Context: an optimization exercise on an open-source flow, tuned for small area. The choices shown serve that exercise and are no tape-out recipe.
At most, simulation tests tie the RTL to the original design; equivalence was not proved.
The series may have gaps, and a smaller design here may also do less where the tests do not look.
The RTL of runs 2 to 6 was laid out without a check of its function.
The flow treats the clock pin as an ideal source, which a real chip does not have.

[design/flow/config.mk]
export PLATFORM = sky130hd
export DESIGN_NAME = top
export DESIGN_NICKNAME = top
export VERILOG_FILES = /design/flow/design.v
export SDC_FILE = /design/flow/constraint.sdc
export NUM_CORES = 4
export LEC_CHECK = 0
export CAP_MARGIN = 20
export CORE_MARGIN = 2
export CORE_UTILIZATION = 40
export SLEW_MARGIN = 20
[design/flow/constraint.sdc]
create_clock -name core_clock -period 10.0 [get_ports {clk}]
set_input_delay 2.0000 -clock core_clock [delete_from_list [all_inputs] [get_ports {clk}]]
set_output_delay 2.0000 -clock core_clock [all_outputs]
set_load 0.01 [all_outputs]
[design/flow/design.v]
module  key_scan(
                 clk    ,
                 rst_n  ,
                 key_col,
               key_row,
                 key_out,
                key_vld   
               );
    parameter      KEY_W  =         4 ;
    parameter      CHK_COL  =   0 ;
    parameter      CHK_ROW  =   1 ;
    parameter      DELAY    =   2 ;
   parameter      WAIT_END =   3 ;
    parameter      COL_CNT  =   16;
  parameter      TIME_20MS=   100;
    input               clk    ;
    input               rst_n  ;
    input  [3:0]        key_col;
    output              key_vld;
   output[3:0]         key_out;
  output[KEY_W-1:0]   key_row;
    reg   [3:0]         key_out;
   reg   [KEY_W-1:0]   key_row;
    reg                 key_vld;
   reg [3:0]           key_col_ff0;
    reg [3:0]           key_col_ff1;
    reg [1:0]           key_col_get;
   wire                shake_flag ;
    reg                 shake_flag_ff0;
    reg[3:0]            state_c;
  reg [6:0]           shake_cnt;
    reg[3:0]            state_n;
    reg [1:0]           row_index;
   reg[15:0]           row_cnt;
   wire                chk_col2chk_row ; 
    wire                chk_row2delay   ;
    wire                delay2wait_end  ;
   wire                wait_end2chk_col;
always  @(posedge clk or negedge rst_n)begin
    if(rst_n==1'b0)begin
       key_col_ff0 <= 4'b1111;
       key_col_ff1 <= 4'b1111;
   end
    else begin
        key_col_ff0 <= key_col    ;
       key_col_ff1 <= key_col_ff0;
    end
end
wire        add_shake_cnt ;
always @(posedge clk or negedge rst_n) begin 
   if (rst_n==0) begin
       shake_cnt <= 0; 
   end
   else if(add_shake_cnt) begin
       if(shake_flag)
            shake_cnt <= 0; 
       else
           shake_cnt <= shake_cnt+1 ;
   end
end
assign add_shake_cnt = key_col_ff1!=4'hf;
assign shake_flag = add_shake_cnt  && shake_cnt == TIME_20MS-1 ;
always  @(posedge clk or negedge rst_n)begin
    if(rst_n==1'b0)begin
       state_c <= CHK_COL;
    end
   else begin
        state_c <= state_n;
    end
end
always  @(*)begin
    case(state_c)
        CHK_COL: begin
                    if(shake_flag && shake_flag_ff0==1'b0)begin
                         state_n = CHK_ROW;
                    end
                     else begin
                         state_n = CHK_COL;
                     end
                 end
        CHK_ROW: begin
                   if(row_index==3 && row_cnt==0)begin
                        state_n = DELAY;
                   end
                     else begin
                       state_n = CHK_ROW;
                   end
                end
        DELAY :  begin
                     if(row_cnt==0)begin
                        state_n = WAIT_END;
                     end
                    else begin
                        state_n = DELAY;
                  end
               end
      WAIT_END: begin
                     if(key_col_ff1==4'hf)begin
                        state_n = CHK_COL;
                   end
                     else begin
                         state_n = WAIT_END;
                     end
                end
       default: state_n = CHK_COL;
    endcase
end
assign chk_col2chk_row = shake_flag && shake_flag_ff0 ==1'b0;
assign chk_row2delay   = row_index==3 && row_cnt==0;
assign delay2wait_end  = row_cnt==0;
assign wait_end2chk_col= key_col_ff1==4'hf;
always  @(posedge clk or negedge rst_n)begin
   if(rst_n==1'b0)begin
        key_row <= 4'b0;
    end
   else if(state_c==CHK_ROW)begin
        key_row <= ~(1'b1 << row_index);
    end
    else begin
        key_row <= 4'b0;
   end
end
always  @(posedge clk or negedge rst_n)begin
    if(rst_n==1'b0)begin
        row_index <= 0;
    end
    else if(state_c==CHK_ROW)begin
       if(row_cnt==0)begin
           if(row_index==3)
               row_index <= 0;
           else
               row_index <= row_index + 1;
       end
  end
    else begin
        row_index <= 0;
    end
end
wire        add_row_cnt ;
wire        end_row_cnt ;
always @(posedge clk or negedge rst_n) begin 
    if (rst_n==0) begin
        row_cnt <= COL_CNT; 
    end
    else if(add_row_cnt) begin
        if(end_row_cnt)
            row_cnt <= COL_CNT; 
        else
            row_cnt <= row_cnt-1 ;
   end
   else begin
       row_cnt <= COL_CNT;
  end
end
assign add_row_cnt = state_c==CHK_ROW || state_c==DELAY;
assign end_row_cnt = add_row_cnt  && row_cnt == 0 ;
always  @(posedge clk or negedge rst_n)begin
   if(rst_n==1'b0)begin
        shake_flag_ff0 <= 1'b0;
  end
    else begin
       shake_flag_ff0 <= shake_flag;
    end
end
always  @(posedge clk or negedge rst_n)begin
    if(rst_n==1'b0)begin
       key_col_get <= 0;
   end
    else if(state_c==CHK_COL && shake_flag==1'b1 && shake_flag_ff0==1'b0) begin
        if(key_col_ff1==4'b1110)
           key_col_get <= 0;
      else if(key_col_ff1==4'b1101)
            key_col_get <= 1;
       else if(key_col_ff1==4'b1011)
          key_col_get <= 2;
       else 
            key_col_get <= 3;
    end
end
always  @(posedge clk or negedge rst_n)begin
    if(rst_n==1'b0)begin
        key_out <= 0;
   end
   else if(state_c==CHK_ROW && row_cnt==0)begin
        key_out <= {row_index,key_col_get};
    end
    else begin
       key_out <= 0;
  end
end
always  @(posedge clk or negedge rst_n)begin
    if(rst_n==1'b0)begin
      key_vld <= 1'b0;
    end
   else if(state_c==CHK_ROW && row_cnt==0 && key_col_ff1[key_col_get]==1'b0)begin
        key_vld <= 1'b1;
   end
    else begin
        key_vld <= 1'b0;
    end
end
endmodule
module control(
    clk             ,
    rst_n           ,
    key_num         ,
    key_vld         ,
    seg_dout        , 
    seg_dout_vld     
    );
   parameter PASSWORD_INI     = 16'h2345    ; 
    parameter CHAR_O           = 5'h10       ; 
    parameter CHAR_P           = 5'h11       ; 
    parameter CHAR_E           = 5'h12       ; 
    parameter CHAR_N           = 5'h13       ; 
    parameter CHAR_L           = 5'h14       ; 
    parameter CHAR_C           = 5'h15       ; 
    parameter CHAR_K           = 5'h16       ; 
    parameter CHAR_D           = 5'h17       ; 
    parameter CHAR_R           = 5'h18       ; 
    parameter NONE_DIS         = 5'h1F       ; 
    parameter C_10S_WID        = 16          ;
    parameter C_10S_NUM        = 50_000      ;
    parameter C_2S_WID         = 14          ;
  parameter C_2S_NUM         = 10_000      ;
    parameter C_PWD_WID        = 3           ;
    input               clk                 ;
    input               rst_n               ;
    input [3:0]         key_num             ;
    input               key_vld             ;
    output[6*5-1:0]     seg_dout            ;
    output[5:0]         seg_dout_vld        ;
   reg   [6*5-1:0]     seg_dout            ;
      wire  [5:0]         seg_dout_vld        ;
    reg   [1:0]         state_c              ;
   reg   [1:0]         state_n             ;
    reg                 lock_stata_flag     ;
    reg                 password_correct_twice  ;
   reg   [C_2S_WID-1:0]    cnt_2s          ; 
    reg   [C_10S_WID-1:0]   cnt_10s_nvld    ;
    reg   [C_PWD_WID-1:0]   cnt_password    ;
   reg   [15:0]            password        ;
    parameter LOCKED    = 2'b00             ;
    parameter OPEN      = 2'b01             ;
    parameter PASSWORD  = 2'b10             ;
    parameter ERROR     = 2'b11             ;
    wire                locked2password_switch  ;
    wire                open2password_switch    ;
    wire                password2locked_switch0 ;
    wire                password2locked_switch1 ;
    wire                password2open_switch0   ;
    wire                password2open_switch1   ;
    wire                password2error_switch   ;
    wire                error2locked_switch0    ;
    wire                add_cnt_10s_nvld        ;
    wire                end_cnt_10s_nvld        ;
    wire                confirm                 ;
    wire                add_cnt_2s              ;
    wire                end_cnt_2s              ;
    wire                add_cnt_password        ;
    wire                end_cnt_password        ;
    always@(posedge clk or negedge rst_n)begin
        if(!rst_n)begin
            state_c <= LOCKED;
        end
        else begin
            state_c <= state_n;   
               end
    end
    always@(*)begin
        case(state_c)
            LOCKED:begin
               if(locked2password_switch)begin
                   state_n = PASSWORD;
                end
                else begin
                   state_n = state_c;
                end
            end
            OPEN:begin
                if(open2password_switch)begin
                  state_n = PASSWORD;
                end
                else begin
                    state_n = state_c;
                end
           end            
            PASSWORD:begin
                if(password2locked_switch0)begin
                   state_n = LOCKED;
                end
                else if(password2open_switch0 || password2open_switch1)begin
                    state_n = OPEN;
                end
                else if(password2error_switch || password2locked_switch1)begin
                    state_n = ERROR;
                end
                else begin
                    state_n = state_c;
                end
            end
            ERROR:begin
                if(error2locked_switch0 )begin
                   state_n = LOCKED;
                end
                else begin
                    state_n = state_c;
                end
            end
            default:begin
              state_n = LOCKED;
            end
        endcase
    end
    assign locked2password_switch    = state_c==LOCKED   &&  lock_stata_flag && key_num<10 && key_vld;
    assign open2password_switch      = state_c==OPEN     && !lock_stata_flag && key_num<10 && key_vld;
    assign password2locked_switch0   = state_c==PASSWORD &&  lock_stata_flag && end_cnt_10s_nvld;
    assign password2locked_switch1   = state_c==PASSWORD &&  lock_stata_flag && confirm && password!=PASSWORD_INI ;
   assign password2open_switch0     = state_c==PASSWORD &&  lock_stata_flag && confirm && password==PASSWORD_INI &&  password_correct_twice;
    assign password2open_switch1     = state_c==PASSWORD && !lock_stata_flag && end_cnt_10s_nvld;
   assign password2error_switch     = state_c==PASSWORD && !lock_stata_flag && confirm && password!=PASSWORD_INI;
    assign error2locked_switch0      = state_c==ERROR    &&  end_cnt_2s;
    always  @(posedge clk or negedge rst_n)begin
      if(rst_n==1'b0)begin
           lock_stata_flag <= 1;
       end
       else if(password2locked_switch0 || password2locked_switch1 || error2locked_switch0)begin
            lock_stata_flag <= 1;
        end
        else if(password2open_switch0 || password2open_switch1 )begin
          lock_stata_flag <= 0;
      end
 end
   always  @(posedge clk or negedge rst_n)begin
       if(rst_n==1'b0)begin
           cnt_10s_nvld <= 0;
       end
        else if(end_cnt_10s_nvld)begin
            cnt_10s_nvld <= 0;
      end
        else if(add_cnt_10s_nvld)begin
            cnt_10s_nvld <= cnt_10s_nvld + 1;
        end
   end
   assign add_cnt_10s_nvld = state_c==PASSWORD;
    assign end_cnt_10s_nvld = add_cnt_10s_nvld && cnt_10s_nvld==C_10S_NUM-1;
   assign confirm = key_num==10 && key_vld;
    always  @(posedge clk or negedge rst_n)begin
        if(rst_n==1'b0)begin
           password_correct_twice <= 0;
       end
       else if(state_c==PASSWORD && lock_stata_flag && confirm && password==PASSWORD_INI && !password_correct_twice)begin
           password_correct_twice <= 1;
      end
       else if(password2locked_switch0 || password2locked_switch1 || password2open_switch0 || password2open_switch1 || password2error_switch)begin
            password_correct_twice <= 0;
      end
    end
   always  @(posedge clk or negedge rst_n)begin
        if(rst_n==1'b0)begin
         cnt_2s <= 0;
        end
       else if(end_cnt_2s )begin
           cnt_2s <= 0;
        end
       else if(add_cnt_2s )begin
           cnt_2s <= cnt_2s + 1;
        end
  end
   assign add_cnt_2s = state_c==ERROR;
    assign end_cnt_2s = add_cnt_2s && cnt_2s==C_2S_NUM-1;
   always  @(posedge clk or negedge rst_n)begin
       if(rst_n==1'b0)begin
           seg_dout <= 0;
       end
      else if(state_c==OPEN)begin
           seg_dout <= {NONE_DIS,NONE_DIS,CHAR_O,CHAR_P,CHAR_E,CHAR_N};
        end
        else if(state_c==LOCKED)begin
            seg_dout <= {CHAR_L,CHAR_O,CHAR_C,CHAR_K,CHAR_E,CHAR_D};
        end
        else if(state_c==ERROR)begin
            seg_dout <= {NONE_DIS,CHAR_E,CHAR_R,CHAR_R,CHAR_O,CHAR_R};
        end
        else if(state_c==PASSWORD)begin
           if(cnt_password==0)
                seg_dout <= {NONE_DIS,NONE_DIS,NONE_DIS,NONE_DIS,NONE_DIS,NONE_DIS};
           else if(cnt_password==1)
               seg_dout <= {NONE_DIS,NONE_DIS,NONE_DIS,NONE_DIS,NONE_DIS,{1'b0,password[3:0]}};
           else if(cnt_password==2)
              seg_dout <= {NONE_DIS,NONE_DIS,NONE_DIS,NONE_DIS,{1'b0,password[7:4]},{1'b0,password[3:0]}};
            else if(cnt_password==3)
                seg_dout <= {NONE_DIS,NONE_DIS,NONE_DIS,{1'b0,password[11:8]},{1'b0,password[7:4]},{1'b0,password[3:0]}};
            else if(cnt_password==4)
                seg_dout <= {NONE_DIS,NONE_DIS,{1'b0,password[15:12]},{1'b0,password[11:8]},{1'b0,password[7:4]},{1'b0,password[3:0]}};
        end
    end
  assign seg_dout_vld = 6'b11_1111;
   always  @(posedge clk or negedge rst_n)begin
       if(rst_n==1'b0)begin
          cnt_password <= 0;
       end
       else if(end_cnt_password)begin
           cnt_password <= 0;
        end
       else if(add_cnt_password)begin
            cnt_password <= cnt_password + 1;
       end
   end
   assign add_cnt_password = state_c!=ERROR && key_num<10 && key_vld && cnt_password<4;
   assign end_cnt_password = confirm || end_cnt_10s_nvld;
   always  @(posedge clk or negedge rst_n)begin
        if(rst_n==1'b0)begin
            password <= 16'h0000;
       end
        else if(add_cnt_password)begin
           password <= {password[11:0],key_num};
       end
   end
  endmodule
module seg_display(
    clk     ,       
   rst_n   ,       
    din     ,       
   din_vld ,      
    segment ,       
    seg_sel         
   );
    parameter SEGMENT_NUM   = 6             ;   
    parameter W_DATA        = 5             ;   
    parameter SEGMENT_WID   = 8             ;   
   parameter TIME_300US    = 20             ;   
    parameter SEG_DATA_0    = 7'b100_0000   ;   
    parameter SEG_DATA_1    = 7'b111_1001   ;
    parameter SEG_DATA_2    = 7'b010_0100   ;
    parameter SEG_DATA_3    = 7'b011_0000   ;
    parameter SEG_DATA_4    = 7'b001_1001   ;
       parameter SEG_DATA_5    = 7'b001_0010   ;
    parameter SEG_DATA_6    = 7'b000_0010   ;
    parameter SEG_DATA_7    = 7'b111_1000   ;
    parameter SEG_DATA_8    = 7'b000_0000   ;
   parameter SEG_DATA_9    = 7'b001_0000   ;  
   parameter SEG_CHAR_O    = 7'b010_0011   ;  
   parameter SEG_CHAR_P    = 7'b000_1100   ;  
    parameter SEG_CHAR_E    = 7'b000_0110   ;  
    parameter SEG_CHAR_N    = 7'b010_1011   ;  
    parameter SEG_CHAR_L    = 7'b100_0111   ;  
   parameter SEG_CHAR_C    = 7'b100_0110   ;  
    parameter SEG_CHAR_K    = 7'b000_0101   ;  
    parameter SEG_CHAR_D    = 7'b010_0001   ;  
    parameter SEG_CHAR_R    = 7'b010_1111   ;  
    parameter SEG_NONE_DIS  = 7'b111_1111   ;  
    input                           clk         ;
    input                           rst_n       ;
    input [SEGMENT_NUM*W_DATA-1:0]  din         ;
    input [SEGMENT_NUM-1:0]         din_vld     ;
   output[SEGMENT_WID-1:0]         segment     ;
    output[SEGMENT_NUM-1:0]         seg_sel     ;
   reg   [SEGMENT_WID-1:0]         segment     ;
    reg   [SEGMENT_NUM-1:0]         seg_sel     ;
    reg   [W_DATA-1:0]              segment_pre ;
    reg   [SEGMENT_NUM*W_DATA-1:0]  din_get     ;
        reg   [4:0]                     cnt_300us   ;
        reg   [2:0]                     cnt_sel     ;
   wire                            dot         ;
wire        add_cnt_300us ;
wire        end_cnt_300us ;
always @(posedge clk or negedge rst_n) begin 
    if (rst_n==0) begin
        cnt_300us <= 0; 
    end
    else if(add_cnt_300us) begin
        if(end_cnt_300us)
           cnt_300us <= 0; 
       else
           cnt_300us <= cnt_300us+1 ;
   end
end
assign add_cnt_300us =1;
assign end_cnt_300us = add_cnt_300us  && cnt_300us == TIME_300US-1 ;
wire        add_cnt_sel ;
wire        end_cnt_sel ;
always @(posedge clk or negedge rst_n) begin 
    if (rst_n==0) begin
        cnt_sel <= 0;   
        end
    else if(add_cnt_sel) begin
        if(end_cnt_sel)          
          cnt_sel <= 0; 
       else
            cnt_sel <= cnt_sel+1 ;
   end
end
assign add_cnt_sel = end_cnt_300us;
assign end_cnt_sel = add_cnt_sel  && cnt_sel == SEGMENT_NUM-1 ;
reg     [SEGMENT_NUM-1:0]   din_vvld;
always  @(posedge clk or negedge rst_n)begin
    if(rst_n==1'b0)begin
        din_vvld <= 0 ;
    end
    else begin
        din_vvld <= din_vld ;
   end
end
reg [ 2:0]  cnt     ;
wire        add_cnt ;
wire        end_cnt ;
always @(posedge clk or negedge rst_n) begin 
    if (rst_n==0) begin
        cnt <= 0; 
    end
    else if(add_cnt) begin
       if(end_cnt)
           cnt <= 0; 
       else
            cnt <= cnt+1 ;
   end
end
assign add_cnt = 1;
assign end_cnt = add_cnt  && cnt == SEGMENT_NUM-1 ;
always  @(posedge clk or negedge rst_n)begin
    if(rst_n==1'b0)begin
        din_get <= 0;
    end
   else if(din_vvld[cnt])begin
        din_get[W_DATA*(cnt+1)-1 -:W_DATA] <= din[W_DATA*(cnt+1)-1 -:W_DATA];
    end
end
    always  @(*)begin
        segment_pre = din_get[W_DATA*(cnt_sel+1)-1 -:W_DATA];
    end
   always  @(posedge clk or negedge rst_n)begin
        if(rst_n==1'b0)begin
           segment <= {dot,SEG_NONE_DIS};
       end
        else if(add_cnt_300us  && cnt_300us ==10-1)begin
           case(segment_pre)
                5'h00: segment <= {dot,SEG_DATA_0};
               5'h01: segment <= {dot,SEG_DATA_1};
                5'h02: segment <= {dot,SEG_DATA_2};
                5'h03: segment <= {dot,SEG_DATA_3};
                5'h04: segment <= {dot,SEG_DATA_4};
               5'h05: segment <= {dot,SEG_DATA_5};
               5'h06: segment <= {dot,SEG_DATA_6};
                5'h07: segment <= {dot,SEG_DATA_7};
                5'h08: segment <= {dot,SEG_DATA_8};
                5'h09: segment <= {dot,SEG_DATA_9};
                5'h10: segment <= {dot,SEG_CHAR_O};
                5'h11: segment <= {dot,SEG_CHAR_P};
                5'h12: segment <= {dot,SEG_CHAR_E};
                5'h13: segment <= {dot,SEG_CHAR_N};
                5'h14: segment <= {dot,SEG_CHAR_L};
              5'h15: segment <= {dot,SEG_CHAR_C};
                5'h16: segment <= {dot,SEG_CHAR_K};
               5'h17: segment <= {dot,SEG_CHAR_D};
                5'h18: segment <= {dot,SEG_CHAR_R};
               5'h1F: segment <= {dot,SEG_NONE_DIS};
             default:segment <= {dot,SEG_NONE_DIS};
           endcase
        end
    end
    assign dot = 1'b1; 
    always@(posedge clk or negedge rst_n)begin
        if(rst_n==1'b0)begin
            seg_sel <= {SEGMENT_NUM{1'b0}};
        end
        else begin
            seg_sel <= ~(1'b1<<cnt_sel);
        end
    end
    endmodule
`timescale 1ns / 1ps
module top(
   clk             ,   
    rst_n           ,   
    key_col         ,
    key_row         ,
    seg_sel         ,   
   segment             
      );
    input               clk                 ;
   input               rst_n               ;
    input [3:0]         key_col             ;
    output[5:0]         seg_sel             ;
   output[7:0]         segment             ;
   output[3:0]         key_row             ;
   wire  [5:0]         seg_sel             ;
    wire  [7:0]         segment             ;
    wire  [3:0]         key_row             ;
    wire  [3:0]         key_out             ;
    wire                key_vld             ;
    wire  [6*5-1:0]     seg_dout            ;
    wire  [5:0]         seg_dout_vld        ;
    key_scan u_key_scan(
        .clk                (clk           ),     
        .rst_n              (rst_n         ),     
      .key_col            (key_col       ),
     .key_row            (key_row       ),
       .key_out            (key_out       ),
       .key_vld            (key_vld       )
    );
   control u_ctrl(
        .clk                (clk            ),      
        .rst_n              (rst_n          ),      
        .key_num            (key_out        ),      
        .key_vld            (key_vld        ),       
        .seg_dout           (seg_dout       ),       
       .seg_dout_vld       (seg_dout_vld   )        
    );
    seg_display u_segment(
      .clk                (clk            ),       
        .rst_n              (rst_n          ),       
      .din                (seg_dout       ),       
       .din_vld            (seg_dout_vld   ),       
      .segment            (segment        ),       
     .seg_sel            (seg_sel        )        
  );
    endmodule
[design/flow/run.sh]
#!/bin/bash
# synth_recipe.tcl (not shown) runs the flow's synth.tcl, then flattens the netlist and writes it again
# the make line also repeats each setting of config.mk as NAME=value (left out here)
make -C /OpenROAD-flow-scripts/flow DESIGN_CONFIG=/design/flow/config.mk WORK_HOME=/design/flow/orfs CLKGATE_MAP_FILE= SYNTH_SCRIPT=/design/flow/synth_recipe.tcl finish
==> flow_summary.toml, run 1 <==
[synthesis]
synthArstFlopShare = 1.00
yosysSeqAreaShare = 0.363
synthFlopType = "dfrtp_1"
synth_top_family_by_area = "simple AND/OR/NAND/NOR gates"
ys_warn_count = 3
synth-edff-count = 0
synth_adder_area_share = 0.0610
ys_types = 103
synth_top_area_share = 0.327
synth_compound_area_frac = 0.172
ys_seq_elements = 178
synthMuxAreaShare = 0.133
synth_top_area_cell = "dfrtp_1"
synth.most_common_cell = "dfrtp_1"
synth_area_mm2 = 0.0123
synthSimpleGateAreaFrac = 0.181
postSynthAreaPerCell_um2 = 9.75
syn_inst = 1266
synthTopCellsByArea = "dfrtp_1, mux4_2, ha_1"
synth_xor_xnor_area_share = 0.0459
synth_common_cells = "dfrtp_1, nand2_1, nor2_1"

[timing]
fmax_ghz = 0.135
finClkSkew_ns = 0.0112
finalCritPeriodShare = 0.739
setup_violations = 0
finalMaxSlewViolations = 0
hold_viol_final = 0
fin_hold_ws_ns = 0.357
rsz0062_at_grt = "no"
layout_setup_ws_ns = 2.61
timing.slew.headroom = 0.317
tightest_slew_ns = 1.02

[floorplanning]
start_util = 0.404
tap_cells = 396
dieHeight_um = 180
coreArea_mm2 = 0.0305
io_pins = 24
fp.dieArea_mm2 = 0.0323
die_w_um = 180
num_rows = 64

[final_layout]
antenna_cells = 0
nNonClkBuffers = 31
seqCellArea_mm2 = 0.00448
top_regs = "u_segment.din_get (30), u_ctrl.seg_dout (23)"
final_common_cell = "dfrtp_1"
clkCellAreaFrac = 0.0456
multi_input_cells = 974
layout.nonclk_buf_frac = 0.0220
sh_seq_area = 0.334
max_flop_register = "u_segment.din_get"
largestClassByArea = "multi-input gates"
nClkBuffers = 18
multiInputGateArea_mm2 = 0.00734
stdcell_area_mm2 = 0.0134
drive_gt1_frac = 0.146
inv_count = 51
nFlopsAndLatches = 178
largest_reg_flops = 30
nets = 1318
fillers = 2948
final_cell_mix = "dfrtp_1, nand2_1, nor2_1"
syn_to_final_growth_pct = 8.69

[place]
dp_slack_ns = 2.77
dp_hpwl_mm = 20.4
post_dp_cell_area_mm2 = 0.0128
gp_congestion = 0.892
dp_cells = 1630
portBuffers = 22

[critical_path]
rr_endpoint = "u_segment.din_get[3]"
crit_arrival_ns = 7.69
cp_top_family = "adder cells"
crit_buf_inv = 5
r2r-start = "u_segment.cnt[0]"
crit_required_ns = 10.30
slowest_stage = "ha_2"
worstRegToRegCells = 19
startpoint = "u_segment.cnt[0]"
cp-end-kind = "flip-flop"
crit_path_end = "u_segment.din_get[3]"
cpPeakStageDelay_ns = 0.93
critPathLaunchType = "flip-flop"
path_class = "flip-flop to flip-flop"
cp_cell_sequence = "buf_4 > inv_1 > ha_2 > buf_4 > inv_2 > a21o_1 > ha_1 > a21oi_1 > nor3b_2 > or2_2 > ha_1 > inv_1 > nand2_1 > a21o_1 > a21oi_2 > and4_1 > nand2_1 > o211ai_1 > o221ai_1"
cp.depth = 19
crit_fanout = 52
r2r_slack_ns = 2.61

[clock_network]
ctsResizeCount = 0
clock_sink_count = 178
cts_inserted_buffers = 17
clockRootBuffer = "clkbuf_16"
cts_buffer_depth = 2
clk_pin_slew_ns = 0.08
cts_tree = "yes"
cts_max_level = 4
post_cts_buffers = 0
hold_buffers = 0
clk_latency_ns = 0.44

[grt]
antenna_found_initial = 0
global_route.overflow_total = 0
grt_first_pass_wirelength_mm = 49.2
busiest_layer = "met2"
use_met3 = 0.0290
grt_start_max_net_pins = 92
grt_pass1_vias = 9596
use_met2 = 0.288
grtUsageMet1 = 0.257

[run]
maxCapViolCount = 0

[drt]
drt_pre_antenna_iters = 5
drt-initial-drc-count = 867
route.detailed.drc = 0
wl_met1_mm = 13.4
route.met3.wl_mm = 1.38
vias_per_cell = 5.82
route.met2.wl_mm = 13.3
top_layer_used = "met4"
ant_nets = 0

[min_path]
whs_path_depth = 0
whs_endpoint = "u_key_scan.key_col_ff1[2]"
hp-start = "u_key_scan.key_col_ff0[2]"
hp-class = "flip-flop to flip-flop"

[outcome]
status = "timing/DRC/antenna clean"
Fig. 1: run 1, critical path on the layout
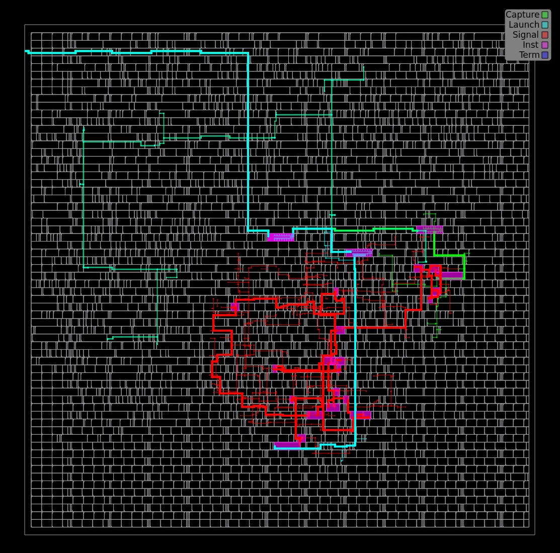
setup TNS: 0 ns
final standard cell utilization of the core: 0.440
clock period minus worst slack: 7.39 ns

Fig. 2: run 1, routed metal per tile
(2 px per um) 36 x 36 tiles, from black (low) to pale yellow (high), scaled to the fullest tile. Values are wire area over tile area, all layers added.
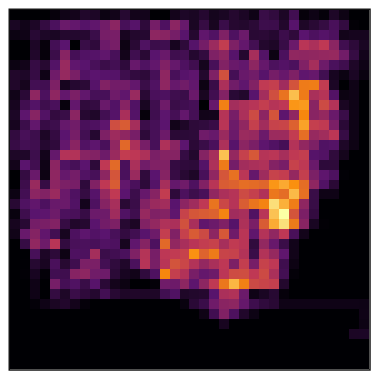
The densest ninth of the die: middle. 27% of the tiles are nearly empty. The fullest tile reaches 0.68. 9.9% of the tiles are over half the peak.
average wire per cell in the routed design: 17.2 um
DR vias: 9669
Total GRT Usage: 0.182
WL final: 28.6 mm

Fig. 3: run 1, gate families picked out
(4 px per um)
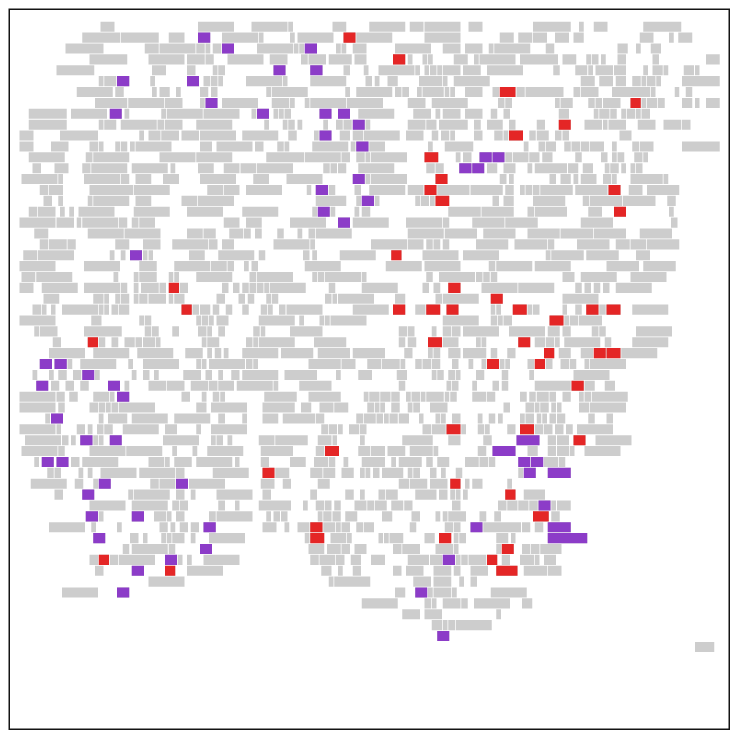
Key: red = AND-OR and OR-AND gates [cells 49]; purple = XOR/XNOR gates [cells 60, where spread over the die]
share of cell area taken by multi-input logic gates: 0.547
fin cells: 1662

==> run 2: a larger rewrite; changed files in full <==
==> design/flow/design.v <==
module key_scan(
    input            clk,
    input            rst_n,
    input      [3:0] key_col,
    output     [3:0] key_row,
    output     [3:0] key_out,
    output           key_vld
);
    reg [3:0] col_ff0, col_ff1;
    reg [6:0] shake_cnt;
    reg [2:0] r;
    reg [4:0] s;
    reg [1:0] col_get;
    always @(posedge clk or negedge rst_n)
        if (!rst_n) begin
            col_ff0 <= 4'hf;
            col_ff1 <= 4'hf;
        end else begin
            col_ff0 <= key_col;
            col_ff1 <= col_ff0;
        end
    wire any_low    = ~&col_ff1;
    wire shake_flag = any_low & shake_cnt[6] & shake_cnt[5] & shake_cnt[1] & shake_cnt[0];
    always @(posedge clk or negedge rst_n)
        if (!rst_n)
            shake_cnt <= 7'd0;
        else if (any_low)
            shake_cnt <= shake_flag ? 7'd0 : shake_cnt + 7'd1;
    wire s_end = s[4];              
    wire idle  = r[2] & r[0];       
    wire r_is4 = r[2] & ~r[0];
    always @(posedge clk or negedge rst_n)
        if (!rst_n) begin
            r <= 3'd7;
            s <= 5'd0;
        end else if (s_end) begin
            if (r_is4) begin
                if (!any_low) begin
                    r <= 3'd7;
                    s <= 5'd0;
                end
            end else begin
                r <= r + 3'd1;
                s <= 5'd0;
            end
        end else if (idle) begin
            if (shake_flag)
                s <= 5'd16;
        end else
            s <= s + 5'd1;
    always @(posedge clk)
        if (idle & ~s_end)
            col_get <= (col_ff1 == 4'b1110) ? 2'd0 :
                       (col_ff1 == 4'b1101) ? 2'd1 :
                       (col_ff1 == 4'b1011) ? 2'd2 : 2'd3;
    assign key_row = {~r[2] & (r[1:0] != 2'd3), ~r[2] & (r[1:0] != 2'd2),
                      ~r[2] & (r[1:0] != 2'd1), ~r[2] & (r[1:0] != 2'd0)};
    assign key_vld = ~r[2] & (&s[3:0]) & ~col_ff1[col_get];
    assign key_out = {r[1:0], col_get};
endmodule
module control(
    input            clk,
    input            rst_n,
    input      [3:0] key_num,
    input            key_vld,
    input      [2:0] dsel,
    output reg [4:0] dchar
);
    localparam LOCKED = 2'b00, OPEN = 2'b01, PASSWORD = 2'b10, ERROR = 2'b11;
    localparam CHAR_O = 5'h10, CHAR_P = 5'h11, CHAR_E = 5'h12, CHAR_N = 5'h13,
               CHAR_L = 5'h14, CHAR_C = 5'h15, CHAR_K = 5'h16, CHAR_D = 5'h17,
               CHAR_R = 5'h18, NONE = 5'h1f;
    reg [1:0]  state;
    reg        lock, twice;
    reg [2:0]  cnt_pw;
    reg [15:0] password;
    reg [15:0] cnt_10s;
    reg [10:0] cnt_2s_hi;    
    wire in_pw  = state == PASSWORD;
    wire in_err = state == ERROR;
    wire digit   = key_vld & (key_num < 4'd10);
    wire confirm = key_vld & (key_num == 4'd10);
    wire pw_ok   = password == 16'h2345;
    wire end_10s = in_pw & cnt_10s[15] & cnt_10s[14] & cnt_10s[9] & cnt_10s[8] &
                   cnt_10s[6] & cnt_10s[3] & cnt_10s[2] & cnt_10s[1] & cnt_10s[0];
    wire end_2s  = in_err & cnt_2s_hi[10] & cnt_2s_hi[7] & cnt_2s_hi[6] &
                   cnt_2s_hi[5] & cnt_2s_hi[0] & (&cnt_pw);
    wire to_locked = in_pw & lock & end_10s;
    wire to_open   = in_pw & ((lock & confirm & pw_ok & twice) | (~lock & end_10s));
    wire to_error  = in_pw & confirm & ~pw_ok;
    wire set_twice = in_pw & lock & confirm & pw_ok & ~twice;
    always @(posedge clk or negedge rst_n)
        if (!rst_n) begin
            state <= LOCKED;
            lock  <= 1'b1;
            twice <= 1'b0;
        end else begin
            case (state)
                LOCKED:   if (digit) state <= PASSWORD;
                OPEN:     if (digit) state <= PASSWORD;
                PASSWORD: if (to_locked) state <= LOCKED;
                          else if (to_open) state <= OPEN;
                          else if (to_error) state <= ERROR;
                ERROR:    if (end_2s) state <= LOCKED;
            endcase
            if (to_locked | end_2s | (to_error & lock))
                lock <= 1'b1;
            else if (to_open)
                lock <= 1'b0;
            if (set_twice)
                twice <= 1'b1;
            else if (to_locked | to_open | to_error)
                twice <= 1'b0;
        end
    wire add_pw = ~in_err & digit & ~cnt_pw[2];
    wire end_pw = confirm | end_10s;
    always @(posedge clk or negedge rst_n)
        if (!rst_n)
            cnt_pw <= 3'd0;
        else if (in_err)
            cnt_pw <= cnt_pw + 3'd1;
        else if (end_pw)
            cnt_pw <= 3'd0;
        else if (add_pw)
            cnt_pw <= cnt_pw + 3'd1;
    always @(posedge clk)
        cnt_2s_hi <= in_err ? cnt_2s_hi + {10'd0, &cnt_pw} : 11'd0;
    always @(posedge clk or negedge rst_n)
        if (!rst_n)
            cnt_10s <= 16'd0;
        else if (end_10s)
            cnt_10s <= 16'd0;
        else
            cnt_10s <= cnt_10s + {15'd0, in_pw};
    always @(posedge clk or negedge rst_n)
        if (!rst_n)
            password[3] <= 1'b1;
        else if (add_pw)
            password[3] <= key_num[3];
    always @(posedge clk)
        if (add_pw)
            {password[15:4], password[2:0]} <= {password[11:0], key_num[2:0]};
    always @(*) begin
        dchar = NONE;
        case (state)
            LOCKED: case (dsel)
                3'd0: dchar = CHAR_D; 3'd1: dchar = CHAR_E; 3'd2: dchar = CHAR_K;
                3'd3: dchar = CHAR_C; 3'd4: dchar = CHAR_O; default: dchar = CHAR_L;
            endcase
            OPEN: case (dsel)
                3'd0: dchar = CHAR_N; 3'd1: dchar = CHAR_E; 3'd2: dchar = CHAR_P;
                3'd3: dchar = CHAR_O; default: dchar = NONE;
            endcase
            ERROR: case (dsel)
                3'd0: dchar = CHAR_R; 3'd1: dchar = CHAR_O; 3'd2: dchar = CHAR_R;
                3'd3: dchar = CHAR_R; 3'd4: dchar = CHAR_E; default: dchar = NONE;
            endcase
            PASSWORD: case (dsel)
                3'd0: dchar = (cnt_pw > 3'd0) ? {1'b0, password[3:0]}   : NONE;
                3'd1: dchar = (cnt_pw > 3'd1) ? {1'b0, password[7:4]}   : NONE;
                3'd2: dchar = (cnt_pw > 3'd2) ? {1'b0, password[11:8]}  : NONE;
                3'd3: dchar = (cnt_pw > 3'd3) ? {1'b0, password[15:12]} : NONE;
                default: dchar = NONE;
            endcase
        endcase
    end
endmodule
module seg_display(
    input            clk,
    input            rst_n,
    input      [4:0] dchar,
    output     [2:0] dsel,
    output     [7:0] segment,
    output     [5:0] seg_sel
);
    reg [4:0] cnt_300us;
    reg [2:0] sel;        
    reg [4:0] hold;
    reg [4:0] code;
    wire end_300us = cnt_300us[4] & cnt_300us[1] & cnt_300us[0];
    wire load      = cnt_300us[3] & cnt_300us[0] & ~cnt_300us[2] & ~cnt_300us[1];
    always @(posedge clk or negedge rst_n)
        if (!rst_n)
            cnt_300us <= 5'd0;
        else
            cnt_300us <= end_300us ? 5'd0 : cnt_300us + 5'd1;
    always @(posedge clk or negedge rst_n)
        if (!rst_n)
            sel <= 3'd7;
        else if (cnt_300us == 5'd0)
            sel <= (sel == 3'd5) ? 3'd0 : sel + 3'd1;
    reg [4:0] take_at;
    always @(*)
        case (sel)
            3'd0: take_at = 5'd4;
            3'd1: take_at = 5'd3;
            3'd2: take_at = 5'd2;
            3'd3: take_at = 5'd1;
            3'd4: take_at = 5'd6;
            default: take_at = 5'd5;
        endcase
    assign dsel = sel;
    always @(posedge clk)
        if (cnt_300us == take_at)
            hold <= dchar;
    always @(posedge clk or negedge rst_n)
        if (!rst_n)
            code <= 5'h1f;
        else if (load)
            code <= hold;
    reg [6:0] seg;
    always @(*)
        case (code)
            5'h00: seg = 7'b100_0000;
            5'h01: seg = 7'b111_1001;
            5'h02: seg = 7'b010_0100;
            5'h03: seg = 7'b011_0000;
            5'h04: seg = 7'b001_1001;
            5'h05: seg = 7'b001_0010;
            5'h06: seg = 7'b000_0010;
            5'h07: seg = 7'b111_1000;
            5'h08: seg = 7'b000_0000;
            5'h09: seg = 7'b001_0000;
            5'h10: seg = 7'b010_0011;
            5'h11: seg = 7'b000_1100;
            5'h12: seg = 7'b000_0110;
            5'h13: seg = 7'b010_1011;
            5'h14: seg = 7'b100_0111;
            5'h15: seg = 7'b100_0110;
            5'h16: seg = 7'b000_0101;
            5'h17: seg = 7'b010_0001;
            5'h18: seg = 7'b010_1111;
            default: seg = 7'b111_1111;
        endcase
    assign segment = {1'b1, seg};
    assign seg_sel = (sel == 3'd7) ? 6'b000000 : ~(6'b000001 << sel);
endmodule
module top(
    input        clk,
    input        rst_n,
    input  [3:0] key_col,
    output [3:0] key_row,
    output [5:0] seg_sel,
    output [7:0] segment
);
    wire [3:0] key_out;
    wire       key_vld;
    wire [2:0] dsel;
    wire [4:0] dchar;
    key_scan u_key_scan(.clk(clk), .rst_n(rst_n), .key_col(key_col),
                        .key_row(key_row), .key_out(key_out), .key_vld(key_vld));
    control u_ctrl(.clk(clk), .rst_n(rst_n), .key_num(key_out), .key_vld(key_vld),
                   .dsel(dsel), .dchar(dchar));
    seg_display u_segment(.clk(clk), .rst_n(rst_n), .dchar(dchar), .dsel(dsel),
                          .segment(segment), .seg_sel(seg_sel));
endmodule
==> flow_summary.toml, run 2 <==
[outcome]
status = "timing/DRC/antenna clean"

[synthesis]
postSynthAreaPerCell_um2 = 9.68
ys_seq_elements = 93
yosysSeqAreaShare = 0.476
synth-edff-count = 22
synthMuxAreaShare = 0.0294
ys_warn_count = 3
synth_top_family_by_area = "simple AND/OR/NAND/NOR gates"
synth_adder_area_share = 0.0642
synthFlopType = "dfrtp_1"
synth_area_mm2 = 0.00506
synth_xor_xnor_area_share = 0.0484
synth.most_common_cell = "nand2_1"
synthTopCellsByArea = "dfrtp_1, edfxtp_1, dfstp_2"

[final_layout]
inv_count = 28
multi_input_cells = 377
seqCellArea_mm2 = 0.00241
top_regs = "u_ctrl.cnt_10s (16), u_ctrl.password (16), u_ctrl.cnt_2s_hi (11)"
sh_seq_area = 0.421
largestClassByArea = "multi-input gates"
clkCellAreaFrac = 0.0547
fillers = 1181
drive_gt1_frac = 0.0950
multiInputGateArea_mm2 = 0.00245
nFlopsAndLatches = 93
stdcell_area_mm2 = 0.00572
final_cell_mix = "nand2_1, nor2_1, o21ai_0, dfrtp_1, a21oi_1"

[timing]
timing.slew.headroom = 0.434
tns_ns = 0
timing.final.crit_period_ns = 4.48
layout_setup_ws_ns = 5.52
finClkSkew_ns = 0.00531
setup_violations = 0
fin_hold_ws_ns = 0.356
tightest_slew_ns = 0.837
rsz0062_at_grt = "no"

[grt]
use_met3 = 0.0353
antenna_found_initial = 0
busiest_layer = "met2"
grtUsageMet1 = 0.211
grt_pass1_vias = 3723
global_route.overflow_total = 0

[clock_network]
cts_buffer_depth = 2
post_cts_buffers = 0
clockRootBuffer = "clkbuf_16"
cts_tree = "yes"
hold_buffers = 0

[drt]
drt_pre_antenna_iters = 5
wl_met1_mm = 4.73
drt_wl_total_mm = 9.81
drt-initial-drc-count = 254
vias_per_cell = 5.41
route.met2.wl_mm = 4.62
top_layer_used = "met4"

[critical_path]
r2r-start = "u_segment.sel[2]"
critPathLaunchType = "flip-flop"
r2r_slack_ns = 7.11
crit_arrival_ns = 2.48
startpoint = "u_segment.code[1]"
cp_top_family = "buffers and inverters"
cp-end-kind = "output pin"
crit_path_end = "segment[3]"
slowest_stage = "dfstp_2"
crit_fanout = 7
worstRegToRegCells = 7
cp_cell_sequence = "inv_1 > ha_1 > a21oi_1 > a21oi_1 > nor2_1 > nor2_1 > a21oi_1 > clkdlybuf4s50_1"
crit_required_ns = 8.00
cp.depth = 8

[place]
dp_hpwl_mm = 6.81
dp_cells = 693
post_dp_cell_area_mm2 = 0.00540
gp_congestion = 0.829

[min_path]
whs_endpoint = "u_key_scan.col_ff1[3]"
whs_path_depth = 0
hp-start = "u_key_scan.col_ff0[3]"

[floorplanning]
fp.dieArea_mm2 = 0.0136
dieHeight_um = 117
coreArea_mm2 = 0.0125
io_pins = 24
die_w_um = 117
start_util = 0.406

[run]
maxCapViolCount = 0
Fig. 4: run 2, gate families picked out
(6 px per um)
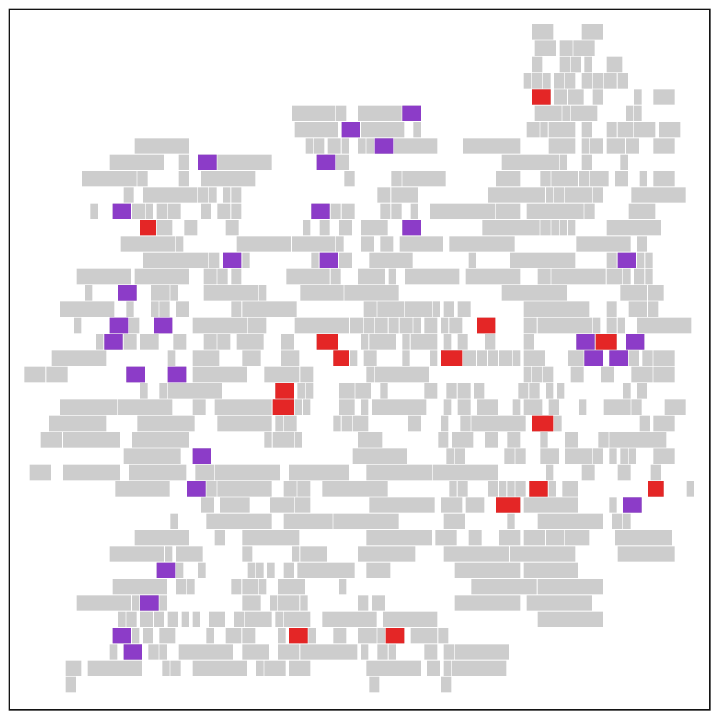
Key: purple = XOR/XNOR gates [cells 28, where spread over the die]; red = AND-OR and OR-AND gates [cells 15]
share of cell area taken by multi-input logic gates: 0.429
fin cells: 709

Fig. 5: run 2, routed metal per tile
(3 px per um) 23 x 23 tiles, from black (low) to pale yellow (high), scaled to the fullest tile. Values are wire area over tile area, all layers added.
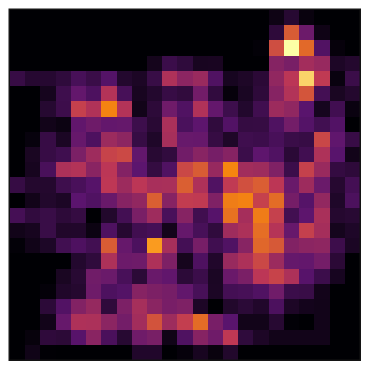
The mean over all tiles is 0.11. The emptiest ninth of the die: top left. The fullest tile reaches 0.56. 25% of the tiles are nearly empty.
DR vias: 3834
Total GRT Usage: 0.159
average wire per cell in the routed design: 13.8 um

## Run 3: files that changed since run 2, shown whole
==> design/flow/design.v <==
module key_scan(
    input            clk,
    input            rst_n,
    input      [3:0] key_col,
    output     [3:0] key_row,
    output     [3:0] key_out,
    output           key_vld
);
    reg [3:0] col_ff0, col_ff1;
    reg [6:0] shake_cnt;
    reg [2:0] r;
    reg [4:0] s;
    reg [1:0] col_get;
    always @(posedge clk or negedge rst_n)
        if (!rst_n) begin
            col_ff0 <= 4'hf;
            col_ff1 <= 4'hf;
        end else begin
            col_ff0 <= key_col;
            col_ff1 <= col_ff0;
        end
    wire any_low    = ~&col_ff1;
    wire shake_flag = any_low & shake_cnt[6] & shake_cnt[5] & shake_cnt[1] & shake_cnt[0];
    wire [7:0] sc;
    wire [6:0] ss;
    assign sc[0] = any_low;
    genvar i;
    generate for (i = 0; i < 7; i = i + 1) begin : g_shake
        assign ss[i]    = shake_cnt[i] ^ sc[i];
        assign sc[i+1]  = shake_cnt[i] & sc[i];
    end endgenerate
    always @(posedge clk or negedge rst_n)
        if (!rst_n)
            shake_cnt <= 7'd0;
        else
            shake_cnt <= {ss[6] & ~shake_flag, ss[5] & ~shake_flag, ss[4:3],
                          ss[2] & ~shake_flag, ss[1:0]};
    wire idle  = r[2] & r[0];       
    wire r_is4 = r[2] & ~r[0];
    wire [4:0] qc;
    wire [3:0] qs;
    assign qc[0] = 1'b1;
    generate for (i = 0; i < 4; i = i + 1) begin : g_s
        assign qs[i]   = s[i] ^ qc[i];
        assign qc[i+1] = s[i] & qc[i];
    end endgenerate
    always @(posedge clk or negedge rst_n)
        if (!rst_n) begin
            r <= 3'd7;
            s <= 5'd0;
        end else if (s[4]) begin
            if (r_is4) begin
                if (!any_low) begin
                    r <= 3'd7;
                    s[4] <= 1'b0;
                end
            end else begin
                r <= r + 3'd1;
                s[4] <= 1'b0;
            end
        end else if (idle) begin
            if (shake_flag)
                s[4] <= 1'b1;
        end else
            s <= {qc[4], qs};
    always @(posedge clk)
        if (idle & ~s[4])
            col_get <= (col_ff1 == 4'b1110) ? 2'd0 :
                       (col_ff1 == 4'b1101) ? 2'd1 :
                       (col_ff1 == 4'b1011) ? 2'd2 : 2'd3;
    assign key_row = {~r[2] & (r[1:0] != 2'd3), ~r[2] & (r[1:0] != 2'd2),
                      ~r[2] & (r[1:0] != 2'd1), ~r[2] & (r[1:0] != 2'd0)};
    assign key_vld = ~r[2] & (&s[3:0]) & ~col_ff1[col_get];
    assign key_out = {r[1:0], col_get};
endmodule
module control(
    input            clk,
    input            rst_n,
    input      [3:0] key_num,
    input            key_vld,
    input      [2:0] dsel,
    output     [4:0] dchar
);
    localparam NONE = 5'd31;
    reg        err, pw, lock, twice;
    reg [3:0]  cnt_pw;       
    reg [15:0] password;
    reg [15:0] cnt_10s;
    reg [7:0]  cnt_2s_hi;
    wire digit   = key_vld & (key_num < 4'd10);
    wire confirm = key_vld & (key_num == 4'd10);
    wire pw_ok   = password == 16'h2345;
    wire [16:0] tc;
    wire [15:0] ts;
    assign tc[0] = pw;
    genvar i;
    generate for (i = 0; i < 16; i = i + 1) begin : g_10s
        assign ts[i]   = cnt_10s[i] ^ tc[i];
        assign tc[i+1] = cnt_10s[i] & tc[i];
    end endgenerate
    wire end_10s = pw & cnt_10s[15] & cnt_10s[14] & cnt_10s[9] & cnt_10s[8] &
                   cnt_10s[6] & cnt_10s[3] & cnt_10s[2] & cnt_10s[1] & cnt_10s[0];
    wire        fb   = cnt_pw[3] ^ ~(cnt_pw[2] & cnt_pw[1] & ~cnt_pw[0]);
    wire        wrap = cnt_pw[3] & ~cnt_pw[2] & ~cnt_pw[1] & ~cnt_pw[0];
    wire [9:0]  e_q  = {cnt_2s_hi, twice, lock};
    wire [10:0] ec;
    wire [9:0]  es;
    assign ec[0] = wrap;
    generate for (i = 0; i < 10; i = i + 1) begin : g_2s
        assign es[i]   = e_q[i] ^ ec[i];
        assign ec[i+1] = e_q[i] & ec[i];
    end endgenerate
    wire end_2s = err & wrap & cnt_2s_hi[7] & cnt_2s_hi[4] & cnt_2s_hi[3] & cnt_2s_hi[2];
    wire add_pw  = ~err & digit & ~cnt_pw[3];
    wire leave   = end_10s | (confirm & (~pw_ok | (lock & twice)));   
    wire to_err  = pw & confirm & ~pw_ok & ~end_10s;
    always @(posedge clk or negedge rst_n)
        if (!rst_n) begin
            err    <= 1'b0;
            pw     <= 1'b0;
            lock   <= 1'b1;
            twice  <= 1'b0;
            cnt_pw <= 4'd0;
        end else if (err) begin
            err <= ~end_2s;
            {twice, lock} <= es[1:0];
            cnt_pw <= {cnt_pw[2:0], fb};
        end else begin
            err <= to_err;
            pw  <= pw ? ~leave : digit;
            if (pw & confirm & ~end_10s & (~pw_ok | (lock & twice)))
                lock <= 1'b0;
            if (pw)
                twice <= twice ? ~(end_10s | confirm) : (lock & confirm & pw_ok);
            if (confirm | end_10s)
                cnt_pw <= 4'd0;
            else if (add_pw)
                cnt_pw <= {cnt_pw[2:0], 1'b1};
        end
    always @(posedge clk)
        cnt_2s_hi <= es[9:2] & {8{err}};
    always @(posedge clk or negedge rst_n)
        if (!rst_n)
            cnt_10s <= 16'd0;
        else
            cnt_10s <= {ts[15:14] & {2{~end_10s}}, ts[13:10], ts[9:8] & {2{~end_10s}},
                        ts[7], ts[6] & ~end_10s, ts[5], ts[4] & ~end_10s, ts[3:0]};
    always @(posedge clk or negedge rst_n)
        if (!rst_n)
            password[3] <= 1'b1;
        else if (add_pw)
            password[3] <= key_num[3];
    always @(posedge clk)
        if (add_pw)
            {password[15:4], password[2:0]} <= {password[11:0], key_num[2:0]};
    wire [4:0] fixed_char = {1'b1,
        (dsel[0] & dsel[1] & ~err) | (dsel[2] & ~err) | (dsel[0] & ~dsel[1] & err),
        ~((dsel[1] & ~lock) | (~dsel[2] & err) | (~dsel[0] & ~dsel[1] & ~err & lock)),
        (~dsel[1] & ~lock) | (dsel[0] & ~dsel[2]) | (err) | (~dsel[0] & ~dsel[1]),
        ~((dsel[0] & ~dsel[2]) | (dsel[1]) | (~dsel[0] & err) | (~dsel[0] & dsel[2] & lock))};
    reg  [4:0] pw_char;
    always @(*)
        case (dsel)
            3'd0:    pw_char = cnt_pw[0] ? {1'b0, password[3:0]}   : NONE;
            3'd1:    pw_char = cnt_pw[1] ? {1'b0, password[7:4]}   : NONE;
            3'd2:    pw_char = cnt_pw[2] ? {1'b0, password[11:8]}  : NONE;
            3'd3:    pw_char = cnt_pw[3] ? {1'b0, password[15:12]} : NONE;
            default: pw_char = NONE;
        endcase
    assign dchar = pw ? pw_char : fixed_char;
endmodule
module seg_display(
    input            clk,
    input            rst_n,
    input      [4:0] dchar,
    output     [2:0] dsel,
    output     [7:0] segment,
    output     [5:0] seg_sel
);
    reg [4:0] cnt_300us;
    reg [2:0] sel;        
    reg [4:0] hold;
    reg [4:0] code;
    wire end_300us = cnt_300us[4] & cnt_300us[1] & cnt_300us[0];
    wire load      = cnt_300us[3] & cnt_300us[0] & ~cnt_300us[2] & ~cnt_300us[1];
    wire [5:0] pc;
    wire [4:0] ps;
    assign pc[0] = 1'b1;
    genvar i;
    generate for (i = 0; i < 5; i = i + 1) begin : g_p
        assign ps[i]   = cnt_300us[i] ^ pc[i];
        assign pc[i+1] = cnt_300us[i] & pc[i];
    end endgenerate
    always @(posedge clk or negedge rst_n)
        if (!rst_n)
            cnt_300us <= 5'd0;
        else
            cnt_300us <= {ps[4] & ~end_300us, ps[3], ps[2] & ~end_300us, ps[1:0]};
    always @(posedge clk or negedge rst_n)
        if (!rst_n)
            sel <= 3'd7;
        else if (cnt_300us == 5'd0)
            sel <= (sel == 3'd5) ? 3'd0 : sel + 3'd1;
    reg [4:0] take_at;
    always @(*)
        case (sel)
            3'd0: take_at = 5'd4;
            3'd1: take_at = 5'd3;
            3'd2: take_at = 5'd2;
            3'd3: take_at = 5'd1;
            3'd4: take_at = 5'd6;
            default: take_at = 5'd5;
        endcase
    assign dsel = sel;
    always @(posedge clk)
        if (cnt_300us == take_at)
            hold <= dchar;
    always @(posedge clk or negedge rst_n)
        if (!rst_n)
            code <= 5'd31;
        else if (load)
            code <= hold;
    wire [6:0] seg = {(~code[1] & ~code[2] & ~code[3] & ~code[4]) | (code[0] & code[1] & code[2] & ~code[4]) | (code[2] & code[3]),
        (code[0] & ~code[2] & ~code[3]) | (code[1] & ~code[2]) | (code[0] & code[1]),
        (code[0] & ~code[4]) | (~code[1] & code[2] & ~code[4]) | (code[0] & code[1] & code[3]),
        (code[0] & ~code[1] & ~code[2] & ~code[3]) | (~code[0] & ~code[1] & code[2] & ~code[4]) | (code[0] & code[1] & code[2]) | (~code[0] & ~code[2] & ~code[3] & code[4]),
        ~((~code[1] & ~code[4]) | (code[0] & ~code[3]) | (code[2] & ~code[4]) | (~code[2] & code[3])),
        ~((~code[0] & ~code[1]) | (code[0] & ~code[2]) | (~code[2] & ~code[4]) | (code[0] & code[1] & ~code[4])),
        (code[0] & ~code[1] & ~code[2] & ~code[3]) | (~code[0] & ~code[1] & code[2]) | (code[1] & ~code[2] & code[4]) | (code[0] & code[4])};
    assign segment = {1'b1, seg};
    assign seg_sel = (sel == 3'd7) ? 6'b000000 : ~(6'b000001 << sel);
endmodule
module top(
    input        clk,
    input        rst_n,
    input  [3:0] key_col,
    output [3:0] key_row,
    output [5:0] seg_sel,
    output [7:0] segment
);
    wire [3:0] key_out;
    wire       key_vld;
    wire [2:0] dsel;
    wire [4:0] dchar;
    key_scan u_key_scan(.clk(clk), .rst_n(rst_n), .key_col(key_col),
                        .key_row(key_row), .key_out(key_out), .key_vld(key_vld));
    control u_ctrl(.clk(clk), .rst_n(rst_n), .key_num(key_out), .key_vld(key_vld),
                   .dsel(dsel), .dchar(dchar));
    seg_display u_segment(.clk(clk), .rst_n(rst_n), .dchar(dchar), .dsel(dsel),
                          .segment(segment), .seg_sel(seg_sel));
endmodule
==> design/flow/config.mk <==
export PLATFORM = sky130hd
export DESIGN_NAME = top
export DESIGN_NICKNAME = top
export VERILOG_FILES = /design/flow/design.v
export SDC_FILE = /design/flow/constraint.sdc
export NUM_CORES = 4
export LEC_CHECK = 0
export ABC_AREA = 1
export CAP_MARGIN = 20
export CORE_MARGIN = 2
export CORE_UTILIZATION = 40
export CTS_BUF_LIST = sky130_fd_sc_hd__clkbuf_8
export CTS_CLUSTER_DIAMETER = 100
export CTS_CLUSTER_SIZE = 30
export SLEW_MARGIN = 20
==> flow_summary.toml, run 3 <==
[synthesis]
synth_compound_area_frac = 0.0879
postSynthAreaPerCell_um2 = 9.76
synthArstFlopShare = 0.670
synth_top_family_by_area = "simple AND/OR/NAND/NOR gates"
synth_top_area_cell = "dfrtp_1"
synth_top_area_share = 0.224
ys_types = 41
synth_common_cells = "nand2_1, inv_1, nor2_1"
syn_inst = 458
synth.most_common_cell = "nand2_1"
synth_adder_area_share = 0.123
ys_seq_elements = 91
synthFlopType = "dfrtp_1"
synthMuxAreaShare = 0.00756
ys_warn_count = 3

[critical_path]
cp_top_family = "buffers and inverters"
crit_path_end = "seg_sel[5]"
r2r_slack_ns = 6.24
cp-end-kind = "output pin"
crit_fanout = 6
cpPeakStageDelay_ns = 0.61
cp_cell_sequence = "nand2_1 > inv_1 > ha_1 > inv_1 > o21ai_0 > inv_1 > clkdlybuf4s50_1"
path_class = "flip-flop to output pin"
worstRegToRegCells = 18
r2r-start = "u_ctrl.pw"
crit_arrival_ns = 2.04
crit_buf_inv = 4
cp.depth = 7
crit_required_ns = 8.00

[clock_network]
clock_sink_count = 91
cts_max_level = 3
cts_inserted_buffers = 9
clockRootBuffer = "clkbuf_8"
post_cts_buffers = 0
hold_buffers = 0
cts_buffer_depth = 2
clk_pin_slew_ns = 0.09
clk_latency_ns = 0.36

[drt]
drt_wl_total_mm = 8.03
drt_pre_antenna_iters = 4
vias_per_cell = 4.95
drt-initial-drc-count = 196
ant_nets = 0
wl_met1_mm = 3.74

[final_layout]
inv_count = 70
stdcell_area_mm2 = 0.00503
final_cells = 632
final_cell_mix = "nand2_1, inv_1, nor2_1"
fin_util = 0.462
top_regs = "u_ctrl.cnt_10s (16), u_ctrl.password (16), u_ctrl.cnt_2s_hi (8)"
seqCellArea_mm2 = 0.00237
clkCellAreaFrac = 0.0393
multi_input_cells = 292
sh_seq_area = 0.472
nFlopsAndLatches = 91
layout.nonclk_buf_frac = 0.0443
fillers = 1032
syn_to_final_growth_pct = 12.6
multiInputGateArea_mm2 = 0.00180
nClkBuffers = 9
largestClassByArea = "registers"

[place]
dp_cells = 616
portBuffers = 22
post_dp_cell_area_mm2 = 0.00483
gp_congestion = 0.834

[outcome]
status = "timing/DRC/antenna clean"

[timing]
finalMaxSlewViolations = 0
fin_hold_ws_ns = 0.360
setup_violations = 0
timing.final.crit_period_ns = 4.04
finalCritPeriodShare = 0.404
timing.slew.headroom = 0.488
rsz0062_at_grt = "no"
fmax_ghz = 0.247

[floorplanning]
coreArea_mm2 = 0.0109
fp.dieArea_mm2 = 0.0120
io_pins = 24
tap_cells = 140
die_w_um = 110

[grt]
grt_pass1_vias = 3106
grt_usage = 0.150
global_route.overflow_total = 0
use_met2 = 0.259
grtUsageMet1 = 0.185

[min_path]
hp-start = "u_key_scan.col_ff0[0]"
whs_path_depth = 0

[run]
maxCapViolCount = 0
Fig. 6: run 3, routed metal per tile
(3 px per um) 22 x 22 tiles, from black (low) to pale yellow (high), scaled to the fullest tile. Values are wire area over tile area, all layers added.
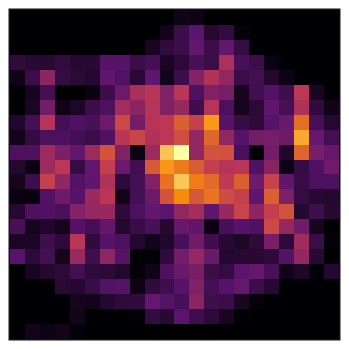
The fullest tile reaches 0.54. The densest ninth of the die: middle. 8.3% of the tiles are over half the peak.

Fig. 7: run 3, gate families picked out
(6 px per um)
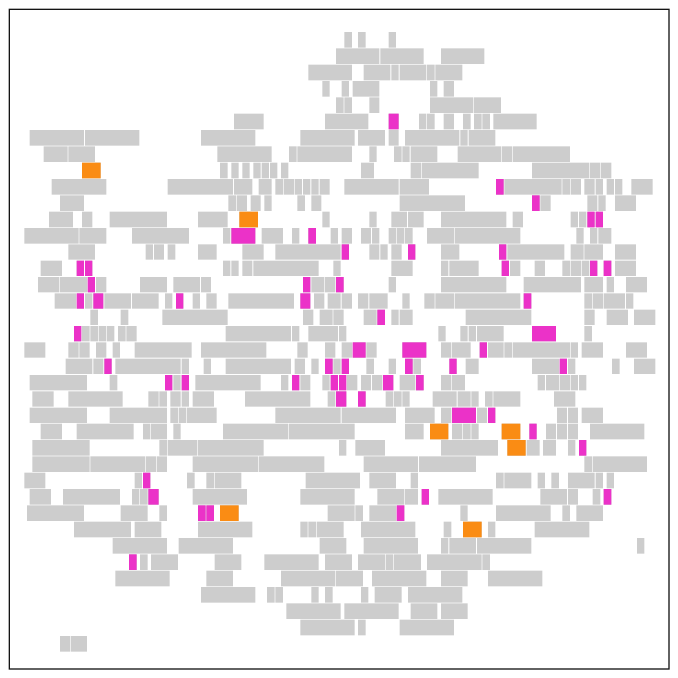
Key: orange = XOR/XNOR gates [cells 7]; magenta = NOR gates [cells 56]

## Run 4: what changed since run 3
==> design/flow/flow/run.sh (new file) <==
#!/bin/bash
# Own layout flow: the standard flow (standard.sh, unchanged synthesis,
# floorplan, power grid and tap cells) with two knobs that ORFS reads from
# its environment: the port buffers are the smallest buffer, and clock tree
# synthesis uses small clock buffers and no dummy loads.
set -euo pipefail
bash standard.sh \
  "BUFFER_PORTS_ARGS=-buffer_cell sky130_fd_sc_hd__buf_1" \
  "CTS_ARGS=-sink_clustering_enable -repair_clock_nets -dont_use_dummy_load -buf_list sky130_fd_sc_hd__clkbuf_8" \
  finish > standard_make.log 2>&1
==> design/flow/standard.sh (new file) <==
#!/bin/bash
# synth_recipe.tcl (not shown) runs the flow's synth.tcl, then flattens the netlist and writes it again
# the make line also repeats each setting of config.mk as NAME=value (left out here)
make -C /OpenROAD-flow-scripts/flow DESIGN_CONFIG=/design/flow/config.mk WORK_HOME=/design/flow/orfs CLKGATE_MAP_FILE= SYNTH_SCRIPT=/design/flow/synth_recipe.tcl "${@:-finish}"
--- a/design/flow/config.mk
+++ b/design/flow/config.mk
@@ -9,7 +9,4 @@
 export CAP_MARGIN = 20
 export CORE_MARGIN = 2
 export CORE_UTILIZATION = 40
-export CTS_BUF_LIST = sky130_fd_sc_hd__clkbuf_8
-export CTS_CLUSTER_DIAMETER = 100
-export CTS_CLUSTER_SIZE = 30
 export SLEW_MARGIN = 20
removed: design/flow/run.sh
==> flow_summary.toml, run 4 <==
[outcome]
status = "timing/DRC/antenna clean"

[timing]
timing.slew.headroom = 0.492
finalMaxSlewViolations = 0
rsz0062_at_grt = "no"
finClkSkew_ns = 0.0212
finalCritPeriodShare = 0.375
fmax_ghz = 0.267
tns_ns = 0
setup_violations = 0
fin_hold_ws_ns = 0.357
tightest_slew_ns = 0.763
timing.final.crit_period_ns = 3.75
hold_viol_final = 0
layout_setup_ws_ns = 6.25

[synthesis]
synth_adder_area_share = 0.123
synthMuxAreaShare = 0.00756
synthTopCellsByArea = "dfrtp_1, edfxtp_1, dfstp_2"
synth_top_area_share = 0.224
synth_top_area_cell = "dfrtp_1"
synth_area_mm2 = 0.00447
synth.most_common_cell = "nand2_1"
syn_inst = 458
synth-edff-count = 22
synth_compound_area_frac = 0.0879
ys_types = 41
synth_xor_xnor_area_share = 0.0137
ys_warn_count = 3
yosysSeqAreaShare = 0.531
synth_common_cells = "nand2_1, inv_1, nor2_1"
synthSimpleGateAreaFrac = 0.169
synthArstFlopShare = 0.670
ys_seq_elements = 91
synthFlopType = "dfrtp_1"
postSynthAreaPerCell_um2 = 9.76
synth_top_family_by_area = "simple AND/OR/NAND/NOR gates"

[critical_path]
crit_top_cell = "ha_1"
r2r_slack_ns = 6.25
crit_fanout = 7
critPathLaunchType = "flip-flop"
cpPeakStageDelay_ns = 0.45
worstRegToRegCells = 18
rr_endpoint = "u_ctrl.cnt_10s[15]"
path_class = "flip-flop to flip-flop"
crit_arrival_ns = 3.99
crit_required_ns = 10.24
cp.depth = 18
cp-end-kind = "flip-flop"
crit_buf_inv = 1
r2r-start = "u_ctrl.pw"
crit_path_end = "u_ctrl.cnt_10s[15]"
startpoint = "u_ctrl.pw"
slowest_stage = "dfrtp_1"
cp_cell_sequence = "ha_1 > ha_1 > ha_1 > ha_1 > ha_1 > ha_1 > ha_1 > ha_1 > ha_1 > ha_1 > ha_1 > ha_1 > ha_1 > ha_1 > ha_1 > xor2_1 > nand2_1 > inv_1"
cp_top_family = "adder cells"

[final_layout]
largestClassByArea = "registers"
nFlopsAndLatches = 91
layout.nonclk_buf_frac = 0.0189
nets = 537
fillers = 1037
sh_seq_area = 0.492
antenna_cells = 0
stdcell_area_mm2 = 0.00483
nNonClkBuffers = 23
multi_input_cells = 292
nClkBuffers = 9
top_regs = "u_ctrl.cnt_10s (16), u_ctrl.password (16), u_ctrl.cnt_2s_hi (8)"
inv_count = 70
seqCellArea_mm2 = 0.00237
final_common_cell = "nand2_1"
clkCellAreaFrac = 0.0257
syn_to_final_growth_pct = 7.98
final_cell_mix = "nand2_1, inv_1, nor2_1"
drive_gt1_frac = 0.115
fin_util = 0.443
multiInputGateArea_mm2 = 0.00180

[grt]
grt_start_max_net_pins = 62
global_route.overflow_total = 0
grt_pass1_vias = 2991
antenna_found_initial = 0
use_met2 = 0.248
use_met3 = 0.0356
busiest_layer = "met2"
grt_first_pass_wirelength_mm = 13.6
grtUsageMet1 = 0.182

[place]
post_dp_cell_area_mm2 = 0.00470
gp_congestion = 0.814
dp_cells = 616
portBuffers = 22
dp_slack_ns = 6.22
dp_hpwl_mm = 5.73

[min_path]
whs_path_depth = 0
hp-class = "flip-flop to flip-flop"
whs_endpoint = "u_key_scan.col_ff1[3]"
hp-start = "u_key_scan.col_ff0[3]"

[drt]
wl_met1_mm = 3.63
top_layer_used = "met4"
drt_pre_antenna_iters = 4
drt-initial-drc-count = 161
route.met3.wl_um = 327
route.met2.wl_mm = 3.67
vias_per_cell = 4.87
ant_nets = 0
route.detailed.drc = 0

[clock_network]
cts_tree = "yes"
cts_max_level = 3
ctsResizeCount = 0
clock_sink_count = 91
clk_pin_slew_ns = 0.08
post_cts_buffers = 0
clockRootBuffer = "clkbuf_8"
cts_inserted_buffers = 9
clk_latency_ns = 0.35
cts_buffer_depth = 2
hold_buffers = 0

[floorplanning]
dieHeight_um = 110
coreArea_mm2 = 0.0109
num_rows = 38
io_pins = 24
fp.dieArea_mm2 = 0.0120
start_util = 0.410
tap_cells = 140
die_w_um = 110

[run]
maxCapViolCount = 0
Fig. 8: run 4, routed metal per tile
(3 px per um) 22 x 22 tiles, from black (low) to pale yellow (high), scaled to the fullest tile. Values are wire area over tile area, all layers added.
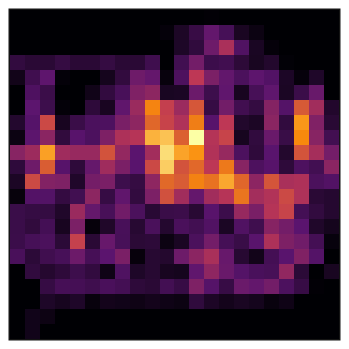
The densest ninth of the die: middle. 26% of the tiles are nearly empty. The mean over all tiles is 0.10.
Total GRT Usage: 0.145
DR vias: 3045
WL final: 7.72 mm
average wire per cell in the routed design: 12.3 um

Fig. 9: run 4, gate families picked out
(6 px per um)
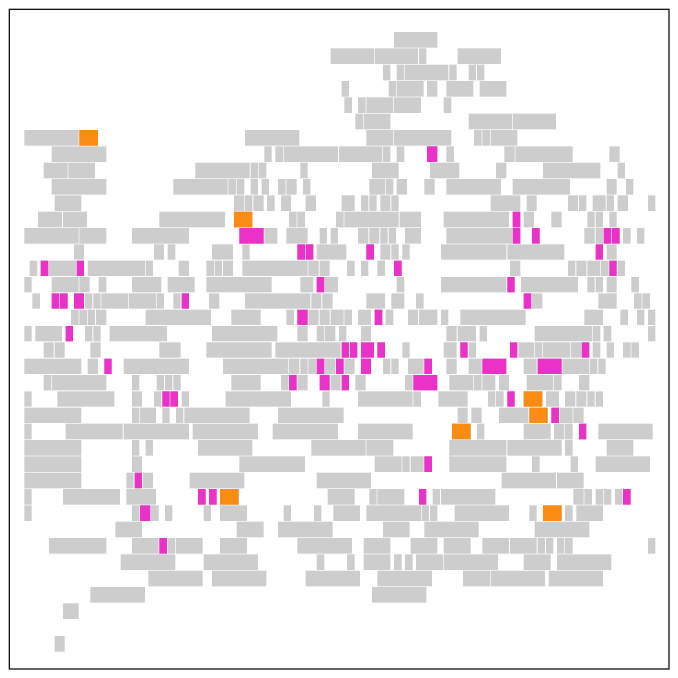
Key: orange = XOR/XNOR gates [cells 7]; magenta = NOR gates [cells 56]
share of cell area taken by multi-input logic gates: 0.372
fin cells: 625

## Run 5: what changed since run 4
--- a/design/flow/flow/run.sh
+++ b/design/flow/flow/run.sh
@@ -7,4 +7,5 @@
 bash standard.sh \
   "BUFFER_PORTS_ARGS=-buffer_cell sky130_fd_sc_hd__buf_1" \
   "CTS_ARGS=-sink_clustering_enable -repair_clock_nets -dont_use_dummy_load -buf_list sky130_fd_sc_hd__clkbuf_8" \
+  "POST_FLOORPLAN_TCL=$PWD/flow/downsize.tcl" \
   finish > standard_make.log 2>&1
==> design/flow/flow/downsize.tcl (new file) <==
# After floorplan: put every combinational cell that synthesis sized up back to
# its smallest drive strength (the design has several ns of slack); later
# repair steps size up again wherever slew, capacitance or timing need it.
set count 0
foreach inst [get_cells *] {
  set master [get_property [get_lib_cells -of_objects $inst] name]
  if {![regexp {^(sky130_fd_sc_hd__)([a-z0-9]+)_([0-9]+)$} $master -> pfx base drive]} { continue }
  if {[string match "df*" $base] || [string match "edf*" $base] || [string match "sdf*" $base]} { continue }
  if {[string match "*tap*" $base] || [string match "*fill*" $base] || [string match "*decap*" $base] || [string match "conb" $base]} { continue }
  foreach d {0 1} {
    if {$d >= $drive} { break }
    set cand "${pfx}${base}_${d}"
    if {[llength [get_lib_cells -quiet */$cand]] > 0 || [llength [get_lib_cells -quiet $cand]] > 0} {
      replace_cell $inst $cand
      incr count
      break
    }
  }
}
puts "downsize: replaced $count cells"
==> flow_summary.toml, run 5 <==
[synthesis]
synthTopCellsByArea = "dfrtp_1, edfxtp_1, dfstp_2"
synth.most_common_cell = "nand2_1"
syn_inst = 458
synthFlopType = "dfrtp_1"
synth_common_cells = "nand2_1, inv_1, nor2_1"
synthArstFlopShare = 0.670
synth_top_area_share = 0.224
synthMuxAreaShare = 0.00756
synth_compound_area_frac = 0.0879
ys_types = 41
synth_top_family_by_area = "simple AND/OR/NAND/NOR gates"
ys_warn_count = 3
synth_area_mm2 = 0.00447
synth-edff-count = 22
synthSimpleGateAreaFrac = 0.169
yosysSeqAreaShare = 0.531
postSynthAreaPerCell_um2 = 9.76
synth_adder_area_share = 0.123
synth_xor_xnor_area_share = 0.0137

[drt]
drt-initial-drc-count = 198
top_layer_used = "met4"
vias_per_cell = 4.97
wl_met1_mm = 3.67
route.detailed.drc = 0
ant_nets = 0
drt_wl_total_mm = 7.75
vias = 3104
route.met2.wl_mm = 3.72
routedWlPerCell_um = 12.4
drt_pre_antenna_iters = 4

[clock_network]
cts_buffer_depth = 2
cts_inserted_buffers = 9
cts_tree = "yes"
cts_max_level = 3
ctsResizeCount = 0
clock_sink_count = 91

[floorplanning]
dieHeight_um = 110
fp.dieArea_mm2 = 0.0120
coreArea_mm2 = 0.0109
num_rows = 38
start_util = 0.410
io_pins = 24
die_w_um = 110

[outcome]
status = "timing/DRC/antenna clean"

[timing]
layout_setup_ws_ns = 6.24
fmax_ghz = 0.266
finClkSkew_ns = 0.0328
fin_hold_ws_ns = 0.360
tns_ns = 0
hold_viol_final = 0
rsz0062_at_grt = "no"
finalMaxSlewViolations = 0
timing.final.crit_period_ns = 3.76
setup_violations = 0

[final_layout]
nFlopsAndLatches = 91
antenna_cells = 0
fillers = 1050
layout.nonclk_buf_frac = 0.0192
clkCellAreaFrac = 0.0261
multi_input_area_share = 0.362
final_cells = 625
nClkBuffers = 9
final_cell_mix = "nand2_1, inv_1, nor2_1"
nets = 537
largestClassByArea = "registers"
seqCellArea_mm2 = 0.00237

[min_path]
whs_path_depth = 0
whs_endpoint = "u_key_scan.col_ff1[2]"
hp-start = "u_key_scan.col_ff0[2]"

[critical_path]
startpoint = "u_ctrl.pw"
cp_top_family = "adder cells"
worstRegToRegCells = 18
cp-end-kind = "flip-flop"
crit_buf_inv = 1
critPathLaunchType = "flip-flop"
crit_top_cell = "ha_1"
cp.depth = 18
crit_path_end = "u_ctrl.cnt_10s[15]"
cpPeakStageDelay_ns = 0.45
crit_fanout = 7
cp_cell_sequence = "ha_1 > ha_1 > ha_1 > ha_1 > ha_1 > ha_1 > ha_1 > ha_1 > ha_1 > ha_1 > ha_1 > ha_1 > ha_1 > ha_1 > ha_1 > xor2_1 > nand2_1 > inv_1"

[grt]
busiest_layer = "met2"
grt_usage = 0.143
grt_first_pass_wirelength_mm = 13.5
global_route.overflow_total = 0
grt_pass1_vias = 3051

[place]
post_dp_cell_area_mm2 = 0.00462
portBuffers = 22
gp_congestion = 0.821
dp_cells = 616
dp_slack_ns = 6.21
dp_hpwl_mm = 5.75

[run]
maxCapViolCount = 0
Fig. 10: run 5, routed metal per tile
(3 px per um) 22 x 22 tiles, from black (low) to pale yellow (high), scaled to the fullest tile. Values are wire area over tile area, all layers added.
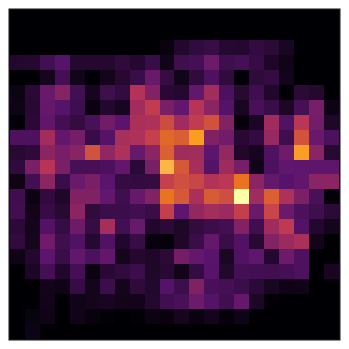
The mean over all tiles is 0.10. 25% of the tiles are nearly empty. The fullest tile reaches 0.58. 5.8% of the tiles are over half the peak. The densest ninth of the die: middle.

Fig. 11: run 5, placement density heat map
(3 px per um) 11 x 11 tiles, from black (low) to pale yellow (high), 0 to 100% covered.
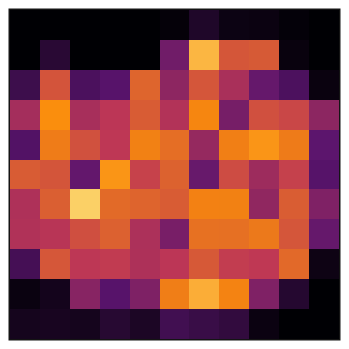
The fullest tile reaches 90%. 5.0% of the tiles are over 75% full. The mean over all tiles is 38%. 13% of the tiles are nearly empty. The emptiest ninth of the die: top left.

## Run 6: what changed since run 5
--- a/design/flow/flow/run.sh
+++ b/design/flow/flow/run.sh
@@ -6,6 +6,7 @@
 set -euo pipefail
 bash standard.sh \
   "BUFFER_PORTS_ARGS=-buffer_cell sky130_fd_sc_hd__buf_1" \
-  "CTS_ARGS=-sink_clustering_enable -repair_clock_nets -dont_use_dummy_load -buf_list sky130_fd_sc_hd__clkbuf_8" \
+  "CTS_ARGS=-sink_clustering_enable -repair_clock_nets -dont_use_dummy_load -buf_list sky130_fd_sc_hd__clkbuf_4" \
   "POST_FLOORPLAN_TCL=$PWD/flow/downsize.tcl" \
+  "POST_CTS_TCL=$PWD/flow/clkfix.tcl" \
   finish > standard_make.log 2>&1
==> design/flow/flow/clkfix.tcl (new file) <==
# After CTS: a clock buffer that drives many flip-flops is made stronger, so
# that every flip-flop clock pin stays well inside the slew limit.
set count 0
foreach inst [get_cells clkbuf_*] {
  set master [get_property [get_lib_cells -of_objects $inst] name]
  if {$master ne "sky130_fd_sc_hd__clkbuf_4"} { continue }
  set net [get_nets -of_objects [get_pins [get_full_name $inst]/X]]
  set loads [llength [get_pins -of_objects $net -filter "direction==input"]]
  if {$loads >= 12} {
    replace_cell [get_full_name $inst] sky130_fd_sc_hd__clkbuf_8
    incr count
  }
}
puts "clkfix: upsized $count clock buffers"
if {$count > 0} {
  detailed_placement
  check_placement -verbose
}
--- a/design/flow/flow/downsize.tcl
+++ b/design/flow/flow/downsize.tcl
@@ -11,7 +11,7 @@
     if {$d >= $drive} { break }
     set cand "${pfx}${base}_${d}"
     if {[llength [get_lib_cells -quiet */$cand]] > 0 || [llength [get_lib_cells -quiet $cand]] > 0} {
-      replace_cell $inst $cand
+      replace_cell [get_full_name $inst] $cand
       incr count
       break
     }
==> flow_summary.toml, run 6 <==
[outcome]
status = "timing/DRC/antenna clean"

[place]
dp_cells = 616
gp_congestion = 0.821
dp_slack_ns = 6.21
dp_hpwl_mm = 5.75
post_dp_cell_area_mm2 = 0.00462
portBuffers = 22

[grt]
global_route.overflow_total = 0
use_met3 = 0.0302
grt_pass1_vias = 3037
grt_first_pass_wirelength_mm = 13.5
grt_start_max_net_pins = 62
antenna_found_initial = 0
busiest_layer = "met2"
grt_usage = 0.144
use_met2 = 0.248

[synthesis]
synthFlopType = "dfrtp_1"
synth_xor_xnor_area_share = 0.0137
synthArstFlopShare = 0.670
ys_types = 41
synth_top_family_by_area = "simple AND/OR/NAND/NOR gates"
synth_top_area_share = 0.224
synth_compound_area_frac = 0.0879
synthSimpleGateAreaFrac = 0.169
postSynthAreaPerCell_um2 = 9.76
synth_adder_area_share = 0.123
synth_common_cells = "nand2_1, inv_1, nor2_1"
synthMuxAreaShare = 0.00756
syn_inst = 458
ys_warn_count = 3
synth.most_common_cell = "nand2_1"
ys_seq_elements = 91
synth_top_area_cell = "dfrtp_1"
yosysSeqAreaShare = 0.531
synthTopCellsByArea = "dfrtp_1, edfxtp_1, dfstp_2"
synth_area_mm2 = 0.00447

[final_layout]
largestClassByArea = "registers"
nClkBuffers = 9
clkCellAreaFrac = 0.0196
final_cells = 625
layout.nonclk_buf_frac = 0.0194
inv_count = 70
antenna_cells = 0
seqCellArea_mm2 = 0.00237
final_cell_mix = "nand2_1, inv_1, nor2_1"
top_regs = "u_ctrl.cnt_10s (16), u_ctrl.password (16), u_ctrl.cnt_2s_hi (8)"
nNonClkBuffers = 23
nets = 537
nFlopsAndLatches = 91
fillers = 1057
syn_to_final_growth_pct = 5.52
sh_seq_area = 0.503
multiInputGateArea_mm2 = 0.00172
drive_gt1_frac = 0.0660
multi_input_cells = 292
stdcell_area_mm2 = 0.00472

[clock_network]
clk_latency_ns = 0.43
clock_sink_count = 91
clk_pin_slew_ns = 0.10
cts_tree = "yes"

[floorplanning]
dieHeight_um = 110
fp.dieArea_mm2 = 0.0120
coreArea_mm2 = 0.0109
tap_cells = 140
num_rows = 38
start_util = 0.410
die_w_um = 110

[critical_path]
cp.depth = 6
worstRegToRegCells = 18
cp_cell_sequence = "nand2_1 > nor2_1 > inv_1 > nand2_1 > inv_1 > buf_1"
crit_path_end = "seg_sel[1]"
path_class = "flip-flop to output pin"
r2r_slack_ns = 6.21
cpPeakStageDelay_ns = 0.58
cp_top_family = "flip-flops"
startpoint = "u_segment.sel[0]"
crit_buf_inv = 3
rr_endpoint = "u_ctrl.cnt_10s[15]"
r2r-start = "u_ctrl.pw"
crit_fanout = 6
critPathLaunchType = "flip-flop"
slowest_stage = "dfstp_2"
cp-end-kind = "output pin"
crit_required_ns = 8.00

[drt]
route.met3.wl_um = 270
vias_per_cell = 4.93
vias = 3084
route.met2.wl_mm = 3.66
drt_pre_antenna_iters = 4
drt_wl_total_mm = 7.71
wl_met1_mm = 3.66
route.detailed.drc = 0
top_layer_used = "met4"
ant_nets = 0
routedWlPerCell_um = 12.3

[min_path]
hp-class = "flip-flop to flip-flop"
whs_endpoint = "u_key_scan.col_ff1[2]"
hp-start = "u_key_scan.col_ff0[2]"
whs_path_depth = 0

[timing]
finalCritPeriodShare = 0.381
fin_hold_ws_ns = 0.360
setup_violations = 0
tns_ns = 0
finClkSkew_ns = 0.0400
fmax_ghz = 0.262
tightest_slew_ns = 0.757
hold_viol_final = 0
rsz0062_at_grt = "no"

[run]
maxCapViolCount = 0
Fig. 12: run 6, gate families picked out
(6 px per um)
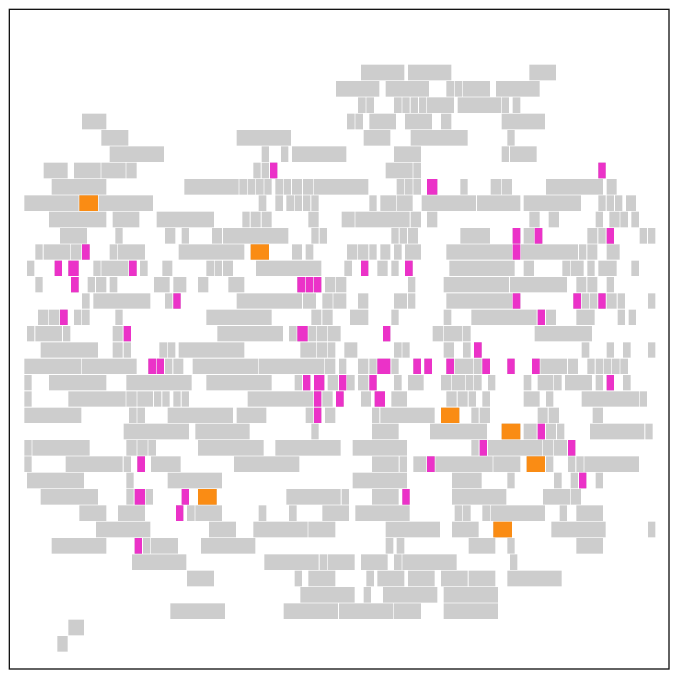
Key: magenta = NOR gates [cells 56]; orange = XOR/XNOR gates [cells 7]
share of cell area taken by multi-input logic gates: 0.365
commonest non-fill, non-tap cell in the layout: nand2_1

Fig. 13: run 6, critical path on the layout
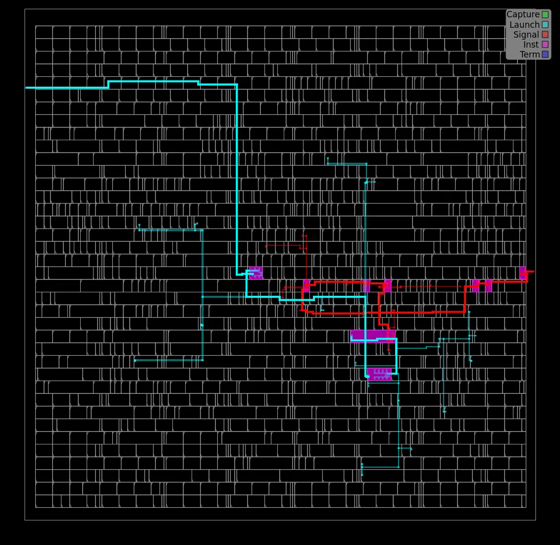
clock period minus worst slack: 3.81 ns
Setup WS post-layout: 6.19 ns
final standard cell utilization of the core: 0.433

## Run 7: what changed since run 6
--- a/design/flow/design.v
+++ b/design/flow/design.v
@@ -102,15 +102,10 @@
                    cnt_10s[6] & cnt_10s[3] & cnt_10s[2] & cnt_10s[1] & cnt_10s[0];
     wire        fb   = cnt_pw[3] ^ ~(cnt_pw[2] & cnt_pw[1] & ~cnt_pw[0]);
     wire        wrap = cnt_pw[3] & ~cnt_pw[2] & ~cnt_pw[1] & ~cnt_pw[0];
-    wire [9:0]  e_q  = {cnt_2s_hi, twice, lock};
-    wire [10:0] ec;
-    wire [9:0]  es;
-    assign ec[0] = wrap;
-    generate for (i = 0; i < 10; i = i + 1) begin : g_2s
-        assign es[i]   = e_q[i] ^ ec[i];
-        assign ec[i+1] = e_q[i] & ec[i];
-    end endgenerate
-    wire end_2s = err & wrap & cnt_2s_hi[7] & cnt_2s_hi[4] & cnt_2s_hi[3] & cnt_2s_hi[2];
+    wire        carry = wrap & twice & lock;
+    wire        hi_fb = ~(cnt_2s_hi[7] ^ cnt_2s_hi[5] ^ cnt_2s_hi[4] ^ cnt_2s_hi[3]);
+    wire end_2s = err & wrap & cnt_2s_hi[7] & ~cnt_2s_hi[6] & cnt_2s_hi[5] &
+                  cnt_2s_hi[2] & ~cnt_2s_hi[1] & cnt_2s_hi[0];
     wire add_pw  = ~err & digit & ~cnt_pw[3];
     wire leave   = end_10s | (confirm & (~pw_ok | (lock & twice)));   
     wire to_err  = pw & confirm & ~pw_ok & ~end_10s;
@@ -123,7 +118,8 @@
             cnt_pw <= 4'd0;
         end else if (err) begin
             err <= ~end_2s;
-            {twice, lock} <= es[1:0];
+            lock  <= lock ^ wrap;
+            twice <= twice ^ (wrap & lock);
             cnt_pw <= {cnt_pw[2:0], fb};
         end else begin
             err <= to_err;
@@ -138,7 +134,8 @@
                 cnt_pw <= {cnt_pw[2:0], 1'b1};
         end
     always @(posedge clk)
-        cnt_2s_hi <= es[9:2] & {8{err}};
+        if (~err | carry)
+            cnt_2s_hi <= {cnt_2s_hi[6:0], err & hi_fb};
     always @(posedge clk or negedge rst_n)
         if (!rst_n)
             cnt_10s <= 16'd0;
@@ -181,39 +178,23 @@
     reg [2:0] sel;        
     reg [4:0] hold;
     reg [4:0] code;
-    wire end_300us = cnt_300us[4] & cnt_300us[1] & cnt_300us[0];
-    wire load      = cnt_300us[3] & cnt_300us[0] & ~cnt_300us[2] & ~cnt_300us[1];
-    wire [5:0] pc;
-    wire [4:0] ps;
-    assign pc[0] = 1'b1;
-    genvar i;
-    generate for (i = 0; i < 5; i = i + 1) begin : g_p
-        assign ps[i]   = cnt_300us[i] ^ pc[i];
-        assign pc[i+1] = cnt_300us[i] & pc[i];
-    end endgenerate
+    wire at_0 = (~cnt_300us[0] & ~cnt_300us[1] & ~cnt_300us[3] & ~cnt_300us[4]);
+    wire load = (cnt_300us[0] & ~cnt_300us[2] & cnt_300us[4]);
+    wire p_fb = cnt_300us[4] ^ ((~cnt_300us[1]) | (~cnt_300us[2]) | (cnt_300us[3]));
     always @(posedge clk or negedge rst_n)
         if (!rst_n)
             cnt_300us <= 5'd0;
         else
-            cnt_300us <= {ps[4] & ~end_300us, ps[3], ps[2] & ~end_300us, ps[1:0]};
+            cnt_300us <= {cnt_300us[3:0], p_fb};
     always @(posedge clk or negedge rst_n)
         if (!rst_n)
             sel <= 3'd7;
-        else if (cnt_300us == 5'd0)
-            sel <= (sel == 3'd5) ? 3'd0 : sel + 3'd1;
-    reg [4:0] take_at;
-    always @(*)
-        case (sel)
-            3'd0: take_at = 5'd4;
-            3'd1: take_at = 5'd3;
-            3'd2: take_at = 5'd2;
-            3'd3: take_at = 5'd1;
-            3'd4: take_at = 5'd6;
-            default: take_at = 5'd5;
-        endcase
+        else if (at_0)
+            sel <= {(sel[0] & sel[1] & ~sel[2]) | (~sel[0] & sel[2]), (sel[0] & ~sel[1] & ~sel[2]) | (~sel[0] & sel[1]), (~sel[0])};
+    wire take = ~((~cnt_300us[0] & ~cnt_300us[1]) | (cnt_300us[4] & ~sel[2]) | (~cnt_300us[0] & sel[0]) | (cnt_300us[2] & sel[1]) | (cnt_300us[1] & ~cnt_300us[2] & sel[0]) | (~cnt_300us[3] & sel[2]));
     assign dsel = sel;
     always @(posedge clk)
-        if (cnt_300us == take_at)
+        if (take)
             hold <= dchar;
     always @(posedge clk or negedge rst_n)
         if (!rst_n)
@@ -228,7 +209,12 @@
         ~((~code[0] & ~code[1]) | (code[0] & ~code[2]) | (~code[2] & ~code[4]) | (code[0] & code[1] & ~code[4])),
         (code[0] & ~code[1] & ~code[2] & ~code[3]) | (~code[0] & ~code[1] & code[2]) | (code[1] & ~code[2] & code[4]) | (code[0] & code[4])};
     assign segment = {1'b1, seg};
-    assign seg_sel = (sel == 3'd7) ? 6'b000000 : ~(6'b000001 << sel);
+    assign seg_sel = {(~sel[2]) | (~sel[0]),
+        (~sel[2]) | (sel[0] & ~sel[1]),
+        (~sel[1]) | (~sel[0]),
+        (~sel[1]) | (sel[0] & ~sel[2]),
+        (~sel[0]) | (sel[1] & ~sel[2]) | (~sel[1] & sel[2]),
+        ~((~sel[0] & ~sel[1] & ~sel[2]) | (sel[1] & sel[2]))};
 endmodule
 module top(
     input        clk,
--- a/design/flow/flow/clkfix.tcl
+++ b/design/flow/flow/clkfix.tcl
@@ -6,7 +6,7 @@
   if {$master ne "sky130_fd_sc_hd__clkbuf_4"} { continue }
   set net [get_nets -of_objects [get_pins [get_full_name $inst]/X]]
   set loads [llength [get_pins -of_objects $net -filter "direction==input"]]
-  if {$loads >= 12} {
+  if {$loads >= 11} {
     replace_cell [get_full_name $inst] sky130_fd_sc_hd__clkbuf_8
     incr count
   }
==> flow_summary.toml, run 7 <==
[grt]
grt_pass1_vias = 2922
busiest_layer = "met2"
global_route.overflow_total = 0
grt_first_pass_wirelength_mm = 13.5
grt_start_max_net_pins = 62
grtUsageMet1 = 0.186
grt_usage = 0.146

[drt]
drt_pre_antenna_iters = 5
drt-initial-drc-count = 187
drt_wl_total_mm = 7.68
wl_met1_mm = 3.49
routedWlPerCell_um = 13.1
top_layer_used = "met4"
route.met2.wl_mm = 3.60

[min_path]
whs_path_depth = 0

[synthesis]
ys_seq_elements = 91
synth_top_area_share = 0.231
synth_compound_area_frac = 0.0893
synthTopCellsByArea = "dfrtp_1, edfxtp_1, dfstp_2"
ys_warn_count = 3
syn_inst = 424
postSynthAreaPerCell_um2 = 10.2
synthArstFlopShare = 0.670
synthMuxAreaShare = 0.00781
synth_adder_area_share = 0.0867
synth-edff-count = 30
synth_common_cells = "nand2_1, inv_1, nor2_1"
synth_top_area_cell = "dfrtp_1"
synth_xor_xnor_area_share = 0.0162
yosysSeqAreaShare = 0.567
synthSimpleGateAreaFrac = 0.172
synth_top_family_by_area = "simple AND/OR/NAND/NOR gates"

[critical_path]
critPathLaunchType = "flip-flop"
path_class = "flip-flop to flip-flop"
crit_arrival_ns = 4.09
crit_required_ns = 10.31
cp_cell_sequence = "ha_1 > ha_1 > ha_1 > ha_1 > ha_1 > ha_1 > ha_1 > ha_1 > ha_1 > ha_1 > ha_1 > ha_1 > ha_1 > ha_1 > ha_1 > xor2_1 > nand2_1 > inv_1"
crit_top_cell = "ha_1"
slowest_stage = "dfrtp_1"
cp_top_family = "adder cells"
r2r_slack_ns = 6.21
cp-end-kind = "flip-flop"
cp.depth = 18
crit_fanout = 9
rr_endpoint = "u_ctrl.cnt_10s[15]"
crit_buf_inv = 1
worstRegToRegCells = 18

[place]
dp_slack_ns = 6.19
post_dp_cell_area_mm2 = 0.00446
gp_congestion = 0.869

[outcome]
status = "timing/DRC/antenna clean"

[final_layout]
fillers = 1016
drive_gt1_frac = 0.0778
final_common_cell = "nand2_1"
nNonClkBuffers = 25
nClkBuffers = 9
multiInputGateArea_mm2 = 0.00153
nFlopsAndLatches = 91
layout.nonclk_buf_frac = 0.0233
clkCellAreaFrac = 0.0203
seqCellArea_mm2 = 0.00245
syn_to_final_growth_pct = 5.26
stdcell_area_mm2 = 0.00456
antenna_cells = 0
inv_count = 54
top_regs = "u_ctrl.cnt_10s (16), u_ctrl.password (16), u_ctrl.cnt_2s_hi (8)"

[timing]
fin_hold_ws_ns = 0.359
tightest_slew_ns = 0.762
tns_ns = 0
hold_viol_final = 0
finalMaxSlewViolations = 0
layout_setup_ws_ns = 6.21
timing.slew.headroom = 0.492
fmax_ghz = 0.264
timing.final.crit_period_ns = 3.79
finalCritPeriodShare = 0.379

[floorplanning]
coreArea_mm2 = 0.0104
start_util = 0.415
fp.dieArea_mm2 = 0.0117
io_pins = 24
tap_cells = 136

[clock_network]
clk_latency_ns = 0.44
cts_tree = "yes"
clk_pin_slew_ns = 0.09
clock_sink_count = 91

[run]
maxCapViolCount = 0
Fig. 14: run 7, routed metal per tile
(3 px per um) 22 x 22 tiles, from black (low) to pale yellow (high), scaled to the fullest tile. Values are wire area over tile area, all layers added.
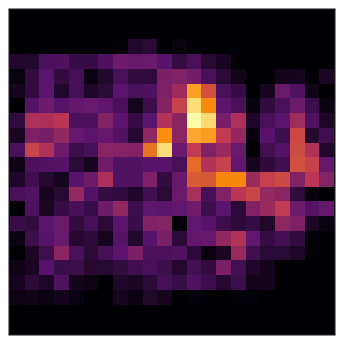
The fullest tile reaches 0.63. 32% of the tiles are nearly empty. The emptiest ninth of the die: top right.

Fig. 15: run 7, gate families picked out
(6 px per um)
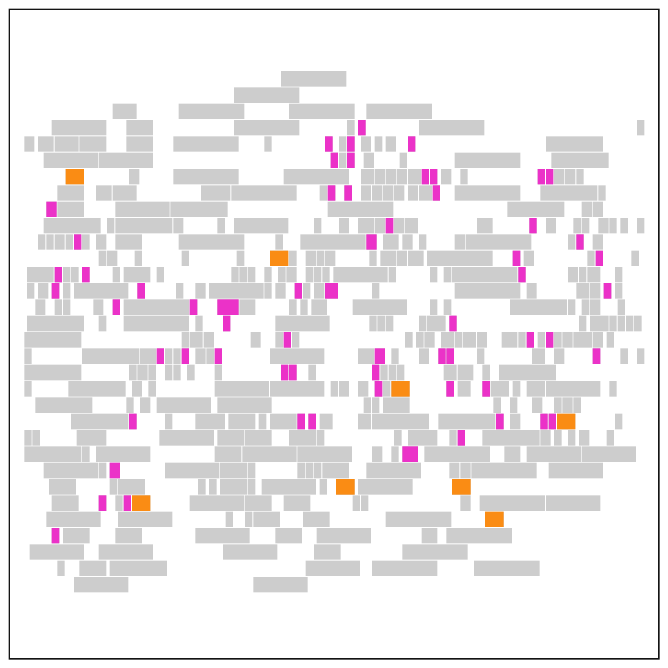
Key: magenta = NOR gates [cells 62]; orange = XOR/XNOR gates [cells 8]
fin cells: 586
share of cell area taken by multi-input logic gates: 0.336

## Run 8: what changed since run 7
--- a/design/flow/config.mk
+++ b/design/flow/config.mk
@@ -5,7 +5,7 @@
 export SDC_FILE = /design/flow/constraint.sdc
 export NUM_CORES = 4
 export LEC_CHECK = 0
-export ABC_AREA = 1
+export ABC_AREA = 0
 export CAP_MARGIN = 20
 export CORE_MARGIN = 2
 export CORE_UTILIZATION = 40
==> flow_summary.toml, run 8 <==
[drt]
top_layer_used = "met4"
drt-initial-drc-count = 161
route.met3.wl_um = 339
drt_wl_total_mm = 7.30
drt_pre_antenna_iters = 4
ant_nets = 0
vias = 2664
route.detailed.drc = 0

[critical_path]
crit_fanout = 9
crit_required_ns = 10.31
r2r-start = "u_ctrl.pw"
critPathLaunchType = "flip-flop"
crit_buf_inv = 0
cp_cell_sequence = "ha_1 > ha_1 > ha_1 > ha_1 > ha_1 > ha_1 > ha_1 > ha_1 > ha_1 > ha_1 > ha_1 > ha_1 > ha_1 > ha_1 > ha_1 > xnor2_1 > nor2_1"
slowest_stage = "dfrtp_1"
rr_endpoint = "u_ctrl.cnt_10s[15]"
crit_path_end = "u_ctrl.cnt_10s[15]"
crit_top_cell = "ha_1"
cp.depth = 17

[min_path]
hp-class = "flip-flop to flip-flop"
hp-start = "u_key_scan.col_ff0[2]"
whs_endpoint = "u_key_scan.col_ff1[2]"
whs_path_depth = 0

[clock_network]
cts_tree = "yes"
clk_latency_ns = 0.45

[synthesis]
synthTopCellsByArea = "dfrtp_1, edfxtp_1, dfstp_2"
synth.most_common_cell = "dfrtp_1"
syn_inst = 344
synthArstFlopShare = 0.670
synth_top_area_cell = "dfrtp_1"
synthMuxAreaShare = 0.0415
synth_common_cells = "dfrtp_1, edfxtp_1, ha_1"

[timing]
fmax_ghz = 0.264
finClkSkew_ns = 0.0340
finalCritPeriodShare = 0.379
tightest_slew_ns = 0.786
timing.slew.headroom = 0.473
rsz0062_at_grt = "no"
finalMaxSlewViolations = 0
hold_viol_final = 0

[final_layout]
final_common_cell = "dfrtp_1"
antenna_cells = 1
clkCellAreaFrac = 0.0218
sh_seq_area = 0.542
fin_util = 0.439
nets = 399
inv_count = 11
syn_to_final_growth_pct = 6.47
nClkBuffers = 9
drive_gt1_frac = 0.0970
largestClassByArea = "registers"
fillers = 975
layout.nonclk_buf_frac = 0.0235
nFlopsAndLatches = 91

[floorplanning]
fp.dieArea_mm2 = 0.0115
num_rows = 37
io_pins = 24

[grt]
busiest_layer = "met2"
grt_first_pass_wirelength_mm = 12.5
grtUsageMet1 = 0.186

[place]
dp_cells = 488

[outcome]
status = "timing/DRC/antenna clean"
Fig. 16: run 8, placement density heat map
(3 px per um) 11 x 11 tiles, from black (low) to pale yellow (high), 0 to 100% covered.
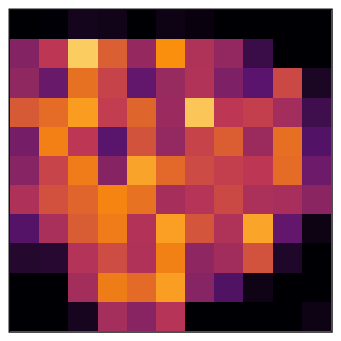
17% of the tiles are nearly empty. The fullest tile reaches 89%. The mean over all tiles is 38%. 6.6% of the tiles are over 75% full. The emptiest ninth of the die: bottom right.
Initial Util: 0.412
core area: 0.0103 mm2

Fig. 17: run 8, gate families picked out
(6 px per um)
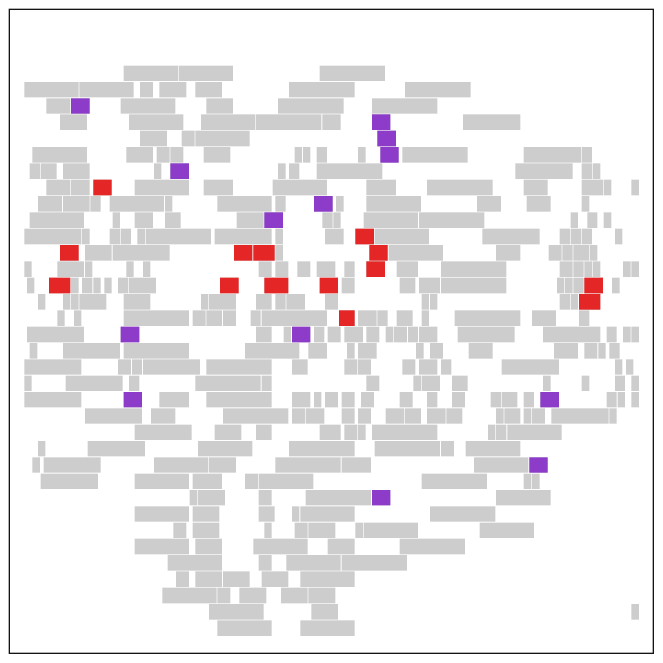
Key: red = AND-OR and OR-AND gates [cells 14]; purple = XOR/XNOR gates [cells 13]
share of cell area taken by multi-input logic gates: 0.366
fin cells: 498

## Run 9: what changed since run 8
==> design/flow/flow/run.sh (replaced) <==
#!/bin/bash
# Own layout flow: the standard flow (standard.sh: the unchanged standard
# synthesis, floorplan, power grid, tap cells, placement, CTS, routing) with
# settings ORFS reads from its environment:
#  - every port gets the smallest buffer (buf_1) instead of the default one;
#  - after floorplan, combinational cells that synthesis sized up go back to
#    their smallest drive (flow/downsize.tcl); later repair steps size up
#    again where slew, capacitance or timing need it;
#  - clock tree synthesis with clkbuf_4 and no dummy loads, and clock
#    buffers that drive 11 or more flip-flops made clkbuf_8 (flow/clkfix.tcl).
# The make output (all tools) goes to standard_make.log here; ORFS also keeps
# each step's log under orfs/logs.
set -euo pipefail
bash standard.sh \
  "BUFFER_PORTS_ARGS=-buffer_cell sky130_fd_sc_hd__buf_1" \
  "CTS_ARGS=-sink_clustering_enable -repair_clock_nets -dont_use_dummy_load -buf_list sky130_fd_sc_hd__clkbuf_4" \
  "POST_FLOORPLAN_TCL=$PWD/flow/downsize.tcl" \
  "POST_CTS_TCL=$PWD/flow/clkfix.tcl" \
  finish > standard_make.log 2>&1
--- a/design/flow/flow/clkfix.tcl
+++ b/design/flow/flow/clkfix.tcl
@@ -1,4 +1,4 @@
-# After CTS: a clock buffer that drives many flip-flops is made stronger, so
+# After CTS: a clock buffer that drives 11 or more flip-flops is made stronger, so
 # that every flip-flop clock pin stays well inside the slew limit.
 set count 0
 foreach inst [get_cells clkbuf_*] {
--- a/design/flow/config.mk
+++ b/design/flow/config.mk
@@ -6,7 +6,7 @@
 export NUM_CORES = 4
 export LEC_CHECK = 0
 export ABC_AREA = 0
-export CAP_MARGIN = 20
+export CAP_MARGIN = 0
 export CORE_MARGIN = 2
 export CORE_UTILIZATION = 40
-export SLEW_MARGIN = 20
+export SLEW_MARGIN = 0
==> flow_summary.toml, run 9 <==
[synthesis]
synth_xor_xnor_area_share = 0.0268
synthArstFlopShare = 0.670
ys_warn_count = 3
synth-edff-count = 30
synthMuxAreaShare = 0.0415
postSynthAreaPerCell_um2 = 12.4
synth_compound_area_frac = 0.0997
synth_top_family_by_area = "simple AND/OR/NAND/NOR gates"
synth_area_mm2 = 0.00425
synth.most_common_cell = "dfrtp_1"
synth_adder_area_share = 0.0883
ys_seq_elements = 91
synthFlopType = "dfrtp_1"
synthSimpleGateAreaFrac = 0.138
yosysSeqAreaShare = 0.577
ys_types = 57
synth_top_area_cell = "dfrtp_1"
synth_top_area_share = 0.235
synth_common_cells = "dfrtp_1, edfxtp_1, ha_1"
syn_inst = 344
synthTopCellsByArea = "dfrtp_1, edfxtp_1, dfstp_2"

[floorplanning]
coreArea_mm2 = 0.0103
die_w_um = 107
num_rows = 37
io_pins = 24
fp.dieArea_mm2 = 0.0115
dieHeight_um = 107
start_util = 0.412
tap_cells = 136

[place]
dp_slack_ns = 6.24
gp_congestion = 0.838
dp_cells = 488
post_dp_cell_area_mm2 = 0.00443
portBuffers = 22
dp_hpwl_mm = 5.06

[final_layout]
largestClassByArea = "registers"
inv_count = 11
top_regs = "u_ctrl.cnt_10s (16), u_ctrl.password (16), u_ctrl.cnt_2s_hi (8)"
fin_util = 0.439
nets = 399
sh_seq_area = 0.542
seqCellArea_mm2 = 0.00245
multi_input_cells = 225
fillers = 975
nNonClkBuffers = 25
final_common_cell = "dfrtp_1"
drive_gt1_frac = 0.0970
layout.nonclk_buf_frac = 0.0235
final_cell_mix = "dfrtp_1, ha_1, edfxtp_1"
nClkBuffers = 9
clkCellAreaFrac = 0.0218
multi_input_area_share = 0.366
stdcell_area_mm2 = 0.00453
final_cells = 498
nFlopsAndLatches = 91
multiInputGateArea_mm2 = 0.00166

[grt]
grt_start_max_net_pins = 62
grtUsageMet1 = 0.186
grt_usage = 0.140
antenna_found_initial = 1
grt_pass1_vias = 2607
grt_first_pass_wirelength_mm = 12.5
use_met2 = 0.217
global_route.overflow_total = 0

[drt]
route.met2.wl_mm = 3.38
top_layer_used = "met4"
route.detailed.drc = 0
routedWlPerCell_um = 14.7
vias = 2664
drt_pre_antenna_iters = 4
ant_nets = 0
vias_per_cell = 5.35
route.met3.wl_um = 339
drt_wl_total_mm = 7.30
drt-initial-drc-count = 161

[min_path]
whs_endpoint = "u_key_scan.col_ff1[2]"
hp-start = "u_key_scan.col_ff0[2]"
whs_path_depth = 0
hp-class = "flip-flop to flip-flop"

[clock_network]
cts_tree = "yes"
clk_pin_slew_ns = 0.09
clock_sink_count = 91

[critical_path]
r2r-start = "u_ctrl.pw"
critPathLaunchType = "flip-flop"
crit_fanout = 9
crit_arrival_ns = 4.10
r2r_slack_ns = 6.21
crit_buf_inv = 0
startpoint = "u_ctrl.pw"
crit_top_cell = "ha_1"
cp_top_family = "adder cells"
cpPeakStageDelay_ns = 0.49
cp_cell_sequence = "ha_1 > ha_1 > ha_1 > ha_1 > ha_1 > ha_1 > ha_1 > ha_1 > ha_1 > ha_1 > ha_1 > ha_1 > ha_1 > ha_1 > ha_1 > xnor2_1 > nor2_1"
cp.depth = 17
cp-end-kind = "flip-flop"
crit_path_end = "u_ctrl.cnt_10s[15]"
slowest_stage = "dfrtp_1"
rr_endpoint = "u_ctrl.cnt_10s[15]"
worstRegToRegCells = 17

[timing]
finalMaxSlewViolations = 0
timing.final.crit_period_ns = 3.79
rsz0062_at_grt = "no"
setup_violations = 0
fmax_ghz = 0.264
finClkSkew_ns = 0.0340
hold_viol_final = 0
tightest_slew_ns = 0.786
layout_setup_ws_ns = 6.21
fin_hold_ws_ns = 0.332
tns_ns = 0
timing.slew.headroom = 0.473

[run]
maxCapViolCount = 0

[outcome]
status = "timing/DRC/antenna clean"
Fig. 18: run 9, cell classes on the final placement
(6 px per um)
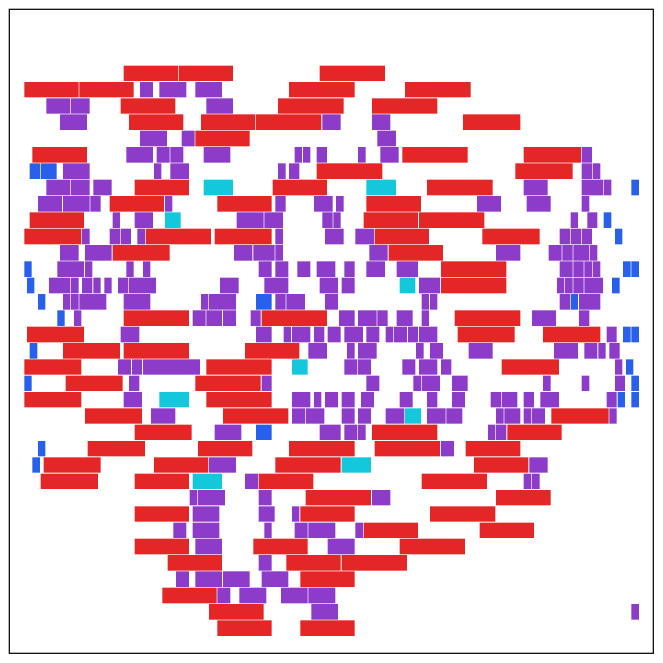
Key: red = flip-flops [cells 91]; purple = all other logic [cells 236]; cyan = cells driving clock nets [cells 9]; blue = other buffers and delay cells [cells 25]

Fig. 19: run 9, routed metal per tile
(3 px per um) 21 x 21 tiles, from black (low) to pale yellow (high), scaled to the fullest tile. Values are wire area over tile area, all layers added.
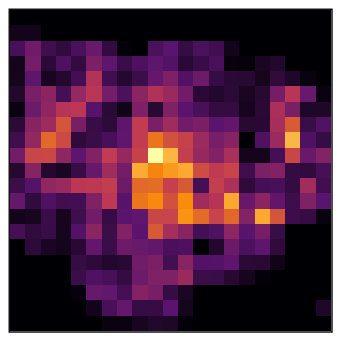
The emptiest ninth of the die: bottom right. The densest ninth of the die: middle. 27% of the tiles are nearly empty. 10% of the tiles are over half the peak. The fullest tile reaches 0.49.

## Run 10: what changed since run 9
--- a/design/flow/config.mk
+++ b/design/flow/config.mk
@@ -8,5 +8,5 @@
 export ABC_AREA = 0
 export CAP_MARGIN = 0
 export CORE_MARGIN = 2
-export CORE_UTILIZATION = 40
+export CORE_UTILIZATION = 60
 export SLEW_MARGIN = 0
==> flow_summary.toml, run 10 <==
[critical_path]
crit_fanout = 9
cp-end-kind = "flip-flop"
crit_arrival_ns = 4.12
path_class = "flip-flop to flip-flop"
crit_top_cell = "ha_1"
cp_top_family = "adder cells"
critPathLaunchType = "flip-flop"
crit_buf_inv = 0
cpPeakStageDelay_ns = 0.49
rr_endpoint = "u_ctrl.cnt_10s[14]"
r2r_slack_ns = 6.18
startpoint = "u_ctrl.pw"
cp_cell_sequence = "ha_1 > ha_1 > ha_1 > ha_1 > ha_1 > ha_1 > ha_1 > ha_1 > ha_1 > ha_1 > ha_1 > ha_1 > ha_1 > ha_1 > ha_1 > and2_0"
crit_required_ns = 10.30
worstRegToRegCells = 16
r2r-start = "u_ctrl.pw"
cp.depth = 16
slowest_stage = "dfrtp_1"
crit_path_end = "u_ctrl.cnt_10s[14]"

[clock_network]
cts_tree = "yes"
clk_pin_slew_ns = 0.08
clock_sink_count = 91
clk_latency_ns = 0.44

[drt]
top_layer_used = "met4"
wl_met1_mm = 3.45
vias_per_cell = 5.77
drt_wl_total_mm = 7.14
drt-initial-drc-count = 131
drt_pre_antenna_iters = 4
routedWlPerCell_um = 15.6
route.detailed.drc = 0
ant_nets = 0
vias = 2635
route.met2.wl_mm = 3.26
route.met3.wl_um = 252

[synthesis]
synth_top_area_share = 0.235
synth-edff-count = 30
synth_compound_area_frac = 0.0997
synth_adder_area_share = 0.0883
synth_area_mm2 = 0.00425
synthMuxAreaShare = 0.0415
syn_inst = 344
synth_top_area_cell = "dfrtp_1"
synth_common_cells = "dfrtp_1, edfxtp_1, ha_1"
synth_top_family_by_area = "simple AND/OR/NAND/NOR gates"
ys_types = 57
synthSimpleGateAreaFrac = 0.138
postSynthAreaPerCell_um2 = 12.4
ys_warn_count = 3
synth.most_common_cell = "dfrtp_1"
synth_xor_xnor_area_share = 0.0268
synthFlopType = "dfrtp_1"
synthArstFlopShare = 0.670
synthTopCellsByArea = "dfrtp_1, edfxtp_1, dfstp_2"
yosysSeqAreaShare = 0.577
ys_seq_elements = 91

[grt]
grt_pass1_vias = 2464
busiest_layer = "met2"
use_met3 = 0.0405
antenna_found_initial = 0
grtUsageMet1 = 0.291
use_met2 = 0.306
grt_start_max_net_pins = 62
grt_usage = 0.205
grt_first_pass_wirelength_mm = 11.9
global_route.overflow_total = 0

[final_layout]
largestClassByArea = "registers"
nFlopsAndLatches = 91
nClkBuffers = 9
drive_gt1_frac = 0.0970
antenna_cells = 0
nets = 399
nNonClkBuffers = 25
multiInputGateArea_mm2 = 0.00166
clkCellAreaFrac = 0.0221
final_cell_mix = "dfrtp_1, ha_1, edfxtp_1"
multi_input_area_share = 0.370
fillers = 552
inv_count = 11
final_common_cell = "dfrtp_1"
syn_to_final_growth_pct = 5.24
seqCellArea_mm2 = 0.00245
top_regs = "u_ctrl.cnt_10s (16), u_ctrl.password (16), u_ctrl.cnt_2s_hi (8)"
multi_input_cells = 225
final_cells = 457
layout.nonclk_buf_frac = 0.0238

[timing]
timing.slew.headroom = 0.495
tns_ns = 0
timing.final.crit_period_ns = 3.82
finalMaxSlewViolations = 0
fmax_ghz = 0.262
finClkSkew_ns = 0.0335
finalCritPeriodShare = 0.382
rsz0062_at_grt = "no"
setup_violations = 0
layout_setup_ws_ns = 6.18
hold_viol_final = 0
fin_hold_ws_ns = 0.358
tightest_slew_ns = 0.757

[min_path]
whs_endpoint = "u_key_scan.col_ff1[1]"
whs_path_depth = 0
hp-start = "u_key_scan.col_ff0[1]"
hp-class = "flip-flop to flip-flop"

[place]
post_dp_cell_area_mm2 = 0.00438
dp_cells = 448
gp_congestion = 0.852
portBuffers = 22
dp_slack_ns = 6.19
dp_hpwl_mm = 4.97

[floorplanning]
dieHeight_um = 88.2
fp.dieArea_mm2 = 0.00778
die_w_um = 88.2
tap_cells = 96
io_pins = 24

[outcome]
status = "timing/DRC/antenna clean"

[run]
maxCapViolCount = 0
Fig. 20: run 10, placement density heat map
(4 px per um) 9 x 9 tiles, from black (low) to pale yellow (high), 0 to 100% covered.
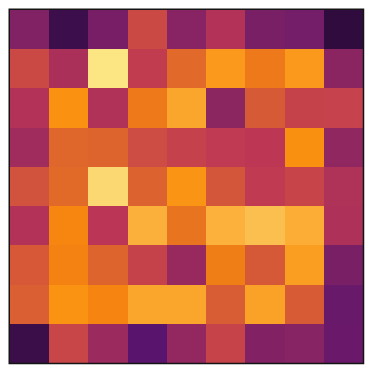
The mean over all tiles is 56%. 21% of the tiles are over 75% full. The fullest tile reaches 95%.
core area: 0.00683 mm2
Initial Util: 0.623

Fig. 21: run 10, cell classes on the final placement
(6 px per um)
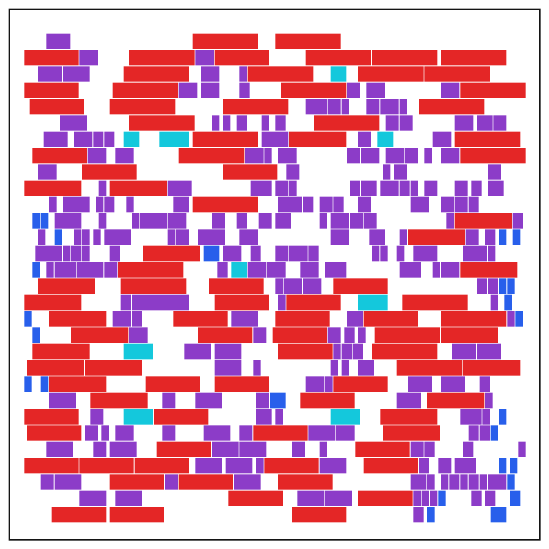
Key: red = flip-flops [cells 91]; cyan = cells driving clock nets [cells 9]; blue = other buffers and delay cells [cells 25]; purple = all other logic [cells 236]
sequential cell area share: 0.548
std cell rows: 30
post-route cell area: 0.00448 mm2
final standard cell utilization of the core: 0.655

## Run 11: what changed since run 10
--- a/design/flow/config.mk
+++ b/design/flow/config.mk
@@ -6,7 +6,8 @@
 export NUM_CORES = 4
 export LEC_CHECK = 0
 export ABC_AREA = 0
-export CAP_MARGIN = 0
+export CAP_MARGIN = 20
 export CORE_MARGIN = 2
-export CORE_UTILIZATION = 60
-export SLEW_MARGIN = 0
+export CORE_UTILIZATION = 40
+export GPL_TIMING_DRIVEN = 0
+export SLEW_MARGIN = 20
==> flow_summary.toml, run 11 <==
[outcome]
status = "timing/DRC/antenna clean"

[critical_path]
worstRegToRegCells = 17
crit_path_end = "seg_sel[4]"
crit_fanout = 10
rr_endpoint = "u_ctrl.cnt_10s[15]"
cp_top_family = "buffers and inverters"
startpoint = "u_segment.sel[0]"
r2r-start = "u_ctrl.pw"
cp-end-kind = "output pin"
crit_top_cell = "clkbuf_1"
cp_cell_sequence = "clkbuf_1 > clkbuf_1 > inv_1 > o21ai_0 > buf_1"
critPathLaunchType = "flip-flop"
crit_buf_inv = 4
crit_arrival_ns = 2.18
crit_required_ns = 8.00
cpPeakStageDelay_ns = 0.53
cp.depth = 5
slowest_stage = "dfstp_2"
r2r_slack_ns = 6.29
path_class = "flip-flop to output pin"

[grt]
busiest_layer = "met2"
grtUsageMet1 = 0.185
grt_start_max_net_pins = 32
grt_usage = 0.140
global_route.overflow_total = 0
use_met2 = 0.225
grt_pass1_vias = 2673
antenna_found_initial = 0
use_met3 = 0.0243
grt_first_pass_wirelength_mm = 12.5

[synthesis]
synth_top_family_by_area = "simple AND/OR/NAND/NOR gates"
synth_adder_area_share = 0.0883
syn_inst = 344
synth_top_area_cell = "dfrtp_1"
ys_seq_elements = 91
synth_compound_area_frac = 0.0997
synthArstFlopShare = 0.670
postSynthAreaPerCell_um2 = 12.4
synth_area_mm2 = 0.00425
ys_warn_count = 3
synth_top_area_share = 0.235
synth-edff-count = 30
synth_xor_xnor_area_share = 0.0268
synth.most_common_cell = "dfrtp_1"
synthMuxAreaShare = 0.0415
synth_common_cells = "dfrtp_1, edfxtp_1, ha_1"
yosysSeqAreaShare = 0.577
synthSimpleGateAreaFrac = 0.138
synthFlopType = "dfrtp_1"
ys_types = 57
synthTopCellsByArea = "dfrtp_1, edfxtp_1, dfstp_2"

[place]
dp_cells = 506
dp_slack_ns = 6.26
dp_hpwl_mm = 5.37
post_dp_cell_area_mm2 = 0.00450
gp_congestion = 0.816
portBuffers = 22

[final_layout]
nFlopsAndLatches = 91
final_cells = 515
antenna_cells = 0
sh_seq_area = 0.534
final_common_cell = "dfrtp_1"
final_cell_mix = "dfrtp_1, ha_1, edfxtp_1"
multiInputGateArea_mm2 = 0.00166
nClkBuffers = 9
layout.nonclk_buf_frac = 0.0397
stdcell_area_mm2 = 0.00460
nNonClkBuffers = 43
syn_to_final_growth_pct = 8.06
nets = 417
fin_util = 0.445
clkCellAreaFrac = 0.0201
seqCellArea_mm2 = 0.00245
largestClassByArea = "registers"
fillers = 965
inv_count = 11
multi_input_cells = 225
multi_input_area_share = 0.360
top_regs = "u_ctrl.cnt_10s (16), u_ctrl.password (16), u_ctrl.cnt_2s_hi (8)"
drive_gt1_frac = 0.0950

[clock_network]
clock_sink_count = 91
clk_pin_slew_ns = 0.11
clk_latency_ns = 0.43
cts_tree = "yes"

[min_path]
whs_path_depth = 0
hp-start = "u_key_scan.col_ff0[2]"
whs_endpoint = "u_key_scan.col_ff1[2]"
hp-class = "flip-flop to flip-flop"

[floorplanning]
tap_cells = 136
start_util = 0.412
coreArea_mm2 = 0.0103
io_pins = 24
die_w_um = 107
dieHeight_um = 107
num_rows = 37
fp.dieArea_mm2 = 0.0115

[timing]
setup_violations = 0
fmax_ghz = 0.239
rsz0062_at_grt = "no"
timing.slew.headroom = 0.379
finalMaxSlewViolations = 0
hold_viol_final = 0
fin_hold_ws_ns = 0.346
finalCritPeriodShare = 0.418
layout_setup_ws_ns = 5.82
tns_ns = 0
finClkSkew_ns = 0.0325
timing.final.crit_period_ns = 4.18
tightest_slew_ns = 0.923

[drt]
routedWlPerCell_um = 14.3
route.detailed.drc = 0
drt_pre_antenna_iters = 4
route.met2.wl_mm = 3.46
vias = 2716
top_layer_used = "met4"
drt_wl_total_mm = 7.37
route.met3.wl_um = 283
drt-initial-drc-count = 141
vias_per_cell = 5.27
ant_nets = 0
wl_met1_mm = 3.54

[run]
maxCapViolCount = 0
Fig. 22: run 11, cell classes on the final placement
(6 px per um)
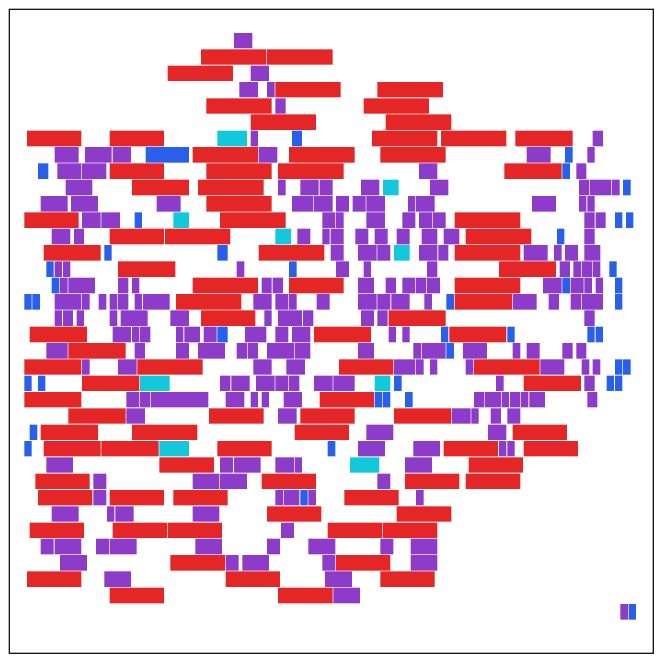
Key: cyan = cells driving clock nets [cells 9]; red = flip-flops [cells 91]; blue = other buffers and delay cells [cells 43]; purple = all other logic [cells 236]

Fig. 23: run 11, routed metal per tile
(3 px per um) 21 x 21 tiles, from black (low) to pale yellow (high), scaled to the fullest tile. Values are wire area over tile area, all layers added.
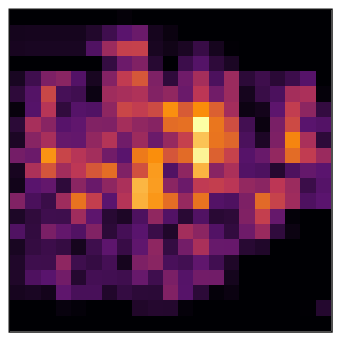
The densest ninth of the die: middle. The fullest tile reaches 0.45. The mean over all tiles is 0.10.

## Run 12: what changed since run 11
--- a/design/flow/config.mk
+++ b/design/flow/config.mk
@@ -9,5 +9,4 @@
 export CAP_MARGIN = 20
 export CORE_MARGIN = 2
 export CORE_UTILIZATION = 40
-export GPL_TIMING_DRIVEN = 0
 export SLEW_MARGIN = 20
==> flow_summary.toml, run 12 <==
[critical_path]
crit_path_end = "u_ctrl.cnt_10s[15]"
cp-end-kind = "flip-flop"
slowest_stage = "dfrtp_1"
rr_endpoint = "u_ctrl.cnt_10s[15]"
startpoint = "u_ctrl.pw"
crit_required_ns = 10.31
path_class = "flip-flop to flip-flop"
cp_cell_sequence = "ha_1 > ha_1 > ha_1 > ha_1 > ha_1 > ha_1 > ha_1 > ha_1 > ha_1 > ha_1 > ha_1 > ha_1 > ha_1 > ha_1 > ha_1 > xnor2_1 > nor2_1"
critPathLaunchType = "flip-flop"
crit_fanout = 9
r2r-start = "u_ctrl.pw"
r2r_slack_ns = 6.21
crit_buf_inv = 0
crit_arrival_ns = 4.10
cpPeakStageDelay_ns = 0.49
cp.depth = 17
worstRegToRegCells = 17
cp_top_family = "adder cells"
crit_top_cell = "ha_1"

[min_path]
whs_path_depth = 0
hp-start = "u_key_scan.col_ff0[2]"
whs_endpoint = "u_key_scan.col_ff1[2]"
hp-class = "flip-flop to flip-flop"

[floorplanning]
dieHeight_um = 107
coreArea_mm2 = 0.0103
start_util = 0.412
fp.dieArea_mm2 = 0.0115
num_rows = 37
tap_cells = 136
io_pins = 24
die_w_um = 107

[timing]
timing.final.crit_period_ns = 3.79
hold_viol_final = 0
finClkSkew_ns = 0.0340
tightest_slew_ns = 0.786
finalCritPeriodShare = 0.379
fmax_ghz = 0.264
timing.slew.headroom = 0.473
layout_setup_ws_ns = 6.21
fin_hold_ws_ns = 0.332
rsz0062_at_grt = "no"
tns_ns = 0
setup_violations = 0

[clock_network]
clk_latency_ns = 0.45
clock_sink_count = 91
cts_tree = "yes"
clk_pin_slew_ns = 0.09

[drt]
routedWlPerCell_um = 14.7
top_layer_used = "met4"
drt_pre_antenna_iters = 4
route.met2.wl_mm = 3.38
drt-initial-drc-count = 161
wl_met1_mm = 3.42
ant_nets = 0
vias_per_cell = 5.35
route.met3.wl_um = 339
drt_wl_total_mm = 7.30
route.detailed.drc = 0
vias = 2664

[outcome]
status = "timing/DRC/antenna clean"

[synthesis]
synthMuxAreaShare = 0.0415
yosysSeqAreaShare = 0.577
ys_warn_count = 3
synth_compound_area_frac = 0.0997
synth_area_mm2 = 0.00425
ys_types = 57
synth-edff-count = 30
synth.most_common_cell = "dfrtp_1"
syn_inst = 344
synth_adder_area_share = 0.0883
synth_top_family_by_area = "simple AND/OR/NAND/NOR gates"
synth_top_area_cell = "dfrtp_1"
synthArstFlopShare = 0.670
synthTopCellsByArea = "dfrtp_1, edfxtp_1, dfstp_2"
synthSimpleGateAreaFrac = 0.138
synth_top_area_share = 0.235
synth_xor_xnor_area_share = 0.0268
synthFlopType = "dfrtp_1"
ys_seq_elements = 91
postSynthAreaPerCell_um2 = 12.4
synth_common_cells = "dfrtp_1, edfxtp_1, ha_1"

[final_layout]
stdcell_area_mm2 = 0.00453
largestClassByArea = "registers"
final_cell_mix = "dfrtp_1, ha_1, edfxtp_1"
top_regs = "u_ctrl.cnt_10s (16), u_ctrl.password (16), u_ctrl.cnt_2s_hi (8)"
fin_util = 0.439
seqCellArea_mm2 = 0.00245
inv_count = 11
nNonClkBuffers = 25
multi_input_area_share = 0.366
fillers = 975
multiInputGateArea_mm2 = 0.00166
antenna_cells = 1
final_cells = 498
nClkBuffers = 9
syn_to_final_growth_pct = 6.47
multi_input_cells = 225
final_common_cell = "dfrtp_1"
clkCellAreaFrac = 0.0218
layout.nonclk_buf_frac = 0.0235
nets = 399
drive_gt1_frac = 0.0970
nFlopsAndLatches = 91
sh_seq_area = 0.542

[grt]
busiest_layer = "met2"
grt_pass1_vias = 2607
grtUsageMet1 = 0.186
use_met2 = 0.217
grt_start_max_net_pins = 62
antenna_found_initial = 1
grt_usage = 0.140
grt_first_pass_wirelength_mm = 12.5
global_route.overflow_total = 0
use_met3 = 0.0371

[place]
dp_cells = 488
post_dp_cell_area_mm2 = 0.00443
dp_hpwl_mm = 5.06
dp_slack_ns = 6.24
gp_congestion = 0.838
portBuffers = 22

[run]
maxCapViolCount = 0

afterwards: timing with drivers on the ports:
In the flow no input, the clock included, has a driving cell. The finished layouts below were timed again as built, in two steps. Step 1: set_driving_cell puts a clkbuf_16 on clk and a buf_2 on each other input, an assumption about the parent block. Step 2 times the ports against the registers' clock, not the clock port: input delays grow and output delays shrink by t, the midpoint of the rising clock arrivals with the driver on. a / b / c = ideal ports / drivers / drivers and shift; a / b = the first two.
run | t (ns) | setup WS [ns] | hold WS [ns] | latest minus earliest clock arrival (ns) | cell pins on the clock port's net
run 1 | 0.485 | 2.608 / 2.608 / 2.608 | 0.357 / 0.357 / 0.357 | 0.015 / 0.014 | 1
run 2 | 0.375 | 5.515 / 5.476 / 5.851 | 0.356 / 0.356 / 0.356 | 0.006 / 0.006 | 1
run 3 | 0.386 | 5.956 / 5.925 / 6.243 | 0.360 / 0.360 / 0.360 | 0.012 / 0.012 | 1
run 4 | 0.369 | 6.249 / 6.249 / 6.249 | 0.357 / 0.357 / 0.357 | 0.021 / 0.021 | 1
run 5 | 0.368 | 6.244 / 6.216 / 6.244 | 0.360 / 0.360 / 0.360 | 0.033 / 0.033 | 1
run 6 | 0.444 | 6.190 / 6.161 / 6.211 | 0.360 / 0.360 / 0.360 | 0.040 / 0.040 | 1
run 7 | 0.454 | 6.215 / 6.215 / 6.215 | 0.359 / 0.359 / 0.359 | 0.032 / 0.032 | 1
run 8 | 0.459 | 6.210 / 6.204 / 6.210 | 0.332 / 0.332 / 0.332 | 0.038 / 0.039 | 1
run 9 | 0.459 | 6.210 / 6.204 / 6.210 | 0.332 / 0.332 / 0.332 | 0.038 / 0.039 | 1
run 10 | 0.446 | 6.177 / 6.177 / 6.177 | 0.358 / 0.358 / 0.358 | 0.034 / 0.034 | 1
run 11 | 0.435 | 5.818 / 5.792 / 6.227 | 0.346 / 0.346 / 0.346 | 0.032 / 0.032 | 1
run 12 | 0.459 | 6.210 / 6.204 / 6.210 | 0.332 / 0.332 / 0.332 | 0.038 / 0.039 | 1
After both steps setup and hold are still met in every run listed.
